Background: an optimization exercise with open tools, aiming at small area. Do not read the settings as production practice.
Function was checked by simulation only, so behaviour that the tests miss may differ from the original.
Not every run is shown, and edits may drop behaviour that the tests do not exercise.

Run 1, cell density map:
Scale: 2 px per um. 21 x 21 tiles, from dark blue (low) to red (high), 0 to 100% covered.
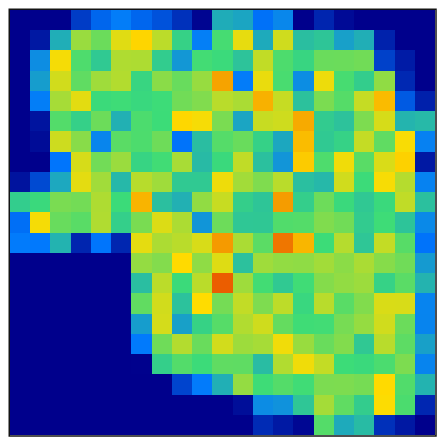
Run 1, drive-strength map:
Scale: 3 px per um.
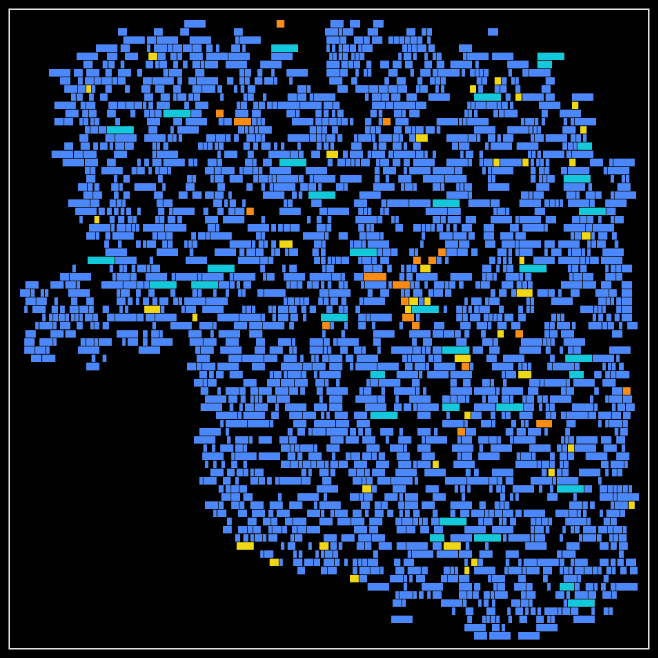
Run 1, placed standard cells:
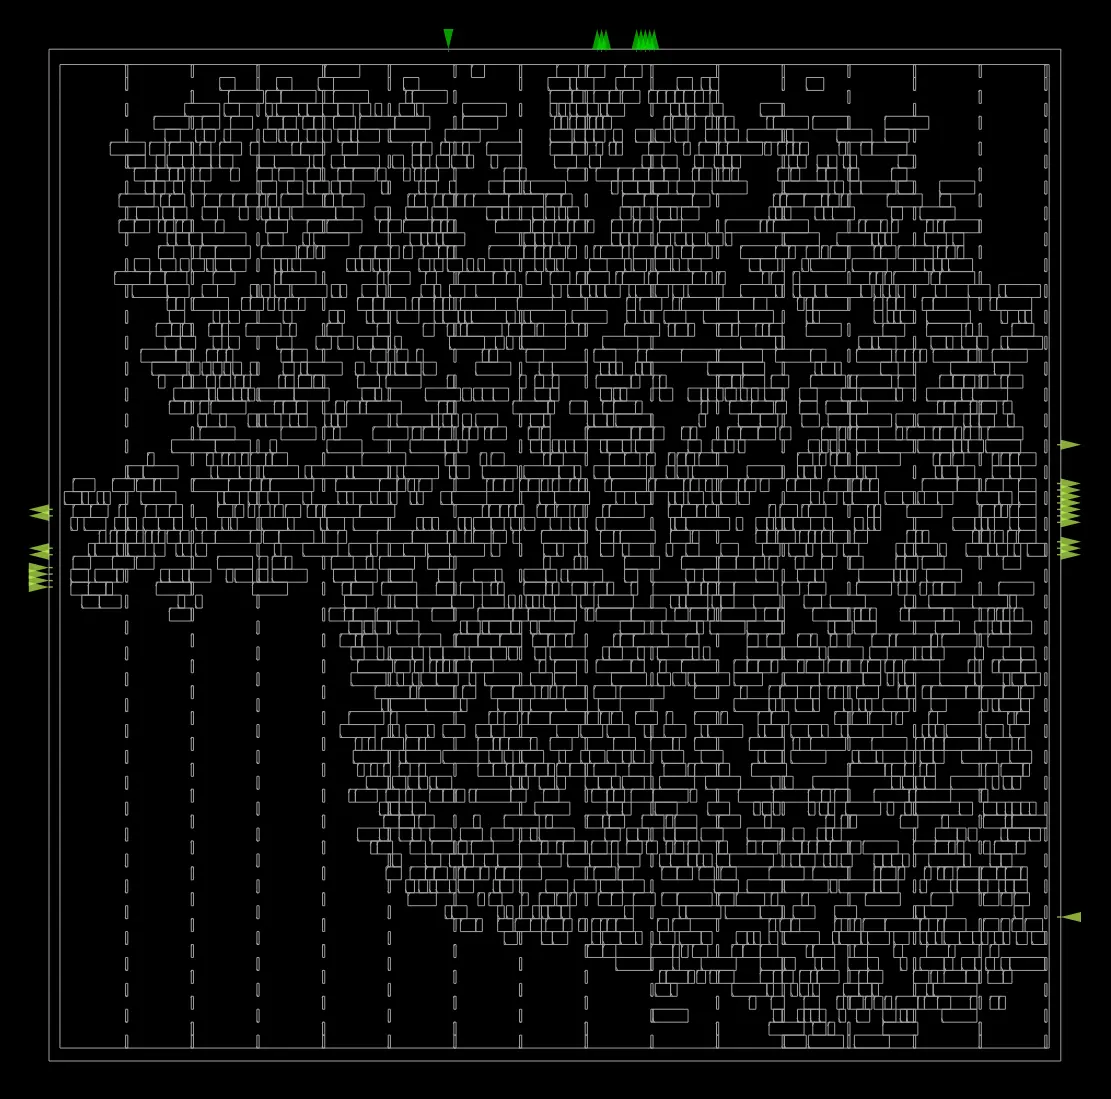
Run 1, met4 routing:
Scale: 2 px per um. Supply wires on this layer in grey.
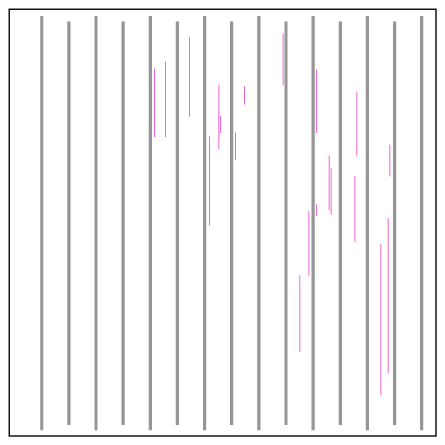
## flow/constraint.sdc

```tcl
create_clock -name core_clock -period 160.0 [get_ports {clk}]
set_input_delay 32.0000 -clock core_clock [delete_from_list [all_inputs] [get_ports {clk}]]
set_output_delay 32.0000 -clock core_clock [all_outputs]
set_load 0.01 [all_outputs]
```

## flow/design.v

```verilog
`timescale 1ns / 1ps
module typing_test_top(
        input wire clk,
        input wire rst,  
        input wire [3:0] rows,
        output wire [3:0] cols,
        output wire [3:0] Anode_Activate,
        output wire [6:0] LED_out,
        output wire SSD_Anode_Activate,
        output wire [6:0] SSD_LED_out
    );
    reg [12:0] cnt;
    wire cnt_wrap = &{cnt[12], cnt[10:8], cnt[6:5], cnt[3:0]};  
    wire one_hz = (cnt == 13'd0);
    wire fast_tick = (cnt[3:0] == 4'd7);
    always @(posedge clk) begin
        if (rst || cnt_wrap) cnt <= 13'd0;
        else cnt <= cnt + 13'd1;
    end
    reg [1:0] led_select;
    always @(posedge clk) begin
        if (rst) led_select <= 2'd0;
        else if (fast_tick) led_select <= led_select + 2'd1;
    end
    reg [6:0] timer;
    reg sampling;
    reg [1:0] col_select;    
    reg [3:0] dec;
    reg bp;                  
    reg rise;                
    wire scan   = !sampling && timer[5] && timer[3];                
    wire sample = sampling && (&timer[6:3]);                        
    wire scan1  = sampling && (timer == 7'd0);                      
    wire press  = scan1 && rise;                                    
    wire any_row = (rows != 4'b1111);
    reg [3:0] dec_next;
    reg dec_hit;
    always @(*) begin
        dec_hit = 1'b1;
        dec_next = 4'd0;
        case ({col_select, rows})
            6'b00_0111: dec_next = 4'h1;
            6'b00_1011: dec_next = 4'h4;
            6'b00_1101: dec_next = 4'h7;
            6'b00_1110: dec_next = 4'h0;
            6'b01_0111: dec_next = 4'h2;
            6'b01_1011: dec_next = 4'h5;
            6'b01_1101: dec_next = 4'h8;
            6'b01_1110: dec_next = 4'hF;
            6'b10_0111: dec_next = 4'h3;
            6'b10_1011: dec_next = 4'h6;
            6'b10_1101: dec_next = 4'h9;
            6'b10_1110: dec_next = 4'hE;
            6'b11_0111: dec_next = 4'hA;
            6'b11_1011: dec_next = 4'hB;
            6'b11_1101: dec_next = 4'hC;
            6'b11_1110: dec_next = 4'hD;
            default: dec_hit = 1'b0;
        endcase
    end
    always @(posedge clk) begin
        if (rst) begin
            timer <= 7'd0;
            sampling <= 1'b0;
            col_select <= 2'd0;
            dec <= 4'd0;
            bp <= 1'b0;
            rise <= 1'b0;
        end else begin
            if (scan) begin
                timer <= 7'd0;
                sampling <= 1'b1;
            end else begin
                timer <= timer + 7'd1;
                if (sample) sampling <= 1'b0;
            end
            if (scan1) col_select <= col_select + 2'd1;
            if (sample) begin
                rise <= any_row && !bp;
                if (any_row && !bp) begin
                    bp <= 1'b1;
                    if (dec_hit) dec <= dec_next;
                end
                if (!any_row && bp) bp <= 1'b0;
            end
        end
    end
    assign cols = (col_select == 2'd0) ? 4'b0111 :
                  (col_select == 2'd1) ? 4'b1011 :
                  (col_select == 2'd2) ? 4'b1101 : 4'b1110;
    reg [15:0] lfsr;
    always @(posedge clk) begin
        if (rst) lfsr <= 16'hD670;
        else lfsr <= {lfsr[14:0], lfsr[15] ^ lfsr[13] ^ lfsr[12] ^ lfsr[10]};
    end
    function [3:0] mod10(input [3:0] x);
        mod10 = (x >= 4'd10) ? x - 4'd10 : x;
    endfunction
    wire [3:0] rand_one   = mod10(lfsr[3:0]);
    wire [3:0] rand_two   = mod10(lfsr[7:4]);
    wire [3:0] rand_three = mod10(lfsr[11:8]);
    wire [3:0] rand_four  = mod10(lfsr[15:12]);
    reg [1:0] mode;          
    reg pm10;                
    reg [1:0] cdig;          
    reg [3:0] nw0, nw1, nw2, nw3;    
    reg [3:0] cw0, cw1, cw2, cw3;    
    reg [3:0] rw0, rw1, rw2, rw3;    
    reg [3:0] acc_d1, acc_d2;        
    reg [6:0] acc;                   
    reg [15:0] S;            
    reg signed [17:0] D;
    reg [6:0] q;
    reg nz;                  
    reg [15:0] E;
    reg [3:0] e_one, e_ten;          
    wire is_sel  = (mode == 2'd0);
    wire is_test = (mode == 2'd1);
    wire is_res  = (mode == 2'd2);
    wire key_b = (dec == 4'hB);
    wire nw_zero = (nw0 == 4'd0) && (nw1 == 4'd0) && (nw2 == 4'd0) && (nw3 == 4'd0);
    wire start = press && !key_b && is_sel && (dec == 4'hA) && !nw_zero;
    wire tpress = press && !key_b && is_test;
    reg [3:0] cur_digit;
    always @(*) begin
        case (cdig)
            2'd0: cur_digit = cw0;
            2'd1: cur_digit = cw1;
            2'd2: cur_digit = cw2;
            default: cur_digit = cw3;
        endcase
    end
    wire correct = (dec == cur_digit);
    wire word_done = tpress && correct && (cdig == 2'd0);
    wire last_word = (rw3 == 4'd0) && (rw2 == 4'd0) && (rw1 == 4'd0) && (rw0 == 4'd1);
    wire tick = one_hz && is_test;
    wire [6:0] acc_m = acc - {3'd0, acc_d2};
    reg [3:0] nd1, nd2;
    always @(*) begin
        if (acc == 7'd100) begin
            nd1 = 4'd10;
            nd2 = 4'd10;
        end else begin
            nd2 = acc % 7'd10;
            if (acc >= {3'd0, acc_d2}) nd1 = acc_m / 7'd10;
            else if ({3'd0, acc_d2} - acc <= 7'd6) nd1 = 4'd9;
            else nd1 = 4'd8;
        end
    end
    wire [7:0] kq = (correct ? 8'd100 : 8'd0) - {1'b0, q};
    wire signed [17:0] addend = tpress ? {{10{kq[7]}}, kq} :
                                D[17] ? {2'b00, S} : ~{2'b00, S};
    wire signed [17:0] dsum = D + addend + ((!tpress && !D[17]) ? 18'sd1 : 18'sd0);
    always @(posedge clk) begin
        if (rst) begin
            mode <= 2'd0;
            pm10 <= 1'b0;
            cdig <= 2'd3;
            {nw3, nw2, nw1, nw0} <= 16'd0;
            {cw3, cw2, cw1, cw0} <= 16'd0;
            {rw3, rw2, rw1, rw0} <= 16'd0;
            acc_d1 <= 4'd0;
            acc_d2 <= 4'd0;
            acc <= 7'd100;
            S <= 16'd0;
            D <= 18'sd0;
            q <= 7'd0;
            nz <= 1'b0;
            E <= 16'd0;
            e_one <= 4'd0;
            e_ten <= 4'd0;
        end else begin
            pm10 <= is_res;
            if (tick) begin
                E <= E + 16'd1;
                if (e_one == 4'd9) begin
                    e_one <= 4'd0;
                    e_ten <= e_ten + 4'd1;
                end else e_one <= e_one + 4'd1;
            end else if (is_sel) begin
                E <= 16'd0;
                e_one <= 4'd0;
                e_ten <= 4'd0;
            end
            if (!tpress && nz) begin
                if (D[17]) begin
                    D <= dsum;
                    q <= q - 7'd1;
                end else if (!dsum[17]) begin
                    D <= dsum;
                    q <= q + 7'd1;
                end
            end
            if (press) begin
                if (key_b) begin
                    if (is_sel) {nw3, nw2, nw1, nw0} <= 16'd0;
                    else mode <= 2'd0;
                    cdig <= 2'd3;
                    acc <= 7'd100;
                    acc_d1 <= 4'd0;
                    acc_d2 <= 4'd0;
                    S <= 16'd0;
                    D <= 18'sd0;
                    q <= 7'd0;
                    nz <= 1'b0;
                end else if (is_sel) begin
                    if (start) begin
                        mode <= 2'd1;
                        cdig <= 2'd3;
                        {rw3, rw2, rw1, rw0} <= {nw3, nw2, nw1, nw0};
                        cw0 <= rand_four;
                        cw1 <= rand_three;
                        cw2 <= rand_two;
                        cw3 <= rand_one;
                    end else begin
                        {nw3, nw2, nw1, nw0} <= {nw2, nw1, nw0, dec};
                    end
                end else if (is_test) begin
                    acc <= nz ? q : 7'd100;
                    acc_d1 <= nd1;
                    acc_d2 <= nd2;
                    S <= S + 16'd1;
                    D <= dsum;
                    if (correct) begin
                        nz <= 1'b1;
                        cdig <= cdig - 2'd1;
                        if (cdig == 2'd0) begin
                            cw0 <= rand_one;
                            cw1 <= rand_two;
                            cw2 <= rand_three;
                            cw3 <= rand_four;
                            if (last_word) mode <= 2'd2;
                            else begin
                                if (rw0 != 4'd0) rw0 <= rw0 - 4'd1;
                                else begin
                                    rw0 <= 4'd9;
                                    if (rw1 != 4'd0) rw1 <= rw1 - 4'd1;
                                    else begin
                                        rw1 <= 4'd9;
                                        if (rw2 != 4'd0) rw2 <= rw2 - 4'd1;
                                        else begin
                                            rw2 <= 4'd9;
                                            rw3 <= rw3 - 4'd1;
                                        end
                                    end
                                end
                            end
                        end
                    end
                end
            end
        end
    end
    wire [19:0] N = nw0 * 20'd60 + nw1 * 20'd600 + nw2 * 20'd6000 + nw3 * 20'd60000;
    reg busy, job1;
    reg [4:0] bc;
    reg [15:0] R;
    reg [3:0] wm, wh;        
    reg [3:0] cur_m, cur_h;
    wire nbit = N[5'd19 - bc];
    wire [16:0] R2 = {R, nbit};
    wire [17:0] rdiff = {1'b0, R2} - {2'b00, E} - {17'd0, !job1};
    wire qb = !rdiff[17];
    wire [4:0] m2 = {wm, qb};
    wire qq = (m2 >= 5'd10);
    wire [3:0] wm_n = qq ? m2 - 5'd10 : m2[3:0];
    wire [3:0] wh_n = {wh[2:0], qq};
    wire last = busy && (bc == 5'd19);
    always @(posedge clk) begin
        if (rst) begin
            busy <= 1'b0;
            job1 <= 1'b0;
            bc <= 5'd0;
            R <= 16'd0;
            wm <= 4'd0;
            wh <= 4'd0;
            cur_m <= 4'd0;
            cur_h <= 4'd0;
        end else if (start || (is_test && ((tick && !busy) || (last && (job1 || tick))))) begin
            if (start) begin
                cur_m <= 4'd0;
                cur_h <= 4'd0;
            end else if (last) begin
                cur_m <= wm_n;
                cur_h <= wh_n;
            end else begin
                cur_m <= wm;
                cur_h <= wh;
            end
            busy <= 1'b1;
            job1 <= 1'b0;
            bc <= 5'd0;
            R <= 16'd0;
            wm <= 4'd0;
            wh <= 4'd0;
        end else if (busy) begin
            if (tick) job1 <= 1'b1;
            bc <= bc + 5'd1;
            R <= qb ? rdiff[15:0] : R2[15:0];
            wm <= wm_n;
            wh <= wh_n;
            if (last) busy <= 1'b0;
        end
    end
    wire one_en = !pm10 && (cdig == 2'd3);
    wire two_en = !pm10 && cdig[1];
    wire three_en = (cdig != 2'd0);
    reg [3:0] digit_one, digit_two, digit_three, digit_four;
    always @(*) begin
        case (mode)
            2'd0: {digit_one, digit_two, digit_three, digit_four} = {nw3, nw2, nw1, nw0};
            2'd1: {digit_one, digit_two, digit_three, digit_four} = {cw3, cw2, cw1, cw0};
            2'd2: {digit_one, digit_two, digit_three, digit_four} = {e_ten, e_one, cur_h, cur_m};
            default: {digit_one, digit_two, digit_three, digit_four} = 16'd0;
        endcase
    end
    reg [3:0] an;
    reg [3:0] bcd;
    always @(*) begin
        an = 4'b1111;
        bcd = 4'd0;
        case (led_select)
            2'd0: if (one_en) begin an = 4'b0111; bcd = digit_one; end
            2'd1: if (two_en) begin an = 4'b1011; bcd = digit_two; end
            2'd2: if (three_en) begin an = 4'b1101; bcd = digit_three; end
            default: begin an = 4'b1110; bcd = digit_four; end
        endcase
    end
    assign Anode_Activate = an;
    reg [6:0] seg;
    always @(*) begin
        case (bcd)
            4'd1: seg = 7'b1001111;
            4'd2: seg = 7'b0010010;
            4'd3: seg = 7'b0000110;
            4'd4: seg = 7'b1001100;
            4'd5: seg = 7'b0100100;
            4'd6: seg = 7'b0100000;
            4'd7: seg = 7'b0001111;
            4'd8: seg = 7'b0000000;
            4'd9: seg = 7'b0000100;
            default: seg = 7'b0000001;
        endcase
    end
    assign LED_out = seg;
    wire acc_en = !is_sel;
    wire [3:0] sbcd = !acc_en ? 4'hF : (led_select[0] ? acc_d2 : acc_d1);
    assign SSD_Anode_Activate = led_select[0];
    reg [6:0] sseg;
    always @(*) begin
        case (sbcd)
            4'd0: sseg = 7'b0111111;
            4'd1: sseg = 7'b0110000;
            4'd2: sseg = 7'b1011011;
            4'd3: sseg = 7'b1111001;
            4'd4: sseg = 7'b1110100;
            4'd5: sseg = 7'b1101101;
            4'd6: sseg = 7'b1101111;
            4'd7: sseg = 7'b0111000;
            4'd8: sseg = 7'b1111111;
            4'd9: sseg = 7'b1111101;
            4'd10: sseg = 7'b1111110;
            default: sseg = 7'b1000000;
        endcase
    end
    assign SSD_LED_out = sseg;
endmodule
```

## flow/config.mk

```make
export PLATFORM = sky130hd
export DESIGN_NAME = typing_test_top
export DESIGN_NICKNAME = typing_test_top
export VERILOG_FILES = /design/flow/design.v
export SDC_FILE = /design/flow/constraint.sdc
export NUM_CORES = 4
export LEC_CHECK = 0
export CAP_MARGIN = 20
export CORE_MARGIN = 2
export CORE_UTILIZATION = 40
export SLEW_MARGIN = 20
```

## flow/run.sh

```bash
#!/bin/bash
# synth_recipe.tcl (not shown) runs the flow's synth.tcl, then flattens the netlist and writes it again
# the make line also repeats each setting of config.mk as NAME=value (left out here)
make -C /OpenROAD-flow-scripts/flow DESIGN_CONFIG=/design/flow/config.mk WORK_HOME=/design/flow/orfs CLKGATE_MAP_FILE= SYNTH_SCRIPT=/design/flow/synth_recipe.tcl finish
```

==> run summary, run 1 <==
run status=timing/DRC/antenna clean; worst min-delay path class=register to register; transition time at the pin with the least slew margin=1077 ps; overall die area=45,230 um^2; minimum setup slack after placement=124,360 ps; cell family contributing the most delay on the critical path=buffers and inverters; chip height=212.7 um; clock tree from TritonCTS=yes; first-pass GRT wire length=69.39 mm; via count of the routed design=14,910; DR pass1 iterations=5; Crit path buffers/inverters=3; NumNets Final=2,383; number of buffers inserted by hold repair at cts=0; cell with the most instances after synthesis=sky130_fd_sc_hd__nor2_1; fraction of layout cells with a size suffix above 1=4.233%; count of instances resized after the clock tree is built=0; Cell variety after synth=83; endpoints failing hold=0; count of buffers added by post-CTS timing repair for setup=0; flip-flop and latch count after synthesis=220; mapped cell area=17,420 um^2; H-tree depth=1; RSZ-0062 raised after global routing=false; average instance area after synthesis=8.048 um^2; max-slew violations=0; most common cell after layout, fill and taps aside=sky130_fd_sc_hd__nor2_1; total wire length after detailed routing=41.68 mm; vias per cell=5.449; post-route cell area=18,930 um^2; Die Wd=212.7 um; share of the synthesized area in the top cell type=25.29%; GR Overflow Total=0; clock latency at the later pin of the worst-skew pair=550 ps; final setup violation count=0; deepest clock path buffer count=3; number of enable flip-flop cells after synthesis=0; Top FF cell, synth=sky130_fd_sc_hd__dfxtp_1; share of flip-flops with an asynchronous set or reset=0%; P&R area growth vs syn=8.714%; worst path cell trace=inv_1, nand2_1, o22ai_1, a222oi_1, o21ai_0, nand2_1, inv_1, ha_1, nor3b_1, clkdlybuf4s50_1; post-synth top area cell=sky130_fd_sc_hd__dfxtp_1; min cycle time layout=36,250 ps; root cell of the clock tree=sky130_fd_sc_hd__clkbuf_16; Setup crit end kind=output port; critical-path maximum fanout=22; critical path's slowest cell=sky130_fd_sc_hd__dfxtp_1; syn nets=2,413; number of CTS-inserted buffers=26; total of max-cap violations=0; Hold Worst Slack=450.7 ps; Sum Neg Setup Slack=0 ps; total routing resource utilization after global routing=18.39%; core area=42,980 um^2
Notes on 'cell density map' above:
The mean over all tiles is 40%. 21% of the tiles are nearly empty. 3.9% of the tiles are over 75% full.

Notes on 'drive-strength map' above:
Blue shows x1 and smaller, cells 2,059, share 96%. Cyan shows x6 and larger, cells 33, share 1.5%. Yellow shows x2, cells 39, share 1.8%. Orange shows x3 and x4, cells 19, share 0.88%.

Notes on 'placed standard cells' above:
number of rows in the core area: 76
count of inserted tapcells: 585
Filler cells: 4,295

Notes on 'met4 routing' above:
The layer carries 634 um of wire. The longest straight run is 77.5 um. The wires run mostly vertical. The layer holds 1.5% of the routed length. 13 nets have wire on it.

## run 1: cells by family (layout without fill, tap and decap cells)
family	Yosys count	after routing	share of synthesized area (%)
adders and majority gates	244	244	19.11
other	0	1	0
xor gates and xnor gates	135	135	6.789
muxes	61	61	3.513
buffers and inverters	303	289	6.710
and+or+nand+nor	634	634	17.10
DFF	220	220	25.29
AOI/OAI and AO/OA	567	567	21.49
## run 1: flip-flops by register name, summed over array words and instances, names as in the netlist, 5 cells and up
signal / flops
D: 18
E: 16
R: 16
S: 16
lfsr: 16
cnt: 13
acc: 7
q: 7
timer: 7
bc: 5
## run 1: layout make-up
class / instances / area, um^2
flip-flops and latches: 220 / 4404
clock buffers: 38 / 755.7
diodes: 1 / 2.502
inverters: 203 / 762.0
fillers: 4295 / 24050
clock inverters: 6 / 41.29
repair buffers: 42 / 379.1
well taps: 585 / 732.0
multi-input cells: 1641 / 11860
## run 1: worst paths after layout
check	startpoint	endpoint	slack (ps)	cells after the start
worst max-delay path	mode[1]$_SDFFE_PP0P_	LED_out[5]	123750	10
worst min-delay path	timer[0]$_SDFF_PP0_	timer[0]$_SDFF_PP0_	450	1
worst max register to register	nw0[2]$_SDFFE_PP0P_	R[12]$_SDFFE_PP0P_	150480	35
worst min register to register	timer[0]$_SDFF_PP0_	timer[0]$_SDFF_PP0_	450	1
## run 1: routing by layer
| metal | up-vias | share of wire [%] | routed length, um | track usage (%) |
|---|---|---|---|---|
| li1 | 7551 | - | - | - |
| met1 | 7027 | 47 | 19770 | 24.62 |
| met2 | 286 | 47 | 19520 | 31.62 |
| met3 | 44 | 4.2 | 1761 | 2.397 |
| met4 | 0 | 1.5 | 633 | 3.906 |
| met5 | - | 0 | 0 | 0 |
## run 1: stage by stage
stage / instances
after detailed placement: 2691
after floorplan: 2164
after global routing: 2735
final: 2736
after CTS: 2735
after global placement: 2690
==> run 2: a larger rewrite; changed files in full <==
==> flow/design.v <==
`timescale 1ns / 1ps
module typing_test_top(
        input wire clk,
        input wire rst,  
        input wire [3:0] rows,
        output wire [3:0] cols,
        output wire [3:0] Anode_Activate,
        output wire [6:0] LED_out,
        output wire SSD_Anode_Activate,
        output wire [6:0] SSD_LED_out
    );
    function [20:0] add20(input [19:0] a, input [19:0] b, input ci);
        integer i;
        reg c;
        begin
            c = ci;
            for (i = 0; i < 20; i = i + 1) begin
                add20[i] = a[i] ^ b[i] ^ c;
                c = (a[i] & b[i]) | (c & (a[i] ^ b[i]));
            end
            add20[20] = c;
        end
    endfunction
    function [15:0] inc16(input [15:0] a);
        integer i;
        reg c;
        begin
            c = 1'b1;
            for (i = 0; i < 16; i = i + 1) begin
                inc16[i] = a[i] ^ c;
                c = c & a[i];
            end
        end
    endfunction
    function [3:0] mod10(input [3:0] x);
        mod10 = (x[3] & (x[2] | x[1])) ? {1'b0, x[2] & x[1], ~x[1], x[0]} : x;
    endfunction
    reg [12:0] cnt;
    wire cnt_wrap = &{cnt[12], cnt[10:8], cnt[6:5], cnt[3:0]};  
    wire one_hz = ~|cnt;
    wire fast_tick = (cnt[3:0] == 4'd7);
    wire [15:0] cnt_inc = inc16({3'd0, cnt});
    always @(posedge clk) begin
        if (rst || cnt_wrap) cnt <= 13'd0;
        else cnt <= cnt_inc[12:0];
    end
    reg [1:0] led_select;
    always @(posedge clk) begin
        if (rst) led_select <= 2'd0;
        else if (fast_tick) led_select <= {led_select[1] ^ led_select[0], ~led_select[0]};
    end
    reg [6:0] timer;
    reg sampling;
    reg [1:0] col_select;    
    reg [3:0] dec;
    reg bp;                  
    reg rise;                
    wire scan   = !sampling && timer[5] && timer[3];                
    wire sample = sampling && (&timer[6:3]);                        
    wire scan1  = sampling && ~|timer;                              
    wire press  = scan1 && rise;                                    
    wire any_row = ~&rows;
    wire [15:0] timer_inc = inc16({9'd0, timer});
    reg [3:0] dec_next;
    reg dec_hit;
    always @(*) begin
        dec_hit = 1'b1;
        dec_next = 4'd0;
        case ({col_select, rows})
            6'b00_0111: dec_next = 4'h1;
            6'b00_1011: dec_next = 4'h4;
            6'b00_1101: dec_next = 4'h7;
            6'b00_1110: dec_next = 4'h0;
            6'b01_0111: dec_next = 4'h2;
            6'b01_1011: dec_next = 4'h5;
            6'b01_1101: dec_next = 4'h8;
            6'b01_1110: dec_next = 4'hF;
            6'b10_0111: dec_next = 4'h3;
            6'b10_1011: dec_next = 4'h6;
            6'b10_1101: dec_next = 4'h9;
            6'b10_1110: dec_next = 4'hE;
            6'b11_0111: dec_next = 4'hA;
            6'b11_1011: dec_next = 4'hB;
            6'b11_1101: dec_next = 4'hC;
            6'b11_1110: dec_next = 4'hD;
            default: dec_hit = 1'b0;
        endcase
    end
    always @(posedge clk) begin
        if (rst) begin
            timer <= 7'd0;
            sampling <= 1'b0;
            col_select <= 2'd0;
            dec <= 4'd0;
            bp <= 1'b0;
            rise <= 1'b0;
        end else begin
            if (scan) begin
                timer <= 7'd0;
                sampling <= 1'b1;
            end else begin
                timer <= timer_inc[6:0];
                if (sample) sampling <= 1'b0;
            end
            if (scan1) col_select <= {col_select[1] ^ col_select[0], ~col_select[0]};
            if (sample) begin
                rise <= any_row && !bp;
                if (any_row && !bp) begin
                    bp <= 1'b1;
                    if (dec_hit) dec <= dec_next;
                end
                if (!any_row && bp) bp <= 1'b0;
            end
        end
    end
    assign cols = {~(col_select == 2'd0), ~(col_select == 2'd1),
                   ~(col_select == 2'd2), ~(col_select == 2'd3)};
    reg [15:0] lfsr;
    always @(posedge clk) begin
        if (rst) lfsr <= 16'hD670;
        else lfsr <= {lfsr[14:0], lfsr[15] ^ lfsr[13] ^ lfsr[12] ^ lfsr[10]};
    end
    reg [1:0] mode;          
    reg pm10;                
    reg [1:0] cdig;          
    reg [3:0] nw0, nw1, nw2, nw3;    
    reg [15:0] cw;           
    reg cw_rev;              
    reg [3:0] rw0, rw1, rw2, rw3;    
    reg [3:0] acc_d1, acc_d2;        
    reg [6:0] acc;                   
    reg [15:0] S;            
    reg [17:0] D;            
    reg [6:0] q;
    reg nz;                  
    reg [15:0] E;
    reg [3:0] e_one, e_ten;          
    wire is_sel  = (mode == 2'd0);
    wire is_test = (mode == 2'd1);
    wire is_res  = mode[1];
    wire key_b = (dec == 4'hB);
    wire nw_zero = ~|{nw3, nw2, nw1, nw0};
    wire start = press && !key_b && is_sel && (dec == 4'hA) && !nw_zero;
    wire tpress = press && !key_b && is_test;
    function [3:0] cw_nib(input [1:0] i);
        case (i ^ {cw_rev, cw_rev})
            2'd0: cw_nib = cw[3:0];
            2'd1: cw_nib = cw[7:4];
            2'd2: cw_nib = cw[11:8];
            default: cw_nib = cw[15:12];
        endcase
    endfunction
    wire correct = (dec == mod10(cw_nib(cdig)));
    wire last_word = ~|{rw3, rw2, rw1, rw0[3:1]} & rw0[0];
    wire tick = one_hz && is_test;
    reg [3:0] at, ao;
    always @(*) begin
        at = acc / 7'd10;
        ao = acc % 7'd10;
    end
    wire o_lt = (ao < acc_d2);
    wire [3:0] dlt = acc_d2 - ao;
    reg [3:0] nd1, nd2;
    always @(*) begin
        if (acc[6] & acc[5] & acc[2]) begin      
            nd1 = 4'd10;
            nd2 = 4'd10;
        end else begin
            nd2 = ao;
            if (at == 4'd0 && o_lt) nd1 = (dlt <= 4'd6) ? 4'd9 : 4'd8;
            else nd1 = at - {3'd0, o_lt};
        end
    end
    wire [7:0] kq = add20({12'd0, correct, correct, 2'b00, correct, 2'b00}, {12'hFFF, 1'b1, ~q}, 1'b1);
    wire [17:0] addend = tpress ? {{10{kq[7]}}, kq} :
                         D[17] ? {2'b00, S} : ~{2'b00, S};
    wire [20:0] dsum_w = add20({{2{D[17]}}, D}, {{2{addend[17]}}, addend}, !tpress && !D[17]);
    wire [17:0] dsum = dsum_w[17:0];
    wire [15:0] q_up = inc16({9'd0, q});
    wire [15:0] q_dn = ~inc16({9'd0, ~q});
    wire [15:0] S_inc = inc16(S);
    wire [15:0] E_inc = inc16(E);
    wire rz0 = ~|rw0, rz1 = ~|rw1, rz2 = ~|rw2;
    wire [15:0] rd0 = ~inc16({12'd0, ~rw0});
    wire [15:0] rd1 = ~inc16({12'd0, ~rw1});
    wire [15:0] rd2 = ~inc16({12'd0, ~rw2});
    wire [15:0] rd3 = ~inc16({12'd0, ~rw3});
    always @(posedge clk) begin
        if (rst) begin
            mode <= 2'd0;
            pm10 <= 1'b0;
            cdig <= 2'd3;
            {nw3, nw2, nw1, nw0} <= 16'd0;
        end else begin
            pm10 <= is_res;
            if (press) begin
                if (key_b) begin
                    if (is_sel) {nw3, nw2, nw1, nw0} <= 16'd0;
                    else mode <= 2'd0;
                    cdig <= 2'd3;
                end else if (is_sel) begin
                    if (start) begin
                        mode <= 2'd1;
                        cdig <= 2'd3;
                    end else begin
                        {nw3, nw2, nw1, nw0} <= {nw2, nw1, nw0, dec};
                    end
                end else if (is_test && correct) begin
                    cdig <= cdig - 2'd1;
                    if (cdig == 2'd0 && last_word) mode <= 2'd2;
                end
            end
        end
    end
    always @(posedge clk) begin
        if (start || (tpress && correct && cdig == 2'd0)) begin
            cw <= lfsr;
            cw_rev <= start;
        end
        if (start) {rw3, rw2, rw1, rw0} <= {nw3, nw2, nw1, nw0};
        else if (tpress && correct && cdig == 2'd0) begin
            rw0 <= rz0 ? 4'd9 : rd0[3:0];
            if (rz0) begin
                rw1 <= rz1 ? 4'd9 : rd1[3:0];
                if (rz1) begin
                    rw2 <= rz2 ? 4'd9 : rd2[3:0];
                    if (rz2) rw3 <= rd3[3:0];
                end
            end
        end
        if (start) begin
            E <= 16'd0;
            e_one <= 4'd0;
            e_ten <= 4'd0;
        end else if (tick) begin
            E <= E_inc;
            if (e_one == 4'd9) begin
                e_one <= 4'd0;
                e_ten <= e_ten + 4'd1;
            end else e_one <= e_one + 4'd1;
        end
        if (start) begin
            acc <= 7'd100;
            acc_d1 <= 4'd0;
            acc_d2 <= 4'd0;
            S <= 16'd0;
            D <= 18'd0;
            q <= 7'd0;
            nz <= 1'b0;
        end else if (tpress) begin
            acc <= nz ? q : 7'd100;
            acc_d1 <= nd1;
            acc_d2 <= nd2;
            S <= S_inc;
            D <= dsum;
            if (correct) nz <= 1'b1;
        end else if (nz) begin
            if (D[17]) begin
                D <= dsum;
                q <= q_dn[6:0];
            end else if (!dsum[17]) begin
                D <= dsum;
                q <= q_up[6:0];
            end
        end
    end
    reg [19:0] X;
    reg [3:0] vh, vo;
    reg [3:0] ch, co;        
    reg [2:0] p;             
    reg [1:0] st;            
    reg busy, job1;
    reg [3:0] a;
    always @(*) begin
        case (p)
            3'd0: a = nw3;
            3'd1: a = nw2;
            3'd2: a = nw1;
            3'd3: a = nw0;
            default: a = 4'd0;
        endcase
    end
    wire st_add = st[0];
    wire [20:0] xs = add20(X, st_add ? {16'd0, a} : {4'hF, ~E}, !st_add && job1);
    wire fits = xs[20];
    wire p5 = p[2] & p[0];
    wire [20:0] xm = add20({2'd0, X[17:0]}, p5 ? {1'b0, X[17:0], 1'b0} : {X[17:0], 2'b00}, 1'b0);
    wire [19:0] xsc = {xm[18:0], 1'b0};
    wire [3:0] vh10 = vo + {vh[2:0], 1'b0} + {vh[0], 3'b000};            
    reg [3:0] f6, g6;
    always @(*) begin
        case (vo)
            4'd0: begin f6 = 4'd0; g6 = 4'd0; end
            4'd1: begin f6 = 4'd0; g6 = 4'd6; end
            4'd2: begin f6 = 4'd1; g6 = 4'd2; end
            4'd3: begin f6 = 4'd1; g6 = 4'd8; end
            4'd4: begin f6 = 4'd2; g6 = 4'd4; end
            4'd5: begin f6 = 4'd3; g6 = 4'd0; end
            4'd6: begin f6 = 4'd3; g6 = 4'd6; end
            4'd7: begin f6 = 4'd4; g6 = 4'd2; end
            4'd8: begin f6 = 4'd4; g6 = 4'd8; end
            default: begin f6 = 4'd5; g6 = 4'd4; end
        endcase
    end
    wire [3:0] vh6 = {vh[1:0], 2'b00} + {vh[2:0], 1'b0} + f6;              
    wire vo9 = vo[3] & vo[0];
    wire done = busy && st[1] && !fits && p5;
    wire restart = start || (is_test && ((tick && !busy) || (done && (job1 || tick))));
    always @(posedge clk) begin
        if (restart) begin
            if (start) begin
                ch <= 4'd0;
                co <= 4'd0;
            end else begin
                ch <= vh;
                co <= vo;
            end
            busy <= 1'b1;
            job1 <= 1'b0;
            X <= 20'd0;
            vh <= 4'd0;
            vo <= 4'd0;
            p <= 3'd0;
            st <= 2'd0;
        end else if (busy) begin
            if (tick) job1 <= 1'b1;
            case (st)
                2'd0: begin
                    X <= xsc;
                    if (p5) begin
                        vh <= vh6;
                        vo <= g6;
                    end else begin
                        vh <= vh10;
                        vo <= 4'd0;
                    end
                    st <= 2'd1;
                end
                2'd1: begin
                    X <= xs[19:0];
                    st <= 2'd2;
                end
                default: begin
                    if (fits) begin
                        X <= xs[19:0];
                        vo <= vo9 ? 4'd0 : vo + 4'd1;
                        if (vo9) vh <= vh + 4'd1;
                    end else if (p5) begin
                        busy <= 1'b0;
                    end else begin
                        p <= p + 3'd1;
                        st <= 2'd0;
                    end
                end
            endcase
        end
    end
    wire one_en = !pm10 && (cdig == 2'd3);
    wire two_en = !pm10 && cdig[1];
    wire three_en = |cdig;
    wire [1:0] ls = led_select;
    wire en = (ls == 2'd0) ? one_en : (ls == 2'd1) ? two_en : (ls == 2'd2) ? three_en : 1'b1;
    reg [3:0] dsel;
    always @(*) begin
        case ({mode[1], ls})
            3'b000: dsel = mode[0] ? mod10(cw_nib(2'd3)) : nw3;
            3'b001: dsel = mode[0] ? mod10(cw_nib(2'd2)) : nw2;
            3'b010: dsel = mode[0] ? mod10(cw_nib(2'd1)) : nw1;
            3'b011: dsel = mode[0] ? mod10(cw_nib(2'd0)) : nw0;
            3'b100: dsel = e_ten;
            3'b101: dsel = e_one;
            3'b110: dsel = ch;
            default: dsel = co;
        endcase
    end
    wire [3:0] bcd = en ? dsel : 4'd0;
    assign Anode_Activate = en ? ~(4'b1000 >> ls) : 4'b1111;
    reg [6:0] seg;
    always @(*) begin
        case (bcd)
            4'd1: seg = 7'b1001111;
            4'd2: seg = 7'b0010010;
            4'd3: seg = 7'b0000110;
            4'd4: seg = 7'b1001100;
            4'd5: seg = 7'b0100100;
            4'd6: seg = 7'b0100000;
            4'd7: seg = 7'b0001111;
            4'd8: seg = 7'b0000000;
            4'd9: seg = 7'b0000100;
            default: seg = 7'b0000001;
        endcase
    end
    assign LED_out = seg;
    wire [3:0] sbcd = is_sel ? 4'hF : (ls[0] ? acc_d2 : acc_d1);
    assign SSD_Anode_Activate = ls[0];
    reg [6:0] sseg;
    always @(*) begin
        case (sbcd)
            4'd0: sseg = 7'b0111111;
            4'd1: sseg = 7'b0110000;
            4'd2: sseg = 7'b1011011;
            4'd3: sseg = 7'b1111001;
            4'd4: sseg = 7'b1110100;
            4'd5: sseg = 7'b1101101;
            4'd6: sseg = 7'b1101111;
            4'd7: sseg = 7'b0111000;
            4'd8: sseg = 7'b1111111;
            4'd9: sseg = 7'b1111101;
            4'd10: sseg = 7'b1111110;
            default: sseg = 7'b1000000;
        endcase
    end
    assign SSD_LED_out = sseg;
endmodule
Run 2, cell density map:
Scale: 2 px per um. 19 x 19 tiles, from dark blue (low) to red (high), 0 to 100% covered.
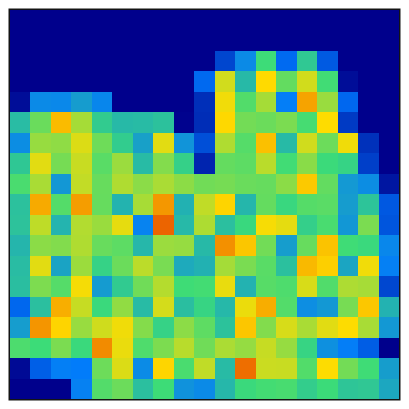
6.9% of the tiles are over 75% full. The fullest tile reaches 89%. The emptiest ninth of the die: north-west. 21% of the tiles are nearly empty. The mean over all tiles is 41%.

Run 2, routed clock nets over the placement:
Scale: 4 px per um.
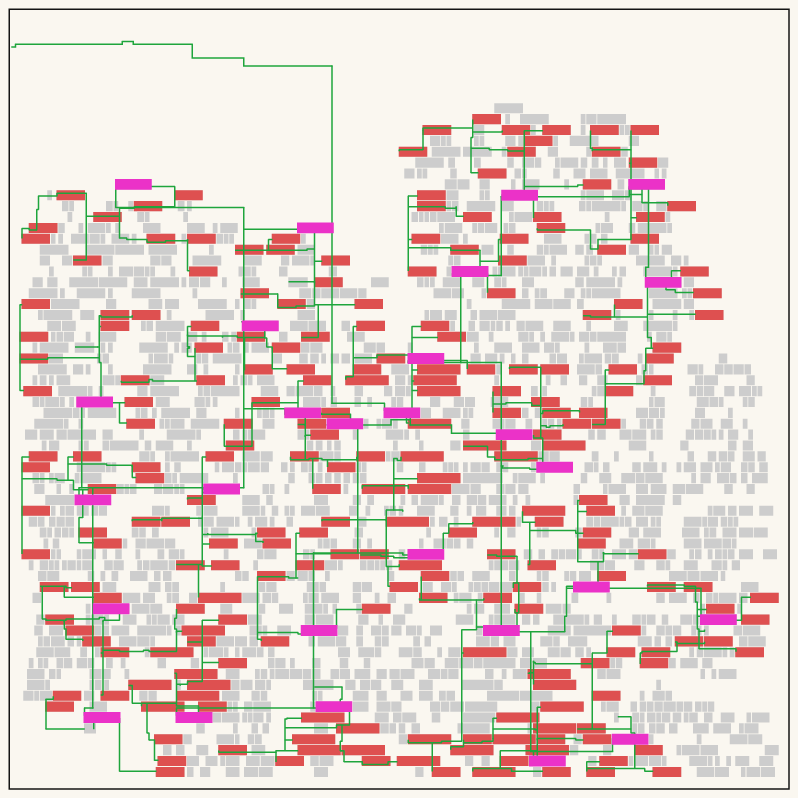
Red shows flip-flops, count 231. Green shows clock wires, length 3,250 um. Magenta shows clock-net drivers, count 27.
There are 28 routed clock nets.

==> run 2 against run 1 <==
Net effect:
- still clean
- design area shrank 16%
- synthesized cell count shrank 25%
==> run summary, run 2 <==
run status=timing/DRC/antenna clean; clock latency at the later pin of the worst-skew pair=540 ps (about the same); P&R area growth vs syn=10.03%; most common cell after layout, fill and taps aside=sky130_fd_sc_hd__dfxtp_1; Worst Hold Depth=0 (-1); GR Overflow Total=0 (unchanged); deepest clock path buffer count=3 (unchanged); worst path cell trace=ha_1, o21ai_0, o21ai_1, o21ai_0, inv_1, ha_1, o22ai_1, mux2i_1, clkdlybuf4s50_1; via count of the routed design=11,190 (-25%); RSZ-0062 raised after global routing=false; Top FF cell, synth=sky130_fd_sc_hd__dfxtp_1; core area=35,660 um^2 (-17%); critical path's slowest cell=sky130_fd_sc_hd__dfxtp_1; critical-path maximum fanout=14 (-36%); syn nets=1,809 (-25%); count of buffers added by post-CTS timing repair for setup=0 (unchanged); root cell of the clock tree=sky130_fd_sc_hd__clkbuf_16; minimum setup slack after placement=124,330 ps (-29.00 ps); max-slew violations=0 (unchanged); flip-flop and latch count after synthesis=231 (+5.0%); startpoint of the worst register-to-register path=dec[3]$_SDFFE_PP0P_; total of max-cap violations=0 (unchanged); final setup violation count=0 (unchanged); mapped cell area=14,530 um^2 (-17%); Cell variety after synth=83 (unchanged); number of flip-flops under the largest register name=20 (+2); H-tree depth=1 (unchanged)
Run 2, met4 routing:
Scale: 2 px per um. Supply wires on this layer in grey.
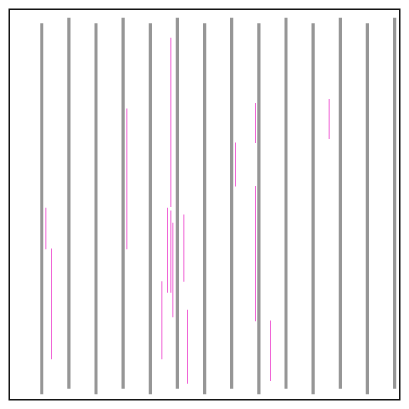
7 nets have wire on it. The layer holds 2.0% of the routed length. The layer carries 627 um of wire.

Run 2, placed standard cells:
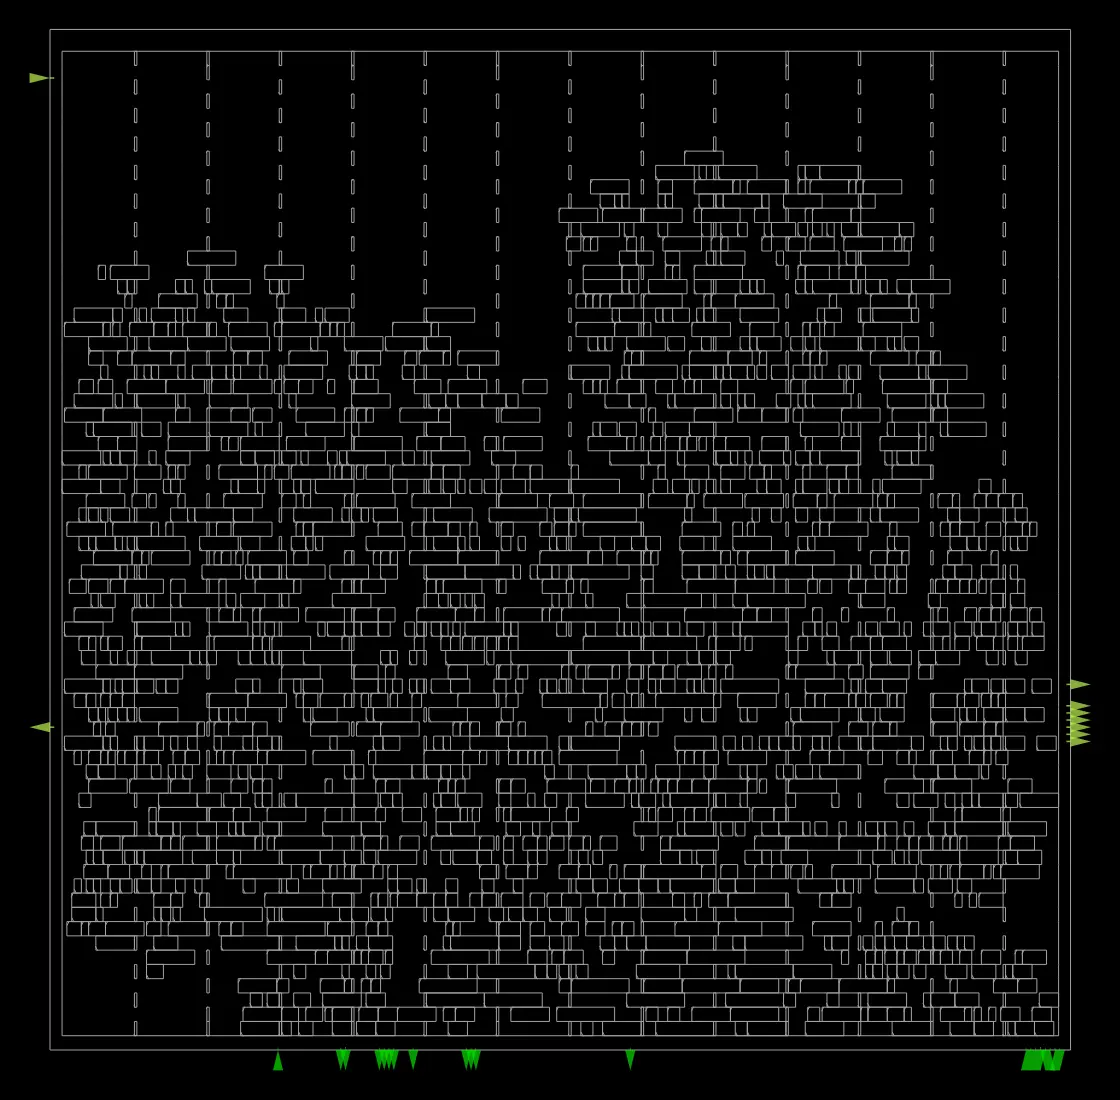
sequential cell area share: 31.50%
count of inserted tapcells: 461
Filler cells: 3,488
number of rows in the core area: 69

[run 2: how the worst max path moves through the flow]
stage,slack (ps),endpoint,cells past startpoint,from
floorplan,125290,LED_out[3],12,led_select[0]$_SDFFE_PP0N_
global placement,124440,LED_out[0],9,led_select[0]$_SDFFE_PP0N_
detailed placement,124330,LED_out[0],11,led_select[0]$_SDFFE_PP0N_
CTS,123750,LED_out[0],11,led_select[0]$_SDFFE_PP0N_
global route,123440,LED_out[0],11,led_select[0]$_SDFFE_PP0N_
finish,123770,LED_out[0],9,led_select[0]$_SDFFE_PP0N_
[run 2: critical path, delay by kind of cell, from the launching register on]
family	cells	cell delay, ps
buffers and inverters	2	800
multiplexers	1	290
flip-flops	1	640
adder cells (fa/ha/maj)	2	760
AO/OA/AOI/OAI	4	1190
[run 2: through the flow]
stage	utilization [%]	hold WS (ps)	cell area, um^2
floorplan	-	400.0	14530
global placement	42.43	407.1	15130
detailed placement	42.47	406.7	15140
CTS	44.75	420.2	15950
global route	44.82	444.2	15980
finish	44.82	419.0	15980
[run 2: cell type report]
class                   count  area [um^2]  share of cell area [%]
clock inverters            10        57.56                  0.3601
multi-input cells        1195         8700                   54.44
clock buffers              40        754.5                   4.721
well taps                 461        576.8                   3.609
repair buffers             44        422.9                   2.646
flip-flops and latches    231         5035                   31.50
inverters                 116        435.4                   2.724
[run 2: cells by family after synthesis]
kind of cell             share of synthesized area, %
AND/OR/NAND/NOR                                 17.73
AO/OA/AOI/OAI                                   16.25
flip-flops                                      34.66
buffers and inverters                           5.444
adder cells (fa/ha/maj)                         17.99
multiplexers                                    4.677
XOR/XNOR                                        3.256
[run 2: per-layer routing]
layer / vias up / share of wire (%) / GRT usage, %
met3: 37 / 3.8 / 2.082
li1: 5638 / - / -
met2: 200 / 45 / 27.56
met4: 0 / 2.0 / 3.932
met5: - / 0 / 0
met1: 5315 / 50 / 24.45
--- run 3 (changed files replaced; the others as in run 2) ---
==> flow/design.v <==
`timescale 1ns / 1ps
module typing_test_top(
        input wire clk,
        input wire rst,  
        input wire [3:0] rows,
        output wire [3:0] cols,
        output wire [3:0] Anode_Activate,
        output wire [6:0] LED_out,
        output wire SSD_Anode_Activate,
        output wire [6:0] SSD_LED_out
    );
    function [20:0] add20(input [19:0] a, input [19:0] b, input ci);
        integer i;
        reg c;
        begin
            c = ci;
            for (i = 0; i < 20; i = i + 1) begin
                add20[i] = a[i] ^ b[i] ^ c;
                c = (a[i] & b[i]) | (c & (a[i] ^ b[i]));
            end
            add20[20] = c;
        end
    endfunction
    function [15:0] inc16(input [15:0] a);
        integer i;
        reg c;
        begin
            c = 1'b1;
            for (i = 0; i < 16; i = i + 1) begin
                inc16[i] = a[i] ^ c;
                c = c & a[i];
            end
        end
    endfunction
    function [3:0] mod10(input [3:0] x);
        mod10 = (x[3] & (x[2] | x[1])) ? {1'b0, x[2] & x[1], ~x[1], x[0]} : x;
    endfunction
    reg [12:0] cnt;
    wire cnt_wrap = &{cnt[12], cnt[10:8], cnt[6:5], cnt[3:0]};  
    wire one_hz = ~|cnt;
    wire fast_tick = (cnt[3:0] == 4'd7);
    wire [15:0] cnt_inc = inc16({3'd0, cnt});
    always @(posedge clk) begin
        if (rst || cnt_wrap) cnt <= 13'd0;
        else cnt <= cnt_inc[12:0];
    end
    reg [1:0] led_select;
    always @(posedge clk) begin
        if (rst) led_select <= 2'd0;
        else if (fast_tick) led_select <= {led_select[1] ^ led_select[0], ~led_select[0]};
    end
    reg [6:0] timer;
    reg sampling;
    reg [1:0] col_select;    
    reg [3:0] dec;
    reg bp;                  
    reg rise;                
    wire scan   = !sampling && timer[5] && timer[3];                
    wire sample = sampling && (&timer[6:3]);                        
    wire scan1  = sampling && ~|timer;                              
    wire press  = scan1 && rise;                                    
    wire any_row = ~&rows;
    wire [15:0] timer_inc = inc16({9'd0, timer});
    reg [3:0] dec_next;
    reg dec_hit;
    always @(*) begin
        dec_hit = 1'b1;
        dec_next = 4'd0;
        case ({col_select, rows})
            6'b00_0111: dec_next = 4'h1;
            6'b00_1011: dec_next = 4'h4;
            6'b00_1101: dec_next = 4'h7;
            6'b00_1110: dec_next = 4'h0;
            6'b01_0111: dec_next = 4'h2;
            6'b01_1011: dec_next = 4'h5;
            6'b01_1101: dec_next = 4'h8;
            6'b01_1110: dec_next = 4'hF;
            6'b10_0111: dec_next = 4'h3;
            6'b10_1011: dec_next = 4'h6;
            6'b10_1101: dec_next = 4'h9;
            6'b10_1110: dec_next = 4'hE;
            6'b11_0111: dec_next = 4'hA;
            6'b11_1011: dec_next = 4'hB;
            6'b11_1101: dec_next = 4'hC;
            6'b11_1110: dec_next = 4'hD;
            default: dec_hit = 1'b0;
        endcase
    end
    always @(posedge clk) begin
        if (rst) begin
            timer <= 7'd0;
            sampling <= 1'b0;
            col_select <= 2'd0;
            dec <= 4'd0;
            bp <= 1'b0;
            rise <= 1'b0;
        end else begin
            if (scan) begin
                timer <= 7'd0;
                sampling <= 1'b1;
            end else begin
                timer <= timer_inc[6:0];
                if (sample) sampling <= 1'b0;
            end
            if (scan1) col_select <= {col_select[1] ^ col_select[0], ~col_select[0]};
            if (sample) begin
                rise <= any_row && !bp;
                if (any_row && !bp) begin
                    bp <= 1'b1;
                    if (dec_hit) dec <= dec_next;
                end
                if (!any_row && bp) bp <= 1'b0;
            end
        end
    end
    assign cols = {~(col_select == 2'd0), ~(col_select == 2'd1),
                   ~(col_select == 2'd2), ~(col_select == 2'd3)};
    reg [15:0] lfsr;
    always @(posedge clk) begin
        if (rst) lfsr <= 16'hD670;
        else lfsr <= {lfsr[14:0], lfsr[15] ^ lfsr[13] ^ lfsr[12] ^ lfsr[10]};
    end
    reg [1:0] mode;          
    reg pm10;                
    reg [1:0] cdig;          
    reg [3:0] nw0, nw1, nw2, nw3;    
    reg [15:0] cw;           
    reg cw_rev;              
    reg [3:0] rw0, rw1, rw2, rw3;    
    reg [3:0] acc_d1, acc_d2;        
    reg [3:0] at, ao;                
    reg [15:0] cd;                   
    reg [15:0] S;                    
    reg nz;                          
    reg [15:0] E;
    reg [3:0] e_one, e_ten;          
    wire is_sel  = (mode == 2'd0);
    wire is_test = (mode == 2'd1);
    wire is_res  = mode[1];
    wire key_b = (dec == 4'hB);
    wire nw_zero = ~|{nw3, nw2, nw1, nw0};
    wire start = press && !key_b && is_sel && (dec == 4'hA) && !nw_zero;
    wire tpress = press && !key_b && is_test;
    function [3:0] cw_nib(input [1:0] i);
        case (i ^ {cw_rev, cw_rev})
            2'd0: cw_nib = cw[3:0];
            2'd1: cw_nib = cw[7:4];
            2'd2: cw_nib = cw[11:8];
            default: cw_nib = cw[15:12];
        endcase
    endfunction
    wire correct = (dec == mod10(cw_nib(cdig)));
    wire word_done = tpress && correct && (cdig == 2'd0);
    wire last_word = ~|{rw3, rw2, rw1, rw0[3:1]} & rw0[0];
    wire tick = one_hz && is_test;
    wire [4:0] dlt_w = add20({16'd0, ao}, {16'hFFFF, ~acc_d2}, 1'b1);    
    wire o_lt = dlt_w[4];                        
    wire le6 = dlt_w[3] & (dlt_w[2] | dlt_w[1]);  
    wire [4:0] at_m = add20({16'd0, at}, {19'h7FFFF, 1'b1}, 1'b0);       
    reg [3:0] nd1, nd2;
    always @(*) begin
        if (at[3] & at[1]) begin                 
            nd1 = 4'd10;
            nd2 = 4'd10;
        end else begin
            nd2 = ao;
            if (at == 4'd0 && o_lt) nd1 = le6 ? 4'd9 : 4'd8;
            else nd1 = o_lt ? at_m[3:0] : at;
        end
    end
    wire [15:0] S_inc = inc16(S);
    wire [15:0] cd_inc = inc16(cd);
    wire [15:0] E_inc = inc16(E);
    wire rz0 = ~|rw0, rz1 = ~|rw1, rz2 = ~|rw2;
    wire [15:0] rd0 = ~inc16({12'd0, ~rw0});
    wire [15:0] rd1 = ~inc16({12'd0, ~rw1});
    wire [15:0] rd2 = ~inc16({12'd0, ~rw2});
    wire [15:0] rd3 = ~inc16({12'd0, ~rw3});
    always @(posedge clk) begin
        if (rst) begin
            mode <= 2'd0;
            pm10 <= 1'b0;
            cdig <= 2'd3;
            {nw3, nw2, nw1, nw0} <= 16'd0;
        end else begin
            pm10 <= is_res;
            if (press) begin
                if (key_b) begin
                    if (is_sel) {nw3, nw2, nw1, nw0} <= 16'd0;
                    else mode <= 2'd0;
                    cdig <= 2'd3;
                end else if (is_sel) begin
                    if (start) begin
                        mode <= 2'd1;
                        cdig <= 2'd3;
                    end else begin
                        {nw3, nw2, nw1, nw0} <= {nw2, nw1, nw0, dec};
                    end
                end else if (is_test && correct) begin
                    cdig <= cdig - 2'd1;
                    if (cdig == 2'd0 && last_word) mode <= 2'd2;
                end
            end
        end
    end
    reg [19:0] X;
    reg [3:0] vh, vo;
    reg [3:0] ch, co;        
    reg [2:0] p;             
    reg [1:0] st;            
    reg aj;                  
    reg wjp;                 
    reg job1;
    wire running = aj || wjp;
    reg [3:0] a;
    always @(*) begin
        case (p)
            3'd0: a = nw3;
            3'd1: a = nw2;
            3'd2: a = nw1;
            3'd3: a = nw0;
            default: a = 4'd0;
        endcase
    end
    wire st_add = st[0];
    wire [15:0] dv = aj ? S : E;
    wire [20:0] xs = add20(X, st_add ? {16'd0, a} : {4'hF, ~dv}, !st_add && (aj || job1));
    wire fits = xs[20];
    wire p5 = p[2] & p[0];
    wire m6 = p5 && !aj;
    wire [20:0] xm = add20({2'd0, X[17:0]}, m6 ? {1'b0, X[17:0], 1'b0} : {X[17:0], 2'b00}, 1'b0);
    wire [19:0] xsc = {xm[18:0], 1'b0};
    wire [3:0] uh = aj ? at : vh;
    wire [3:0] uo = aj ? ao : vo;
    wire [20:0] uh10_w = add20({16'd0, uo}, {16'd0, uh[2:0], 1'b0}, 1'b0);
    wire [3:0] uh10 = {uh10_w[3] ^ uh[0], uh10_w[2:0]};                   
    reg [3:0] f6, g6;
    always @(*) begin
        case (uo)
            4'd0: begin f6 = 4'd0; g6 = 4'd0; end
            4'd1: begin f6 = 4'd0; g6 = 4'd6; end
            4'd2: begin f6 = 4'd1; g6 = 4'd2; end
            4'd3: begin f6 = 4'd1; g6 = 4'd8; end
            4'd4: begin f6 = 4'd2; g6 = 4'd4; end
            4'd5: begin f6 = 4'd3; g6 = 4'd0; end
            4'd6: begin f6 = 4'd3; g6 = 4'd6; end
            4'd7: begin f6 = 4'd4; g6 = 4'd2; end
            4'd8: begin f6 = 4'd4; g6 = 4'd8; end
            default: begin f6 = 4'd5; g6 = 4'd4; end
        endcase
    end
    wire [20:0] uh6_w = add20({16'd0, uh[1:0], 2'b00}, {16'd0, uh[2:0], 1'b0}, 1'b0);
    wire [20:0] uh6_x = add20({16'd0, uh6_w[3:0]}, {16'd0, f6}, 1'b0);
    wire [3:0] uh6 = uh6_x[3:0];                                           
    wire uo9 = uo[3] & uo[0];
    wire [15:0] uh_inc = inc16({12'd0, uh});
    wire [15:0] uo_inc = inc16({12'd0, uo});
    reg [3:0] un_h, un_o;    
    always @(*) begin
        un_h = uh;
        un_o = uo;
        if (st == 2'd0) begin
            if (m6) begin
                un_h = uh6;
                un_o = g6;
            end else begin
                un_h = uh10;
                un_o = 4'd0;
            end
        end else if (st[1] && fits) begin
            un_h = uo9 ? uh_inc[3:0] : uh;
            un_o = uo9 ? 4'd0 : uo_inc[3:0];
        end
    end
    wire done = running && st[1] && !fits && p5;
    wire aj_done = done && aj;
    wire wj_done = done && !aj;
    wire init_aj = tpress && nz;
    wire init_wj = start || (tick && !wjp && !aj) || (wj_done && (job1 || tick)) ||
                   (aj_done && (wjp || tick));
    always @(posedge clk) begin
        if (start) begin
            ch <= 4'd0;
            co <= 4'd0;
            wjp <= 1'b1;
            job1 <= 1'b0;
        end else begin
            if (wj_done) begin
                if (job1 || tick) begin
                    ch <= vh;
                    co <= vo;
                    job1 <= 1'b0;
                end else wjp <= 1'b0;
            end else if (tick) begin
                if (wjp) job1 <= 1'b1;
                else begin
                    ch <= vh;
                    co <= vo;
                    wjp <= 1'b1;
                end
            end
        end
        if (init_aj) begin
            X <= {4'd0, cd};
            p <= 3'd3;
            st <= 2'd2;
            aj <= 1'b1;
        end else if (init_wj) begin
            X <= 20'd0;
            p <= 3'd0;
            st <= 2'd0;
            aj <= 1'b0;
        end else if (running) begin
            if (aj_done) aj <= 1'b0;
            case (st)
                2'd0: begin
                    X <= xsc;
                    st <= 2'd1;
                end
                2'd1: begin
                    X <= xs[19:0];
                    st <= 2'd2;
                end
                default: begin
                    if (fits) X <= xs[19:0];
                    else if (!p5) begin
                        p <= p + 3'd1;
                        st <= 2'd0;
                    end
                end
            endcase
        end
        if (init_wj) begin
            vh <= 4'd0;
            vo <= 4'd0;
        end else if (running && !aj) begin
            vh <= un_h;
            vo <= un_o;
        end
        if (start) begin
            at <= 4'd10;
            ao <= 4'd0;
            acc_d1 <= 4'd0;
            acc_d2 <= 4'd0;
            cd <= 16'd0;
            S <= 16'd0;
            nz <= 1'b0;
        end else if (tpress) begin
            acc_d1 <= nd1;
            acc_d2 <= nd2;
            if (correct) begin
                cd <= cd_inc;
                nz <= 1'b1;
            end
            if (nz) begin
                at <= 4'd0;
                ao <= 4'd0;
            end else begin
                at <= 4'd10;
                ao <= 4'd0;
                S <= S_inc;
            end
        end else begin
            if (aj) begin
                at <= un_h;
                ao <= un_o;
            end
            if (aj_done) S <= S_inc;
        end
    end
    always @(posedge clk) begin
        if (start || word_done) begin
            cw <= lfsr;
            cw_rev <= start;
        end
        if (start) {rw3, rw2, rw1, rw0} <= {nw3, nw2, nw1, nw0};
        else if (word_done) begin
            rw0 <= rz0 ? 4'd9 : rd0[3:0];
            if (rz0) begin
                rw1 <= rz1 ? 4'd9 : rd1[3:0];
                if (rz1) begin
                    rw2 <= rz2 ? 4'd9 : rd2[3:0];
                    if (rz2) rw3 <= rd3[3:0];
                end
            end
        end
        if (start) begin
            E <= 16'd0;
            e_one <= 4'd0;
            e_ten <= 4'd0;
        end else if (tick) begin
            E <= E_inc;
            if (e_one == 4'd9) begin
                e_one <= 4'd0;
                e_ten <= e_ten + 4'd1;
            end else e_one <= e_one + 4'd1;
        end
    end
    wire one_en = !pm10 && (cdig == 2'd3);
    wire two_en = !pm10 && cdig[1];
    wire three_en = |cdig;
    wire [1:0] ls = led_select;
    wire en = (ls == 2'd0) ? one_en : (ls == 2'd1) ? two_en : (ls == 2'd2) ? three_en : 1'b1;
    wire [1:0] ci = ~ls ^ {cw_rev, cw_rev};
    wire [3:0] cwn = ci[1] ? (ci[0] ? cw[15:12] : cw[11:8]) : (ci[0] ? cw[7:4] : cw[3:0]);
    wire [3:0] nwn = ls[1] ? (ls[0] ? nw0 : nw1) : (ls[0] ? nw2 : nw3);
    wire [3:0] rsn = ls[1] ? (ls[0] ? co : ch) : (ls[0] ? e_one : e_ten);
    wire [3:0] dsel = mode[1] ? rsn : mode[0] ? mod10(cwn) : nwn;
    wire [3:0] bcd = en ? dsel : 4'd0;
    assign Anode_Activate = en ? ~(4'b1000 >> ls) : 4'b1111;
    reg [6:0] seg;
    always @(*) begin
        case (bcd)
            4'd1: seg = 7'b1001111;
            4'd2: seg = 7'b0010010;
            4'd3: seg = 7'b0000110;
            4'd4: seg = 7'b1001100;
            4'd5: seg = 7'b0100100;
            4'd6: seg = 7'b0100000;
            4'd7: seg = 7'b0001111;
            4'd8: seg = 7'b0000000;
            4'd9: seg = 7'b0000100;
            default: seg = 7'b0000001;
        endcase
    end
    assign LED_out = seg;
    wire [3:0] sbcd = is_sel ? 4'hF : (ls[0] ? acc_d2 : acc_d1);
    assign SSD_Anode_Activate = ls[0];
    reg [6:0] sseg;
    always @(*) begin
        case (sbcd)
            4'd0: sseg = 7'b0111111;
            4'd1: sseg = 7'b0110000;
            4'd2: sseg = 7'b1011011;
            4'd3: sseg = 7'b1111001;
            4'd4: sseg = 7'b1110100;
            4'd5: sseg = 7'b1101101;
            4'd6: sseg = 7'b1101111;
            4'd7: sseg = 7'b0111000;
            4'd8: sseg = 7'b1111111;
            4'd9: sseg = 7'b1111101;
            4'd10: sseg = 7'b1111110;
            default: sseg = 7'b1000000;
        endcase
    end
    assign SSD_LED_out = sseg;
endmodule
==> flow/config.mk <==
export PLATFORM = sky130hd
export DESIGN_NAME = typing_test_top
export DESIGN_NICKNAME = typing_test_top
export VERILOG_FILES = /design/flow/design.v
export SDC_FILE = /design/flow/constraint.sdc
export NUM_CORES = 4
export LEC_CHECK = 0
export ABC_AREA = 1
export CAP_MARGIN = 20
export CORE_MARGIN = 2
export CORE_UTILIZATION = 60
export CTS_BUF_LIST = sky130_fd_sc_hd__clkbuf_4
export SLEW_MARGIN = 20
Run 3, placed standard cells:
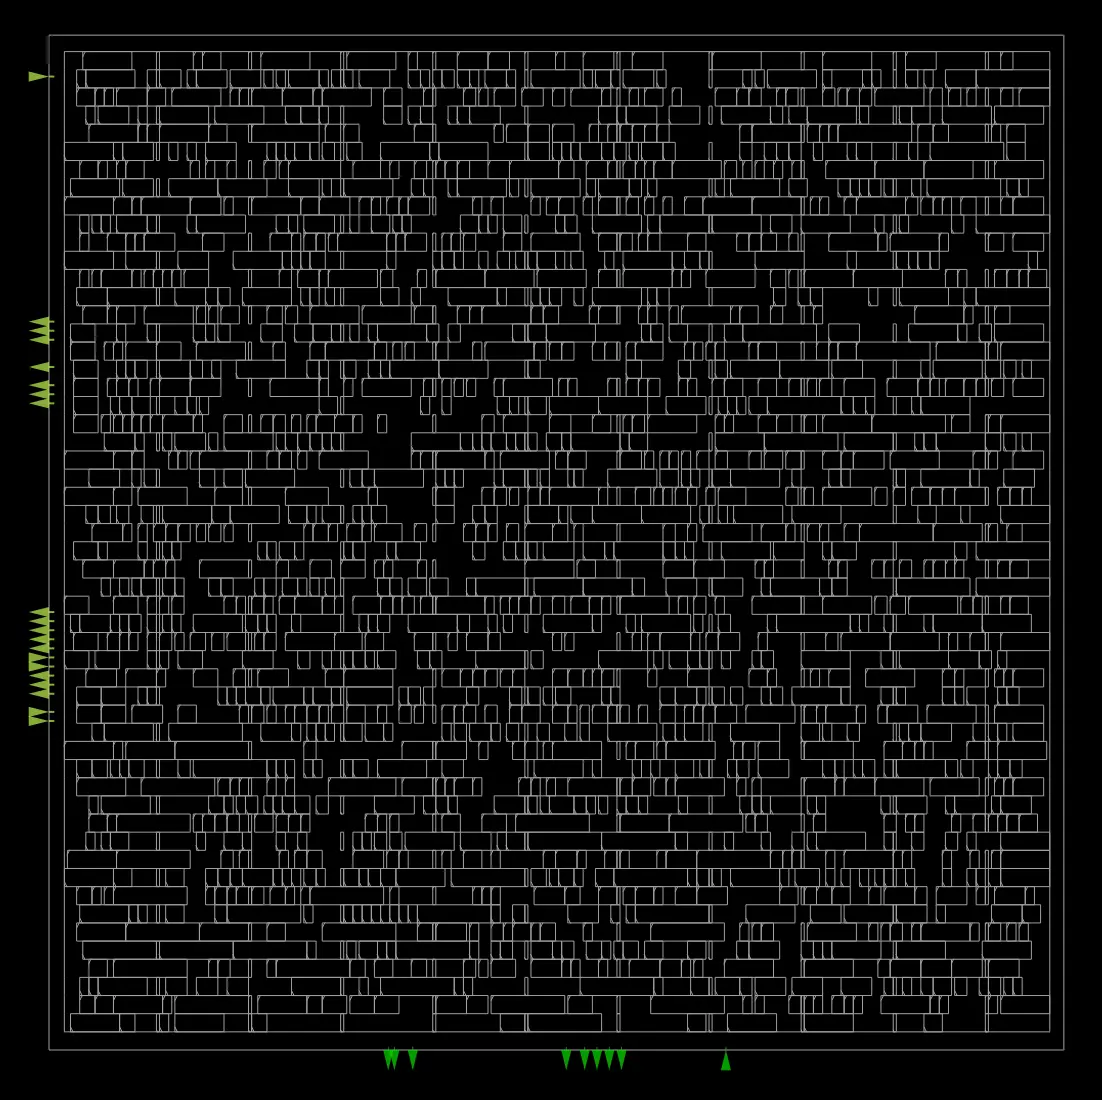
number of rows in the core area: 54
Filler cells: 1,923
Final Instance Count excl. Fillers: 1,997
sequential cells: 218
core area: 21,690 um^2

Run 3, met4 routing:
Scale: 3 px per um. Supply wires on this layer in grey.
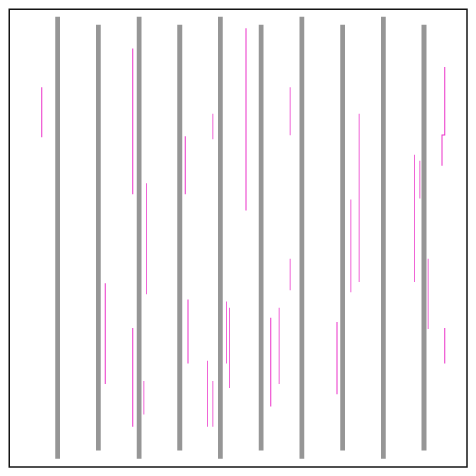
The longest straight run is 60.5 um. The layer carries 684 um of wire. 18 nets have wire on it. The wires run mostly vertical.

==> run 3 against run 2 <==
Net effect:
- design area is 11% lower
- non-clock buffer count is 10 lower
- synthesized cell count unchanged
- die area fell by 39%
- critical endpoint is now LED_out[1]
==> run summary, run 3 <==
startpoint of the worst register-to-register path=st[0]$_SDFFE_PP0P_; Hold Worst Slack=422.4 ps (+3.398 ps); H-tree depth=2 (+1); total of max-cap violations=0 (unchanged); root cell of the clock tree=sky130_fd_sc_hd__clkbuf_4; critical-path maximum fanout=29 (+15); RSZ-0062 raised after global routing=false; most common cell after layout, fill and taps aside=sky130_fd_sc_hd__nand2_1; syn nets=1,788 (-1.2%); Crit path buffers/inverters=4 (+2); mapped cell area=13,150 um^2 (-9.4%); count of buffers added by post-CTS timing repair for setup=0 (unchanged); worst path cell trace=clkinv_1, ha_1, nand2_1, o21ai_0, o21ai_2, inv_1, a21oi_1, inv_1, ha_1, or2_2, a21oi_1, clkdlybuf4s50_1; Worst Hold Depth=2 (+2); number of flip-flops under the largest register name=20 (unchanged); Top FF cell, synth=sky130_fd_sc_hd__dfxtp_1; share of the core filled with cells=65.95% (+21 points); run status=timing/DRC/antenna clean; minimum setup slack after placement=123,690 ps (-645.0 ps); P&R area growth vs syn=8.732%; clock latency at the later pin of the worst-skew pair=690 ps (+150 ps); sequential element share of the synthesized area=36.91%; GR Overflow Total=0 (unchanged); Die Wd=152.1 um
Run 3, drive-strength map:
Scale: 4 px per um.
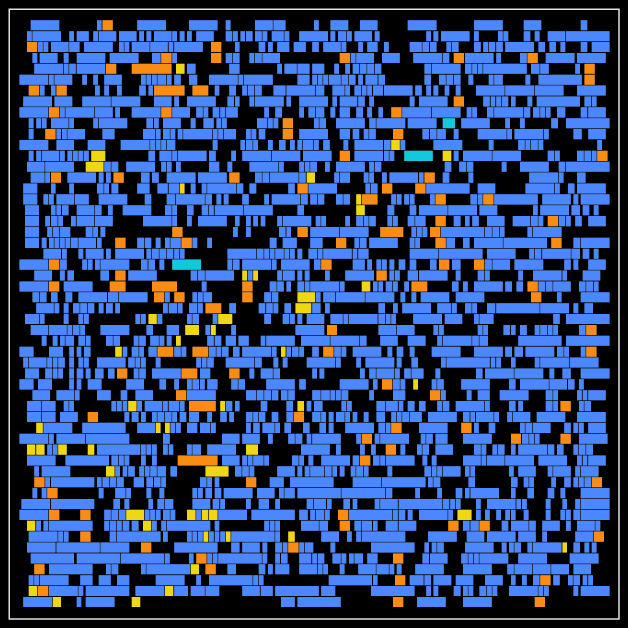
Cyan shows x6 and larger, cells 3, share 0.17%. Blue shows x1 and smaller, cells 1,551, share 90%. Orange shows x3 and x4, cells 111, share 6.5%. Yellow shows x2, cells 51, share 3.0%.

Run 3, cell density map:
Scale: 2 px per um. 15 x 15 tiles, from dark blue (low) to red (high), 0 to 100% covered.
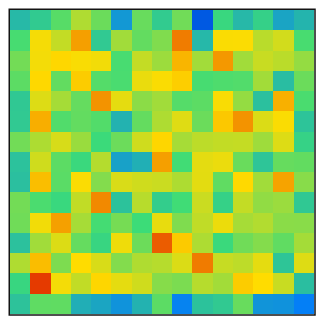
13% of the tiles are over 75% full. The fullest tile reaches 93%. The mean over all tiles is 60%.

## run 3: changes by cell type in the layout (fill, tap and decap cells not counted), sizes merged, moves of 21 or more
cell	change
a211oi	-45
and2	-36
clkbuf	+51
dfxtp	-21
inv	+110
mux2i	-42
nand2	+136
nand3	+28
nor2b	-41
o21ai	+101
xnor2	-22
## run 3: layout make-up
cell class                      instances  area, um^2
Antenna cell                            1       2.502
Clock buffer                           91       683.2
Clock inverter                         18       75.07
Fill cell                            1923        7386
Inverter                              228       860.8
Multi-Input combinational cell       1127        7151
Sequential cell                       218        4855
Tap cell                              280       350.3
Timing Repair Buffer                   34       325.3
## run 3: metrics by stage
stage / area (um^2)
2_1_floorplan: 13150
3_3_place_gp: 13530
3_5_place_dp: 13530
4_1_cts: 14290
5_1_grt: 14300
6_report: 14300
## run 3: worst max path at each step
stage                                    start          to  slack (ps)  cells past startpoint
floorplan           led_select[0]$_SDFFE_PP0N_  LED_out[1]      125340                     13
global placement    led_select[0]$_SDFFE_PP0N_  LED_out[1]      123770                     12
detailed placement  led_select[0]$_SDFFE_PP0N_  LED_out[1]      123690                     12
CTS                 led_select[0]$_SDFFE_PP0N_  LED_out[1]      122920                     12
global route        led_select[0]$_SDFFE_PP0N_  LED_out[1]      122580                     12
finish              led_select[0]$_SDFFE_PP0N_  LED_out[1]      122920                     12
## run 3: layer usage
metal | share of wire [%] | global-route usage (%) | wire (um)
met1 | 43 | 33.44 | 13400
met2 | 49 | 47.40 | 15240
met3 | 5.0 | 4.507 | 1528
met4 | 2.2 | 8.322 | 683
met5 | 0 | 0 | 0
## run 3: cell families (layout without fill, tap and decap cells)
| family | after synthesis | after routing | synth area share [%] |
|---|---|---|---|
| buffers and inverters | 284 | 371 | 8.875 |
| other | 0 | 1 | 0 |
| adder cells (fa/ha/maj) | 153 | 153 | 16.89 |
| XOR/XNOR | 28 | 28 | 2.064 |
| flip-flops | 218 | 218 | 36.91 |
| multiplexers | 4 | 4 | 0.3139 |
| AO/OA/AOI/OAI | 356 | 356 | 15.19 |
| AND/OR/NAND/NOR | 586 | 586 | 19.76 |
==> run 4: changes to the inputs <==
--- a/flow/config.mk
+++ b/flow/config.mk
@@ -7,7 +7,5 @@
 export LEC_CHECK = 0
-export ABC_AREA = 1
 export CAP_MARGIN = 20
 export CORE_MARGIN = 2
-export CORE_UTILIZATION = 60
-export CTS_BUF_LIST = sky130_fd_sc_hd__clkbuf_4
+export CORE_UTILIZATION = 40
 export SLEW_MARGIN = 20
Run 4, met4 routing:
Scale: 2 px per um. Supply wires on this layer in grey.
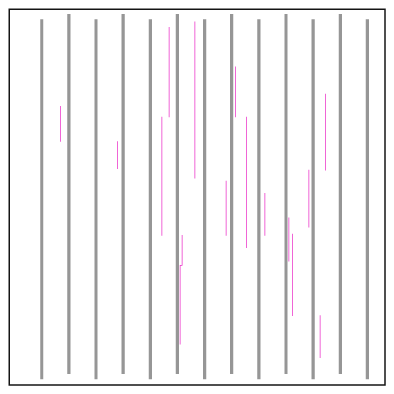
The layer holds 1.9% of the routed length. 6 nets have wire on it.

Run 4, placed standard cells:
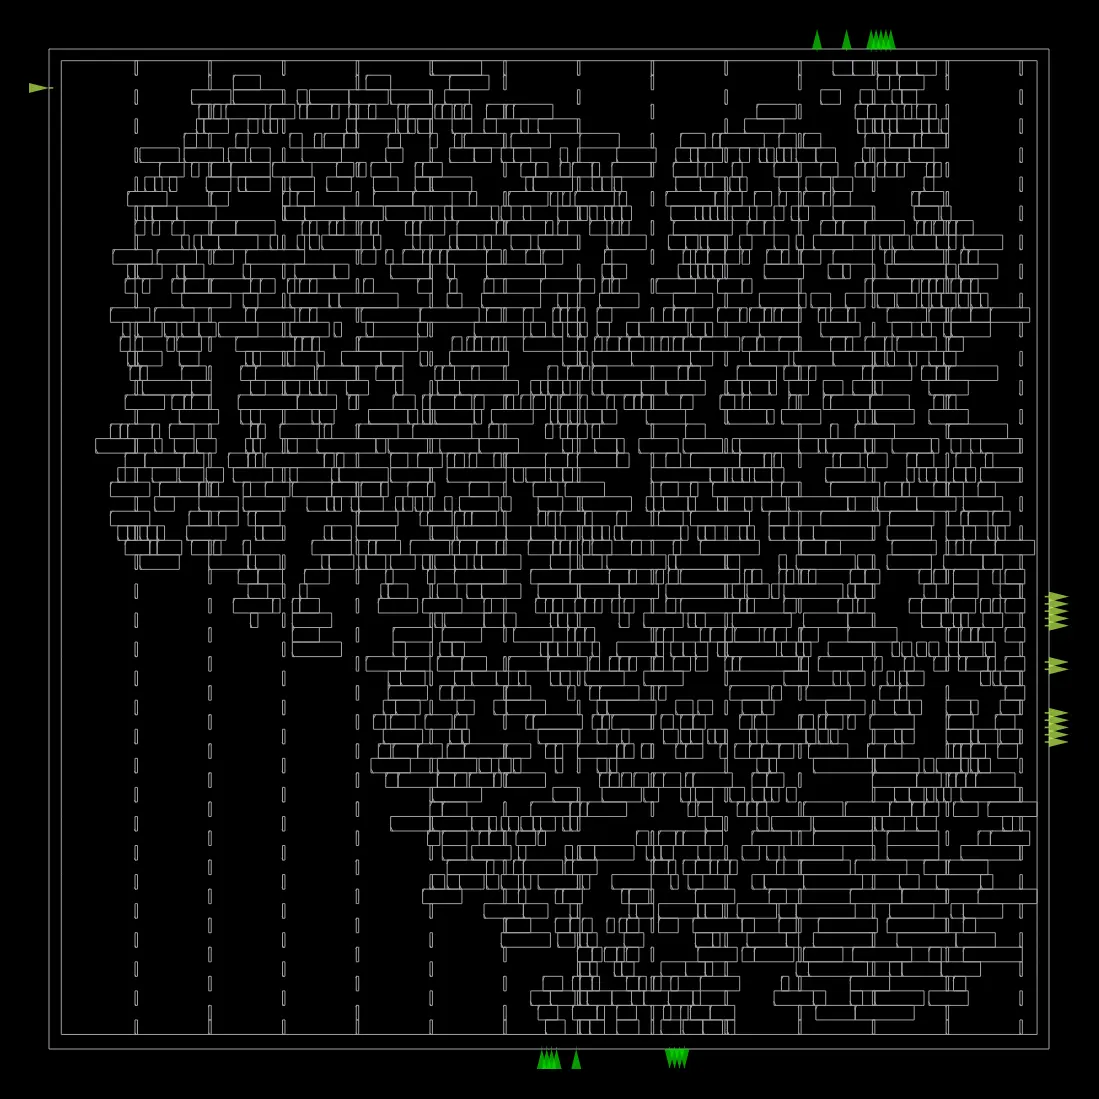
number of rows in the core area: 67
core area: 33,280 um^2

==> run 4 against run 3 <==
Net effect:
- count of clock-buffer cells in the layout shrank 54
- still clean on timing, DRC and antenna
- maximum frequency grew 1.4%
- synthesized cell count shrank 11%
- clock skew shrank 11 ps
- die area grew 51%
- largest cell class unchanged
==> run summary, run 4 <==
run status=timing/DRC/antenna clean; Hold Worst Slack=418.9 ps (-3.538 ps); Clock Network Area Fraction=6.352% (+1.1 points); compound-cell area share of the yosys netlist=12.33% (-2.9 points); most common cell after layout, fill and taps aside=sky130_fd_sc_hd__nand2_1; total routing resource utilization after global routing=17.01%; post-route cell area=14,910 um^2 (+4.3%); mapped cell area=13,420 um^2 (+2.0%); multi-input logic area=7863 um^2 (+10%); post-synthesis share of cell area spent on and, or, nand and nor gates=17.51% (-2.2 points); non-clock buffer count in the final layout=39 (+15%); Filler cells=3,217 (+67%); GR Overflow Total=0 (unchanged); number of CTS-inserted buffers=27; sequential element share of the synthesized area=36.18% (-0.73 points); share of the core filled with cells=44.80% (-21 points); clock slew at the register clock pins of the worst setup and hold paths=60 ps; endpoints failing hold=0; clock latency at the later pin of the worst-skew pair=550 ps (-140 ps); Die Wd=187.2 um (+23%); Final Instance Count excl. Fillers=1,898 (-5.0%); root cell of the clock tree=sky130_fd_sc_hd__clkbuf_16; clock tree buffer count of the final layout=37 (-59%); count of multi-input gates=1,058 (-6.1%); critical-path maximum fanout=18 (-38%); RSZ-0062 raised after global routing=false; diode count=0 (-1); Yosys warnings=1; multiplexer share of the synthesized area=9.828% (+9.5 points); fraction of area in multi-input gates=52.73% (+2.7 points); total of max-cap violations=0 (unchanged); instance area at placement=13,950 um^2 (+3.1%); Top FF cell, synth=sky130_fd_sc_hd__dfxtp_1; P&R area growth vs syn=11.12%; count of buffers added by post-CTS timing repair for setup=0 (unchanged); total wire length after detailed routing=29.79 mm; cell class ranked first by area=multi-input combinational cells; Non-CTS inverters=85 (-63%); syn nets=1,603 (-10%); main combinational cell family by area after synthesis=simple AND/OR/NAND/NOR gates; sequential cells=218 (unchanged); average instance area after synthesis=9.292 um^2; count of inserted tapcells=448 (+60%); post-synthesis share of cell area spent on xor and xnor gates=2.322% (+0.26 points); number of buffers inserted by hold repair at cts=0; FF/Latch Area=4856 um^2 (about the same); synthesized-area fraction occupied by adder cells=16.56% (-0.33 points); H-tree depth=1 (-1); buffering overhead=2.450% (+0.18 points); share of flip-flops with an asynchronous set or reset=0%; number of flip-flops under the largest register name=20 (unchanged); Sum Neg Setup Slack=0 ps; average wire per standard cell=15.70 um; Worst Hold Depth=0 (-2); sequential cell area share=32.57% (-1.4 points); Setup crit end kind=output port; minimum setup slack after placement=123,920 ps (+234.0 ps)
Run 4, cell density map:
Scale: 2 px per um. 19 x 19 tiles, from dark blue (low) to red (high), 0 to 100% covered.
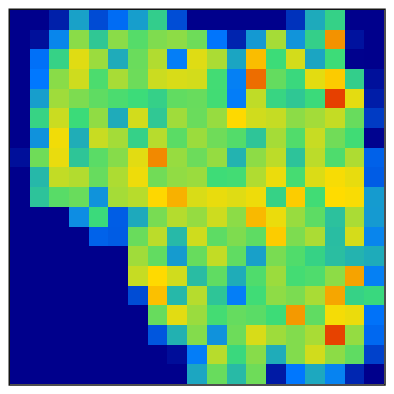
The mean over all tiles is 41%. The densest ninth of the die: centre. The fullest tile reaches 93%. 5.3% of the tiles are over 75% full. 22% of the tiles are nearly empty. The emptiest ninth of the die: south-west.

Run 4, drive-strength map:
Scale: 3 px per um.
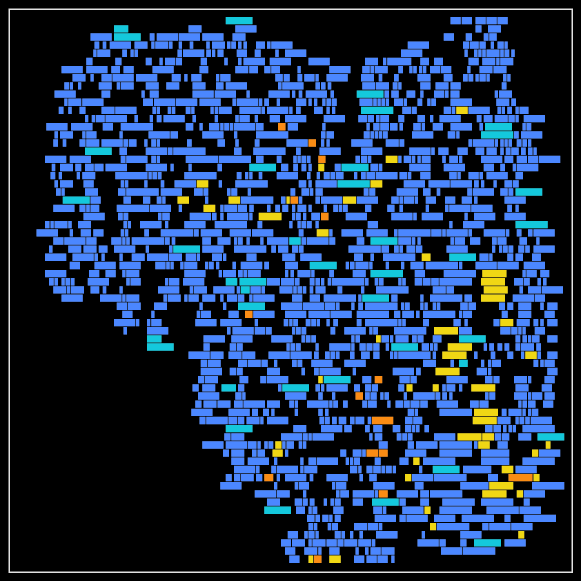
Cyan shows x6 and larger, cells 39, share 2.7%. Blue shows x1 and smaller, cells 1,347, share 93%. Yellow shows x2, cells 49, share 3.4%. Orange shows x3 and x4, cells 15, share 1.0%.

run 4: cell types whose count changed after synthesis, moves of 16 or more:
cell	previous run	this run
sky130_fd_sc_hd__a21oi_1	116	83
sky130_fd_sc_hd__and2_1	1	25
sky130_fd_sc_hd__clkbuf_1	31	64
sky130_fd_sc_hd__inv_1	211	84
sky130_fd_sc_hd__mux2i_1	3	74
sky130_fd_sc_hd__nand2_1	287	200
sky130_fd_sc_hd__nand3_1	70	33
sky130_fd_sc_hd__nor2_1	153	130
sky130_fd_sc_hd__nor2b_1	0	30
sky130_fd_sc_hd__o21ai_0	131	53
sky130_fd_sc_hd__o21ai_1	25	1
sky130_fd_sc_hd__o22ai_1	27	11
run 4: worst max-delay path: stages, from the launching register on:
cell	delay, ps
sky130_fd_sc_hd__dfxtp_1	970
sky130_fd_sc_hd__xor2_1	510
sky130_fd_sc_hd__mux4_2	600
sky130_fd_sc_hd__nand2b_1	100
sky130_fd_sc_hd__a311oi_1	90
sky130_fd_sc_hd__o21ai_0	450
sky130_fd_sc_hd__inv_1	140
sky130_fd_sc_hd__ha_1	220
sky130_fd_sc_hd__mux2_2	250
sky130_fd_sc_hd__o21ai_0	140
sky130_fd_sc_hd__clkdlybuf4s50_1	550
run 4: path summary, 6_finish.rpt:
check	startpoint	to
max	led_select[0]$_SDFFE_PP0N_	LED_out[2]
min	lfsr[0]$_SDFF_PP0_	cw[0]$_DFFE_PP_
max reg2reg	aj$_SDFFE_PP1P_	X[0]$_DFFE_PP_
min reg2reg	lfsr[0]$_SDFF_PP0_	cw[0]$_DFFE_PP_
run 4: layer usage:
| layer | global-route usage [%] | up-vias | routed length [um] |
|---|---|---|---|
| met5 | 0 | - | 0 |
| met4 | 4.121 | 0 | 557 |
| met3 | 2.045 | 38 | 1057 |
| met2 | 29.15 | 163 | 14220 |
| met1 | 22.89 | 4836 | 13960 |
| li1 | - | 5013 | - |
==> run 5: changes to the inputs <==
--- a/flow/design.v
+++ b/flow/design.v
@@ -128,3 +128,2 @@
     reg cw_rev;              
-    reg [3:0] rw0, rw1, rw2, rw3;    
     reg [3:0] acc_d1, acc_d2;        
@@ -153,3 +152,2 @@
     wire word_done = tpress && correct && (cdig == 2'd0);
-    wire last_word = ~|{rw3, rw2, rw1, rw0[3:1]} & rw0[0];
     wire tick = one_hz && is_test;
@@ -173,7 +171,4 @@
     wire [15:0] E_inc = inc16(E);
-    wire rz0 = ~|rw0, rz1 = ~|rw1, rz2 = ~|rw2;
-    wire [15:0] rd0 = ~inc16({12'd0, ~rw0});
-    wire [15:0] rd1 = ~inc16({12'd0, ~rw1});
-    wire [15:0] rd2 = ~inc16({12'd0, ~rw2});
-    wire [15:0] rd3 = ~inc16({12'd0, ~rw3});
+    wire [15:0] e_one_inc = inc16({12'd0, e_one});
+    wire [15:0] e_ten_inc = inc16({12'd0, e_ten});
     always @(posedge clk) begin
@@ -199,4 +194,4 @@
                 end else if (is_test && correct) begin
-                    cdig <= cdig - 2'd1;
-                    if (cdig == 2'd0 && last_word) mode <= 2'd2;
+                    cdig <= {cdig[1] ^ ~cdig[0], ~cdig[0]};
+                    if (cdig == 2'd0 && lastw) mode <= 2'd2;
                 end
@@ -209,7 +204,10 @@
     reg [2:0] p;             
-    reg [1:0] st;            
+    reg st;                  
     reg aj;                  
+    reg lj;                  
     reg wjp;                 
     reg job1;
-    wire running = aj || wjp;
+    reg lastw;
+    wire ax = aj || lj;
+    wire running = ax || wjp;
     reg [3:0] a;
@@ -224,8 +222,11 @@
     end
-    wire st_add = st[0];
-    wire [15:0] dv = aj ? S : E;
-    wire [20:0] xs = add20(X, st_add ? {16'd0, a} : {4'hF, ~dv}, !st_add && (aj || job1));
+    wire st_add = !st;
+    wire [15:0] dv = aj ? S : lj ? {2'd0, cd_inc[15:2]} : E;
+    wire [20:0] xs = add20(X, st_add ? {16'd0, a} : {4'hF, ~dv}, !st_add && (aj || (!lj && job1)));
     wire fits = xs[20];
+    wire fits_e = fits && !lj;
     wire p5 = p[2] & p[0];
-    wire m6 = p5 && !aj;
+    wire p3 = !p[2] & p[1] & p[0];
+    wire last = lj ? p3 : p5;
+    wire m6 = p[2] && !p[0] && !ax;      
     wire [20:0] xm = add20({2'd0, X[17:0]}, m6 ? {1'b0, X[17:0], 1'b0} : {X[17:0], 2'b00}, 1'b0);
@@ -261,3 +262,6 @@
         un_o = uo;
-        if (st == 2'd0) begin
+        if (st && fits) begin
+            un_h = uo9 ? uh_inc[3:0] : uh;
+            un_o = uo9 ? 4'd0 : uo_inc[3:0];
+        end else if (st && !p5) begin
             if (m6) begin
@@ -269,13 +273,12 @@
             end
-        end else if (st[1] && fits) begin
-            un_h = uo9 ? uh_inc[3:0] : uh;
-            un_o = uo9 ? 4'd0 : uo_inc[3:0];
         end
     end
-    wire done = running && st[1] && !fits && p5;
+    wire done = running && st && !fits_e && last;
     wire aj_done = done && aj;
-    wire wj_done = done && !aj;
+    wire lj_done = done && lj;
+    wire wj_done = done && !ax;
     wire init_aj = tpress && nz;
-    wire init_wj = start || (tick && !wjp && !aj) || (wj_done && (job1 || tick)) ||
-                   (aj_done && (wjp || tick));
+    wire init_lj = (tpress && !nz) || aj_done;
+    wire init_wj = start || (tick && !wjp && !ax) || (wj_done && (job1 || tick)) ||
+                   (lj_done && (wjp || tick));
     always @(posedge clk) begin
@@ -302,2 +305,3 @@
         end
+        if (lj_done) lastw <= !fits;
         if (init_aj) begin
@@ -305,28 +309,23 @@
             p <= 3'd3;
-            st <= 2'd2;
-            aj <= 1'b1;
-        end else if (init_wj) begin
+            st <= 1'b1;
+        end else if (init_lj || init_wj) begin
             X <= 20'd0;
             p <= 3'd0;
-            st <= 2'd0;
+            st <= 1'b0;
+        end else begin
+            X <= (!st || fits_e) ? xs[19:0] : xsc;
+            if (!st) st <= 1'b1;
+            else if (!fits_e && !last) begin
+                p <= {p[2] | (p[1] & p[0]), p[1] ^ p[0], ~p[0]};
+                st <= 1'b0;
+            end
+        end
+        if (start) begin
             aj <= 1'b0;
-        end else if (running) begin
-            if (aj_done) aj <= 1'b0;
-            case (st)
-                2'd0: begin
-                    X <= xsc;
-                    st <= 2'd1;
-                end
-                2'd1: begin
-                    X <= xs[19:0];
-                    st <= 2'd2;
-                end
-                default: begin
-                    if (fits) X <= xs[19:0];
-                    else if (!p5) begin
-                        p <= p + 3'd1;
-                        st <= 2'd0;
-                    end
-                end
-            endcase
+            lj <= 1'b0;
+        end else begin
+            if (init_aj) aj <= 1'b1;
+            else if (aj_done) aj <= 1'b0;
+            if (init_lj) lj <= 1'b1;
+            else if (lj_done) lj <= 1'b0;
         end
@@ -335,3 +334,3 @@
             vo <= 4'd0;
-        end else if (running && !aj) begin
+        end else if (running && !ax) begin
             vh <= un_h;
@@ -375,13 +374,2 @@
         end
-        if (start) {rw3, rw2, rw1, rw0} <= {nw3, nw2, nw1, nw0};
-        else if (word_done) begin
-            rw0 <= rz0 ? 4'd9 : rd0[3:0];
-            if (rz0) begin
-                rw1 <= rz1 ? 4'd9 : rd1[3:0];
-                if (rz1) begin
-                    rw2 <= rz2 ? 4'd9 : rd2[3:0];
-                    if (rz2) rw3 <= rd3[3:0];
-                end
-            end
-        end
         if (start) begin
@@ -392,6 +380,6 @@
             E <= E_inc;
-            if (e_one == 4'd9) begin
+            if (e_one[3] & e_one[0]) begin
                 e_one <= 4'd0;
-                e_ten <= e_ten + 4'd1;
-            end else e_one <= e_one + 4'd1;
+                e_ten <= e_ten_inc[3:0];
+            end else e_one <= e_one_inc[3:0];
         end
--- a/flow/config.mk
+++ b/flow/config.mk
@@ -7,5 +7,9 @@
 export LEC_CHECK = 0
+export ABC_AREA = 1
 export CAP_MARGIN = 20
 export CORE_MARGIN = 2
-export CORE_UTILIZATION = 40
+export CORE_UTILIZATION = 60
+export CTS_BUF_LIST = sky130_fd_sc_hd__clkbuf_4
+export CTS_CLUSTER_DIAMETER = 50
+export CTS_CLUSTER_SIZE = 8
 export SLEW_MARGIN = 20
Run 5, placed standard cells:
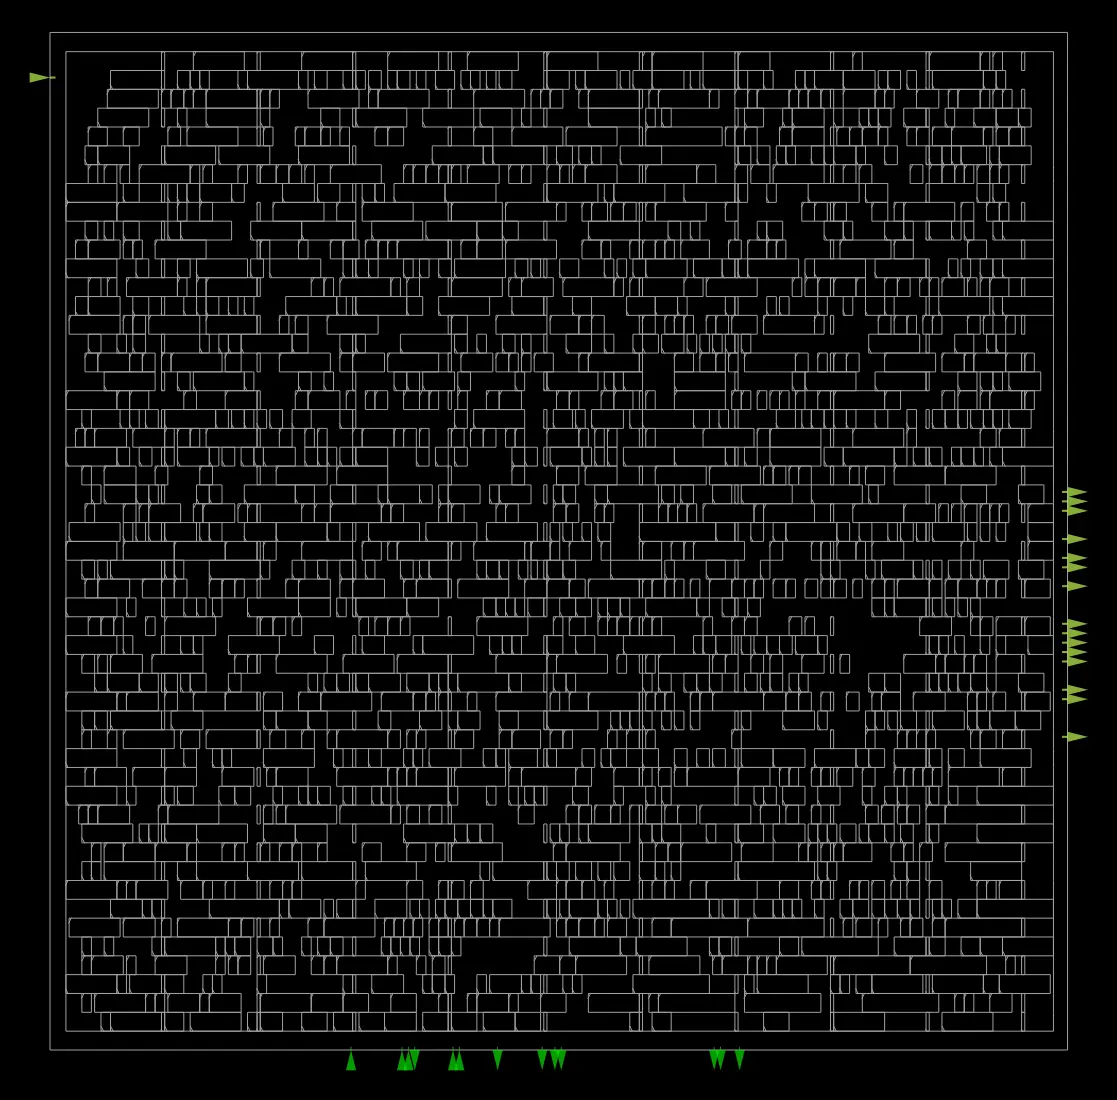
Final Instance Count excl. Fillers: 1,866
sequential cells: 203
Filler cells: 1,871
number of rows in the core area: 52
count of inserted tapcells: 270

Run 5, met4 routing:
Scale: 3 px per um. Supply wires on this layer in grey.
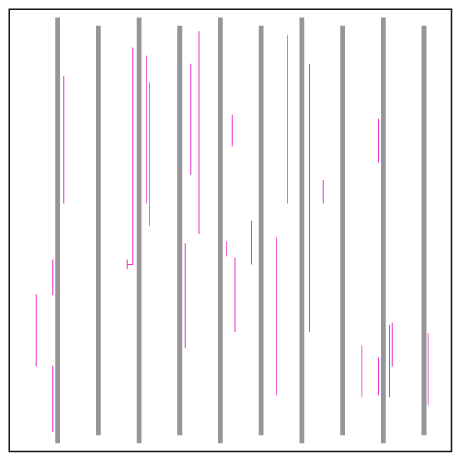
The wires run mostly vertical. The layer carries 775 um of wire. The longest straight run is 89.1 um. 16 nets have wire on it. The layer holds 2.8% of the routed length.

==> run 5 against run 4 <==
Net effect:
- non-clock buffer count shrank 2
- critical path depth rose by 2
- utilization increased by 20 points
- register-to-register slack gained 670 ps
==> run summary, run 5 <==
count of multi-input gates=1,104 (+4.3%); share of flip-flops with an asynchronous set or reset=0% (unchanged); clock latency at the later pin of the worst-skew pair=690 ps (+140 ps); cell family contributing the most delay on the critical path=buffers and inverters; mapped cell area=12,260 um^2 (-8.6%); sequential cell area share=32.58% (about the same); clock tree buffer count of the final layout=37 (unchanged); Die Wd=146.9 um (-21%); post-route cell area=13,030 um^2 (-13%); P&R area growth vs syn=6.257%; total wire length after detailed routing=28.05 mm (-5.8%); RSZ-0062 raised after global routing=false; FF/Latch Area=4244 um^2 (-13%); average wire per standard cell=15.03 um (-4.2%); GR Overflow Total=0 (unchanged); fraction of area in multi-input gates=53.54% (+0.80 points); diode count=2 (+2); final setup violation count=0; worst path required time=128,000 ps; multi-input logic area=6973 um^2 (-11%); fraction of layout cells with a size suffix above 1=7.905%; Yosys warnings=1 (unchanged); DR pass1 iterations=5; Clock Network Area Fraction=2.459% (-3.9 points); cell class ranked first by area=multi-input combinational cells; worst path cell trace=inv_2, ha_1, nand2_1, o21ai_0, o21ai_2, inv_1, a21oi_1, inv_1, ha_1, or2_0, a21oi_1, clkdlybuf4s50_1; count of buffers added by post-CTS timing repair for setup=0 (unchanged); Syn Inst Count=1,569; number of buffers inserted by hold repair at cts=0 (unchanged); share of the core filled with cells=64.58% (+20 points); minimum setup slack after placement=124,490 ps (+564.0 ps); peak per-stage delay on the critical path=860 ps (-110 ps); non-clock buffer count in the final layout=37 (-5.1%); clock slew at the register clock pins of the worst setup and hold paths=90 ps (+30 ps); H-tree depth=1 (unchanged); Top FF cell, synth=sky130_fd_sc_hd__dfxtp_1; root cell of the clock tree=sky130_fd_sc_hd__clkbuf_4; number of flip-flops under the largest register name=20 (unchanged); Crit path buffers/inverters=4 (+2); syn nets=1,722 (+7.4%); share of the synthesized area in the top cell type=30.21%; buffering overhead=2.671% (+0.22 points); Hold Worst Slack=421.4 ps (+2.522 ps); run status=timing/DRC/antenna clean; Non-CTS inverters=209 (+150%); critical path's slowest cell=sky130_fd_sc_hd__dfxtp_1; critical-path maximum fanout=25 (+7); Sum Neg Setup Slack=0 ps (unchanged); endpoints failing hold=0 (unchanged); sequential element share of the synthesized area=34.62% (-1.6 points); number of CTS-inserted buffers=30 (+11%); most common cell after layout, fill and taps aside=sky130_fd_sc_hd__nand2_1; Setup crit end kind=output port; core area=20,170 um^2 (-39%); total of max-cap violations=0 (unchanged); instance area at placement=12,690 um^2 (-9.0%); share of the clock period used by the worst path=22.64%
Run 5, drive-strength map:
Scale: 4 px per um.
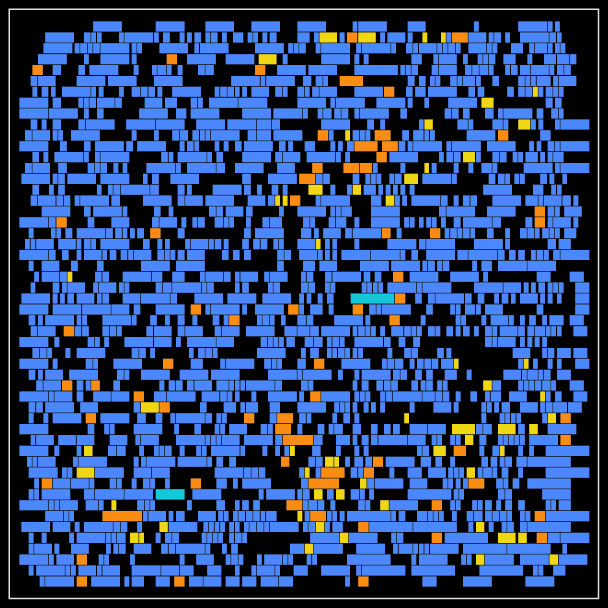
Blue shows x1 and smaller, cells 1,468, share 92%. Yellow shows x2, cells 57, share 3.6%. Orange shows x3 and x4, cells 67, share 4.2%. Cyan shows x6 and larger, cells 2, share 0.13%.

Run 5, cell density map:
Scale: 2 px per um. 15 x 15 tiles, from dark blue (low) to red (high), 0 to 100% covered.
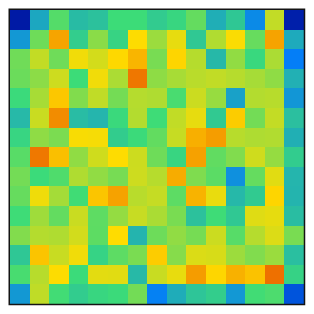
The mean over all tiles is 59%. The fullest tile reaches 87%. 12% of the tiles are over 75% full.

## run 5: cell types whose count changed after synthesis, moves of 14 or more
cell,change
sky130_fd_sc_hd__and2_1,-25
sky130_fd_sc_hd__o21ai_0,+88
sky130_fd_sc_hd__dfxtp_1,+16
sky130_fd_sc_hd__nand2_1,+77
sky130_fd_sc_hd__mux2i_1,-71
sky130_fd_sc_hd__inv_1,+100
sky130_fd_sc_hd__edfxtp_1,-31
sky130_fd_sc_hd__nand3_1,+41
sky130_fd_sc_hd__clkbuf_1,-31
sky130_fd_sc_hd__a21oi_1,+37
sky130_fd_sc_hd__nor2_1,+22
sky130_fd_sc_hd__mux4_2,-14
sky130_fd_sc_hd__nor2b_1,-30
sky130_fd_sc_hd__inv_2,+20
## run 5: worst register-to-register path, delay by kind of cell (launching register included)
kind	cells	cell delay, ps
adders and majority gates	20	6380
AOI/OAI and AO/OA	6	1190
and+or+nand+nor	5	960
buffers and inverters	6	1130
DFF	1	510
## run 5: per-layer routing
layer / part of all wire, % / track usage [%] / routed length (um)
met2: 45 / 42.77 / 12730
met4: 2.8 / 7.260 / 775
met3: 4.1 / 3.323 / 1139
met5: 0 / 0 / 0
met1: 48 / 37.90 / 13410
## run 5: worst paths after layout
| path | to | startpoint | cells after the start | slack [ps] |
|---|---|---|---|---|
| min reg2reg | lfsr[8]$_SDFF_PP0_ | lfsr[7]$_SDFF_PP0_ | 2 | 420 |
| max | LED_out[1] | led_select[0]$_SDFFE_PP0N_ | 12 | 123770 |
| max reg2reg | X[16]$_SDFF_PP0_ | st$_SDFF_PP1_ | 37 | 149780 |
| min | lfsr[8]$_SDFF_PP0_ | lfsr[7]$_SDFF_PP0_ | 2 | 420 |
## run 5: cell families (layout without fill, tap and decap cells)
kind of cell,Yosys count,after routing,share of synthesized area (%)
compound gates,351,351,16.25
xor+xnor,20,20,1.490
fa+ha+maj,147,147,17.52
buf+inv,262,287,8.645
flops,203,203,34.62
mux,3,3,0.2450
other cells,0,2,0
simple gates,583,583,21.23
==> run 6: changes to the inputs <==
--- a/flow/config.mk
+++ b/flow/config.mk
@@ -8,3 +8,3 @@
 export ABC_AREA = 1
-export CAP_MARGIN = 20
+export CAP_MARGIN = 0
 export CORE_MARGIN = 2
@@ -14,2 +14,2 @@
 export CTS_CLUSTER_SIZE = 8
-export SLEW_MARGIN = 20
+export SLEW_MARGIN = 0
Run 6, cell density map:
Scale: 2 px per um. 15 x 15 tiles, from dark blue (low) to red (high), 0 to 100% covered.
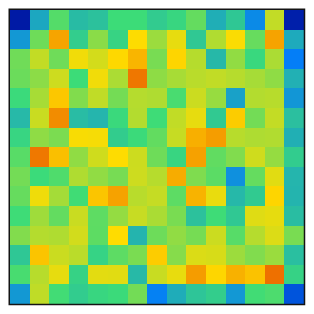
12% of the tiles are over 75% full. The mean over all tiles is 59%. The fullest tile reaches 87%.

Run 6, drive-strength map:
Scale: 4 px per um.
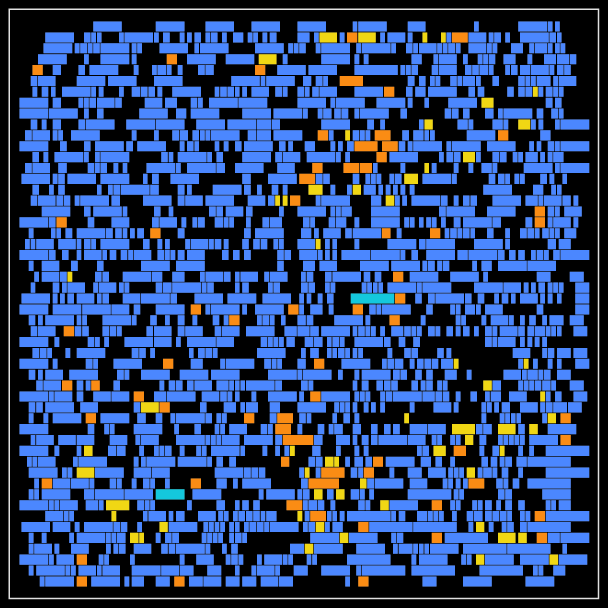
Orange shows x3 and x4, cells 66, share 4.1%. Cyan shows x6 and larger, cells 2, share 0.13%. Yellow shows x2, cells 58, share 3.6%. Blue shows x1 and smaller, cells 1,468, share 92%.

==> run 6 against run 5 <==
Net effect:
- synthesized cell count unchanged
- first-iteration DRC count up 8.4%
- die area unchanged
- largest cell class unchanged
- still clean
- count of clock-buffer cells in the layout unchanged
- setup slack worse by 20 ps
==> run summary, run 6 <==
run status=timing/DRC/antenna clean; startpoint of the worst register-to-register path=st$_SDFF_PP1_; share of the synthesized area in the top cell type=30.21% (unchanged); worst path required time=128,000 ps (about the same); Worst Hold End=lfsr[8]$_SDFF_PP0_; critical path's slowest cell=sky130_fd_sc_hd__dfxtp_1; compound-cell area share of the yosys netlist=16.25% (unchanged); r2r worst-path depth=37 (unchanged); endpoint of the most critical register-to-register path=X[19]$_SDFF_PP0_; startpoint of the tightest hold check path=lfsr[7]$_SDFF_PP0_; final setup violation count=0 (unchanged); clock slew at the register clock pins of the worst setup and hold paths=90 ps (about the same); count of buffers added by post-CTS timing repair for setup=0 (unchanged); total wire length after detailed routing=28.08 mm (+0.11%); share of the clock period used by the worst path=22.66% (about the same); Syn Inst Count=1,569 (unchanged); number of CTS-inserted buffers=30 (unchanged); critical-path maximum fanout=25 (unchanged); endpoints failing hold=0 (unchanged); Hold Worst Slack=421.3 ps (-0.08000 ps); Top FF cell, synth=sky130_fd_sc_hd__dfxtp_1; via count of the first global-routing pass=9,631; Worst Hold Depth=2 (unchanged); setup slack on the worst flop-to-flop path=149,780 ps (about the same); worst path cell trace=inv_2, ha_1, nand2_1, o21ai_0, o21ai_2, inv_1, a21oi_1, inv_1, ha_1, or2_0, a21oi_1, clkdlybuf4s50_1; average wire per standard cell=15.05 um (+0.11%); syn nets=1,722 (unchanged); Filler cells=1,872 (+0.053%); number of rows in the core area=52 (unchanged); clock latency at the later pin of the worst-skew pair=690 ps (about the same); Sum Neg Setup Slack=0 ps (unchanged); core area=20,170 um^2 (unchanged); most common cell after layout, fill and taps aside=sky130_fd_sc_hd__nand2_1; total of max-cap violations=0 (unchanged); sequential element share of the synthesized area=34.62% (unchanged); GR Overflow Total=0 (unchanged); RSZ-0062 raised after global routing=false; Crit path buffers/inverters=4 (unchanged); transition time at the pin with the least slew margin=1189 ps; root cell of the clock tree=sky130_fd_sc_hd__clkbuf_4; main combinational cell family by area after synthesis=simple AND/OR/NAND/NOR gates; share of flip-flops with an asynchronous set or reset=0% (unchanged); min cycle time layout=36,250 ps; H-tree depth=1 (unchanged); count of buffers inserted at the top-level ports=28; max-slew violations=0; post-synthesis share of cell area spent on xor and xnor gates=1.490% (unchanged); mapped cell area=12,260 um^2 (unchanged); Yosys warnings=1 (unchanged); synthesized-area fraction occupied by adder cells=17.52% (unchanged); DR pass1 iterations=4 (-1); P&R area growth vs syn=6.165% (about the same); peak per-stage delay on the critical path=870 ps (about the same); post-synthesis share of cell area spent on and, or, nand and nor gates=21.23% (unchanged); Die Wd=146.9 um (unchanged)
Run 6, routed clock nets over the placement:
Scale: 4 px per um.
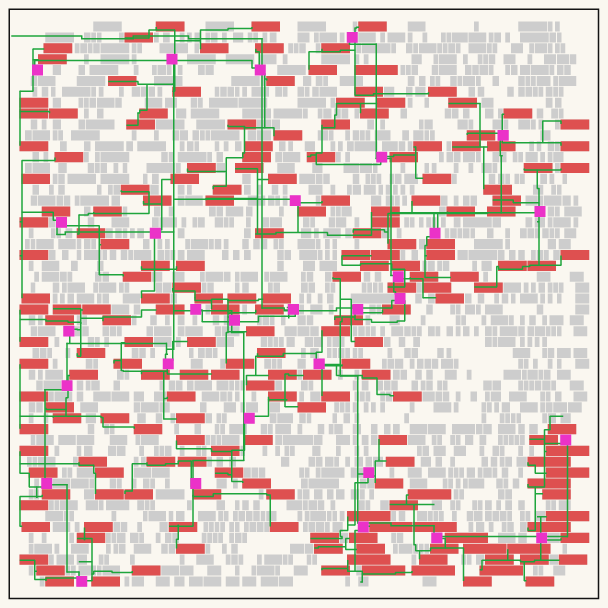
Magenta shows clock-net drivers, count 30. Red shows flip-flops, count 203. Green shows clock wires, length 2,650 um.
Position of the flops: spread over the die.

Run 6, met4 routing:
Scale: 3 px per um. Supply wires on this layer in grey.
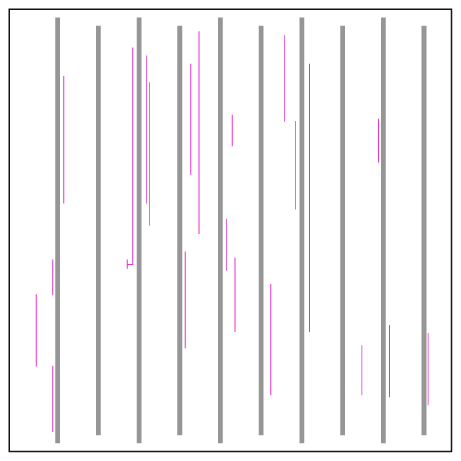
The wires run mostly vertical. The longest straight run is 89.1 um.

==> run 6: cell counts after synthesis <==
No cell type changed its count.
==> run 6: logic make-up after synthesis <==
kind of cell	count (synthesis)
AOI/OAI and AO/OA	351
xor gates and xnor gates	20
adders and majority gates	147
buffers and inverters	262
DFF	203
muxes	3
and+or+nand+nor	583
==> run 6: per-stage QoR <==
stage | util (%) | setup WS [ps] | instances | area, um^2
5_1_grt | 64.52 | 123360 | 1866 | 13010
3_5_place_dp | 62.91 | 124490 | 1823 | 12690
4_1_cts | 64.50 | 123750 | 1864 | 13010
6_report | 64.52 | 123750 | 1866 | 13010
3_3_place_gp | 62.91 | 124600 | 1823 | 12690
2_1_floorplan | - | 125660 | 1569 | 12260
==> run 6: layout make-up <==
type	count	area [um^2]	share of cell area [%]
clock inverters	4	42.54	0.3269
clock buffers	37	277.8	2.134
repair buffers	37	347.8	2.673
diodes	2	5.005	0.03846
well taps	270	337.8	2.596
inverters	209	797.0	6.124
flip-flops and latches	203	4244	32.61
multi-input cells	1104	6962	53.50
==> run 6: worst max path at each step <==
stage          cells past startpoint  slack (ps)         end                        from
6_report                          12      123750  LED_out[1]  led_select[0]$_SDFFE_PP0N_
5_1_grt                           15      123360  LED_out[1]  led_select[0]$_SDFFE_PP0N_
3_3_place_gp                      12      124600  LED_out[1]  led_select[0]$_SDFFE_PP0N_
3_5_place_dp                      12      124490  LED_out[1]  led_select[0]$_SDFFE_PP0N_
4_1_cts                           12      123750  LED_out[1]  led_select[0]$_SDFFE_PP0N_
2_1_floorplan                     12      125660  LED_out[1]  led_select[0]$_SDFFE_PP0N_
==> run 6: per-layer routing <==
metal | track usage (%) | part of all wire, % | vias to the layer above
li1 | - | - | 5220
met1 | 37.90 | 48 | 4817
met2 | 42.77 | 45 | 189
met3 | 3.323 | 4.1 | 49
met4 | 7.260 | 2.6 | 0
met5 | 0 | 0 | -
==> run 7: changes to the inputs <==
--- a/flow/config.mk
+++ b/flow/config.mk
@@ -8,8 +8,8 @@
 export ABC_AREA = 1
-export CAP_MARGIN = 0
+export CAP_MARGIN = 20
 export CORE_MARGIN = 2
 export CORE_UTILIZATION = 60
-export CTS_BUF_LIST = sky130_fd_sc_hd__clkbuf_4
-export CTS_CLUSTER_DIAMETER = 50
-export CTS_CLUSTER_SIZE = 8
-export SLEW_MARGIN = 0
+export CTS_BUF_LIST = sky130_fd_sc_hd__clkbuf_8
+export CTS_CLUSTER_DIAMETER = 60
+export CTS_CLUSTER_SIZE = 10
+export SLEW_MARGIN = 20
Run 7, met4 routing:
Scale: 3 px per um. Supply wires on this layer in grey.
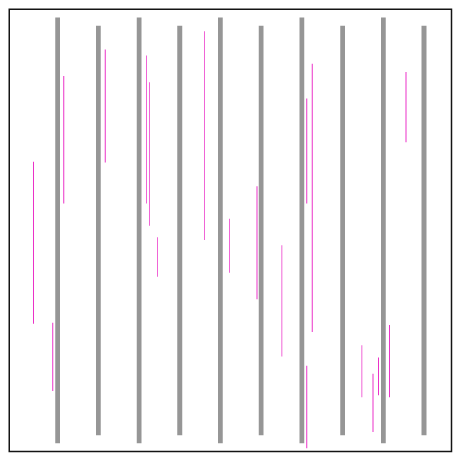
14 nets have wire on it. The wires run mostly vertical. The layer holds 2.4% of the routed length. The layer carries 673 um of wire.

Run 7, routed clock nets over the placement:
Scale: 4 px per um.
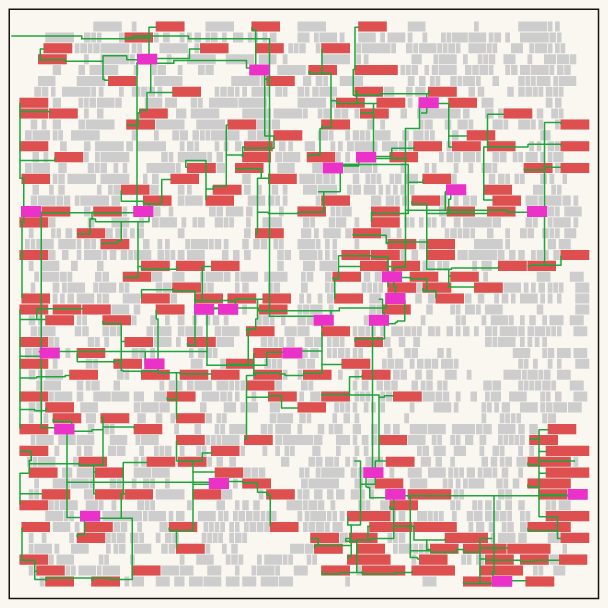
Green shows clock wires, length 2,620 um. Magenta shows clock-net drivers, count 25. Red shows flip-flops, count 203.
Position of the flops: spread over the die.

==> run 7 against run 6 <==
Net effect:
- utilization increased by 0.54 points
- count of clock-buffer cells in the layout down 11
- clock skew decreased by 17 ps
- register-to-register slack improved by 20 ps
- hold slack hardly changed
- design area up 0.84%
- global-route usage barely moved
- critical endpoint unchanged
- non-clock buffer count is the same
==> run summary, run 7 <==
run status=timing/DRC/antenna clean; Top FF cell, synth=sky130_fd_sc_hd__dfxtp_1; instance area at placement=12,690 um^2 (unchanged); syn nets=1,722 (unchanged); total wire length after detailed routing=28.13 mm (+0.15%); share of flip-flops with an asynchronous set or reset=0% (unchanged); Die Wd=146.9 um (unchanged); total of max-cap violations=0 (unchanged); max-slew violations=0 (unchanged); post-synthesis share of cell area spent on xor and xnor gates=1.490% (unchanged); Final Instance Count excl. Fillers=1,858 (-0.43%); H-tree depth=1 (unchanged); peak per-stage delay on the critical path=870 ps (about the same); diode count=0 (-2); number of CTS-inserted buffers=25 (-17%); number of rows in the core area=52 (unchanged); P&R area growth vs syn=7.053%; Hold Worst Slack=421.0 ps (-0.3480 ps); min cycle time layout=36,120 ps (-130.0 ps); DR pass1 iterations=5 (+1); FF/Latch Area=4244 um^2 (unchanged); Yosys warnings=1 (unchanged); worst path required time=128,000 ps (about the same); share of the synthesized area in the top cell type=30.21% (unchanged); post-route cell area=13,120 um^2 (+0.84%); GR Overflow Total=0 (unchanged); post-synthesis share of cell area spent on and, or, nand and nor gates=21.23% (unchanged); Crit path buffers/inverters=3 (-1); sequential element share of the synthesized area=34.62% (unchanged); cell family contributing the most delay on the critical path=buffers and inverters; worst path cell trace=inv_2, ha_1, nand2_1, o21ai_0, o21ai_2, nand3_1, a31oi_1, inv_1, ha_1, or2_0, a21oi_1, clkdlybuf4s50_1; clock slew at the register clock pins of the worst setup and hold paths=80 ps (about the same); average wire per standard cell=15.14 um (+0.58%); synthesized-area fraction occupied by adder cells=17.52% (unchanged); final setup violation count=0 (unchanged); minimum setup slack after placement=124,490 ps (unchanged); fraction of layout cells with a size suffix above 1=7.242%; transition time at the pin with the least slew margin=854.9 ps (-334.4 ps); critical-path maximum fanout=25 (unchanged); most common cell after layout, fill and taps aside=sky130_fd_sc_hd__nand2_1; dpl cells=1,823 (unchanged); startpoint type of the worst setup path=register; root cell of the clock tree=sky130_fd_sc_hd__clkbuf_8; I/O pin count=29; Setup WS post-layout=123,880 ps (+130.0 ps); clock latency at the later pin of the worst-skew pair=530 ps (-160 ps); via count of the first global-routing pass=9,601 (-0.31%); main combinational cell family by area after synthesis=simple AND/OR/NAND/NOR gates; setup slack on the worst flop-to-flop path=149,800 ps (+20 ps); worst min-delay path class=register to register; count of buffers inserted at the top-level ports=28 (unchanged); mapped cell area=12,260 um^2 (unchanged); share of the clock period used by the worst path=22.57% (-0.081 points)
Run 7, drive-strength map:
Scale: 4 px per um.
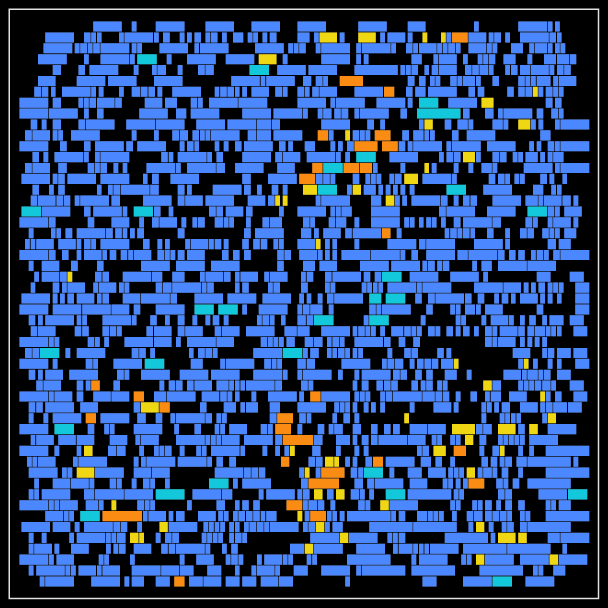
Yellow shows x2, cells 56, share 3.5%. Cyan shows x6 and larger, cells 29, share 1.8%. Blue shows x1 and smaller, cells 1,473, share 93%. Orange shows x3 and x4, cells 30, share 1.9%.

Run 7, placed standard cells:
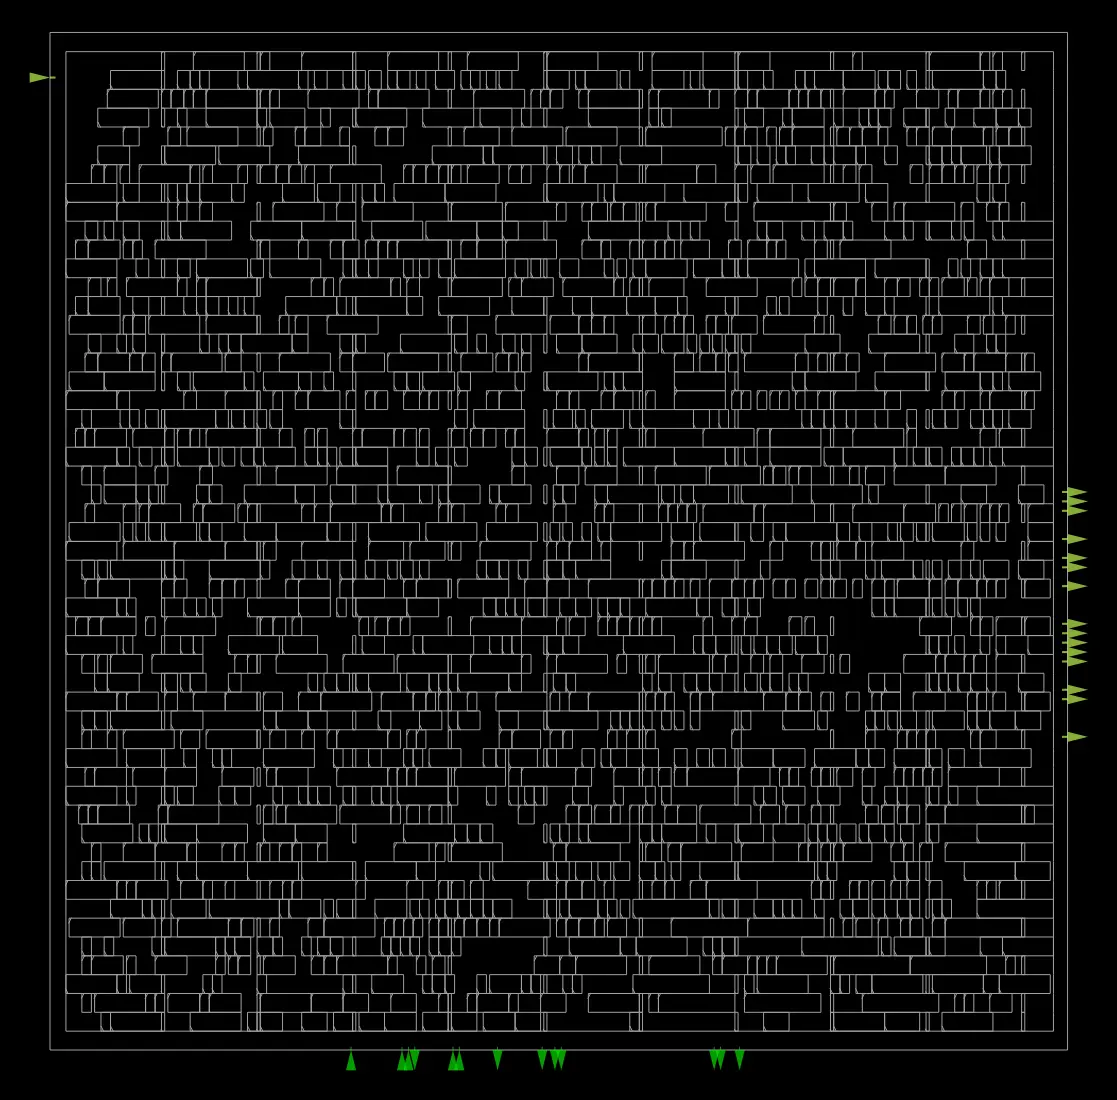
share of the core filled with cells: 65.06%
sequential cell area share: 32.34%
Filler cells: 1,852
core area: 20,170 um^2

[run 7: layout make-up]
type | instances | area share [%]
clock buffer | 26 | 2.727
clock inverter | 9 | 0.4958
inverter | 209 | 6.074
multi-input combinational | 1104 | 53.14
sequential | 203 | 32.34
tap | 270 | 2.574
timing repair buffer | 37 | 2.651
[run 7: worst min-delay path, stage by stage, from the launching register on]
cell                      delay [ps]
sky130_fd_sc_hd__dfxtp_1         310
sky130_fd_sc_hd__inv_1            40
sky130_fd_sc_hd__nor2_1           30
[run 7: cells by family after synthesis]
| group | after synthesis |
|---|---|
| xor+xnor | 20 |
| compound gates | 351 |
| simple gates | 583 |
| fa+ha+maj | 147 |
| buf+inv | 262 |
| flops | 203 |
| mux | 3 |
[run 7: final timing paths]
check / startpoint / to / depth (start not counted)
max: led_select[0]$_SDFFE_PP0N_ / LED_out[1] / 12
min: lfsr[7]$_SDFF_PP0_ / lfsr[8]$_SDFF_PP0_ / 2
max reg2reg: st$_SDFF_PP1_ / X[16]$_SDFF_PP0_ / 37
min reg2reg: lfsr[7]$_SDFF_PP0_ / lfsr[8]$_SDFF_PP0_ / 2
[run 7: layer usage]
| layer | GRT usage [%] | vias up | wire length (um) |
|---|---|---|---|
| met1 | 38.17 | 4786 | 13500 |
| met2 | 43.03 | 205 | 12790 |
| met3 | 3.075 | 44 | 1168 |
| li1 | - | 5190 | - |
| met4 | 6.779 | 0 | 672 |
| met5 | 0 | - | 0 |

==> gallery <==
Routed clock nets over the placement.
Scale: 4 px per um.
image #1
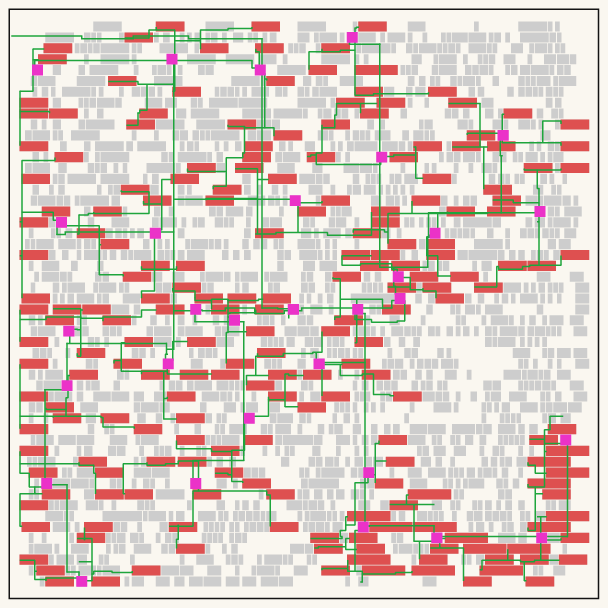
image #2
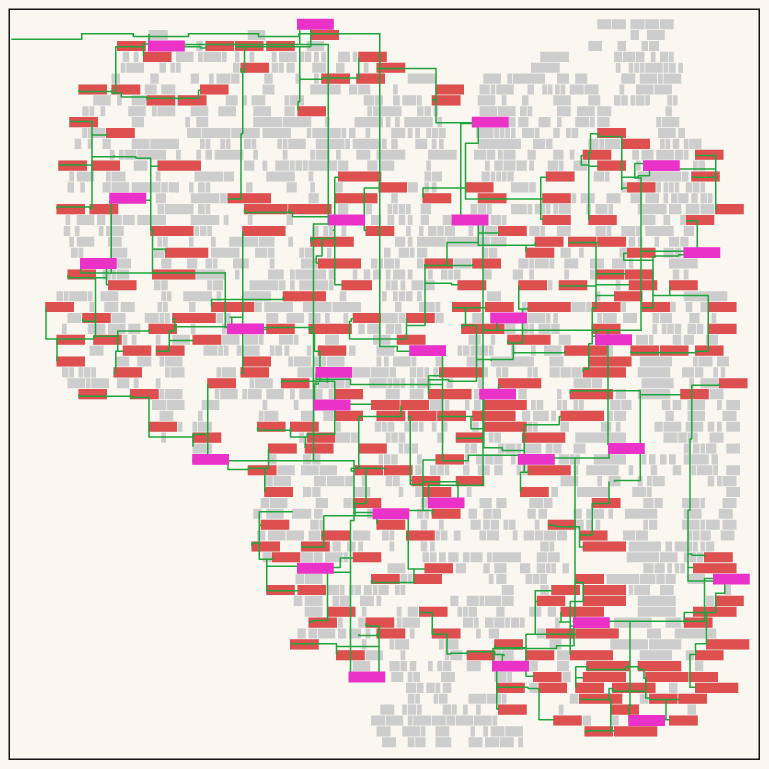
image #3
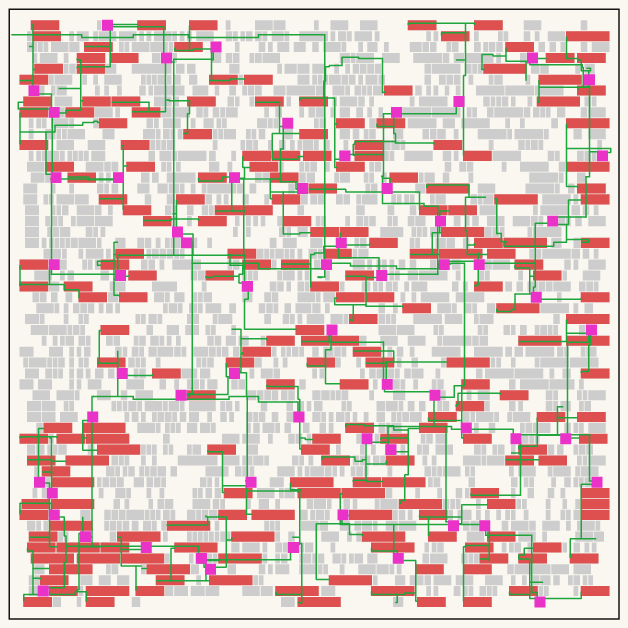
image #4
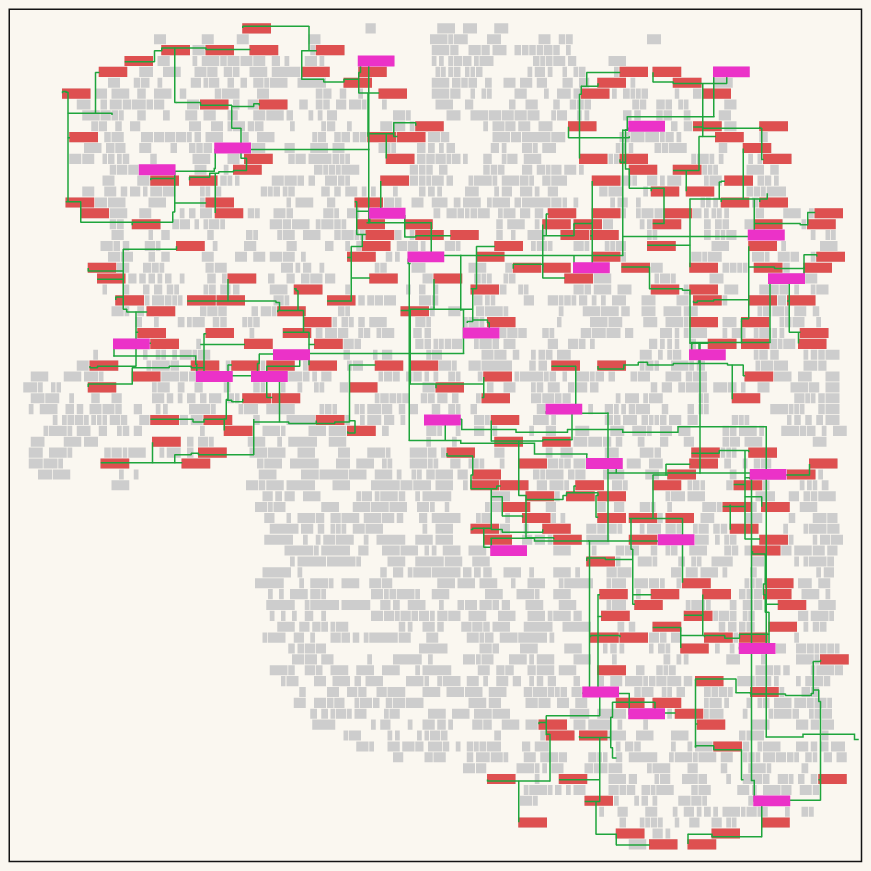
- image #3 = run 3
- image #4 = run 1
- image #2 = run 4
- image #1 = run 5

Key to image #2:
Red shows flip-flops, count 218. Green shows clock wires, length 3,240 um. Magenta shows clock-net drivers, count 27.
There are 28 routed clock nets. Position of the flops: spread over the die.

-- separate check: timing with driven ports --
The flow's constraints put no driver on any port. The routed layouts listed below were extracted and timed again, unchanged, in two steps.
Step 1: set_driving_cell puts a clkbuf_16 on clk and a buf_2 on each other input, an assumption about the parent block.
Step 2, shift: input delay + t, output delay - t, t = (earliest + latest rising clock arrival at the registers) / 2. This alone moves slack from input paths to output paths.
Slacks: ideal ports / drivers / drivers and shift; pairs: ideal ports / drivers.
| run | t, ns | setup slack, ns | hold WS [ns] | pins driven straight from the clock port |
|---|---|---|---|---|
| run 1 | 0.595 | 123.754 / 123.700 / 124.295 | 0.451 / 0.451 / 0.451 | 1 |
| run 2 | 0.579 | 123.766 / 123.719 / 124.298 | 0.419 / 0.419 / 0.419 | 1 |
| run 3 | 0.714 | 122.923 / 122.880 / 123.595 | 0.422 / 0.422 / 0.422 | 1 |
| run 4 | 0.591 | 123.417 / 123.365 / 123.957 | 0.419 / 0.419 / 0.419 | 1 |
| run 5 | 0.718 | 123.771 / 123.726 / 124.444 | 0.421 / 0.421 / 0.421 | 1 |
| run 6 | 0.716 | 123.751 / 123.705 / 124.421 | 0.421 / 0.421 / 0.421 | 1 |
| run 7 | 0.565 | 123.881 / 123.833 / 124.398 | 0.421 / 0.421 / 0.421 | 1 |
After both steps setup and hold are still met in every run listed.
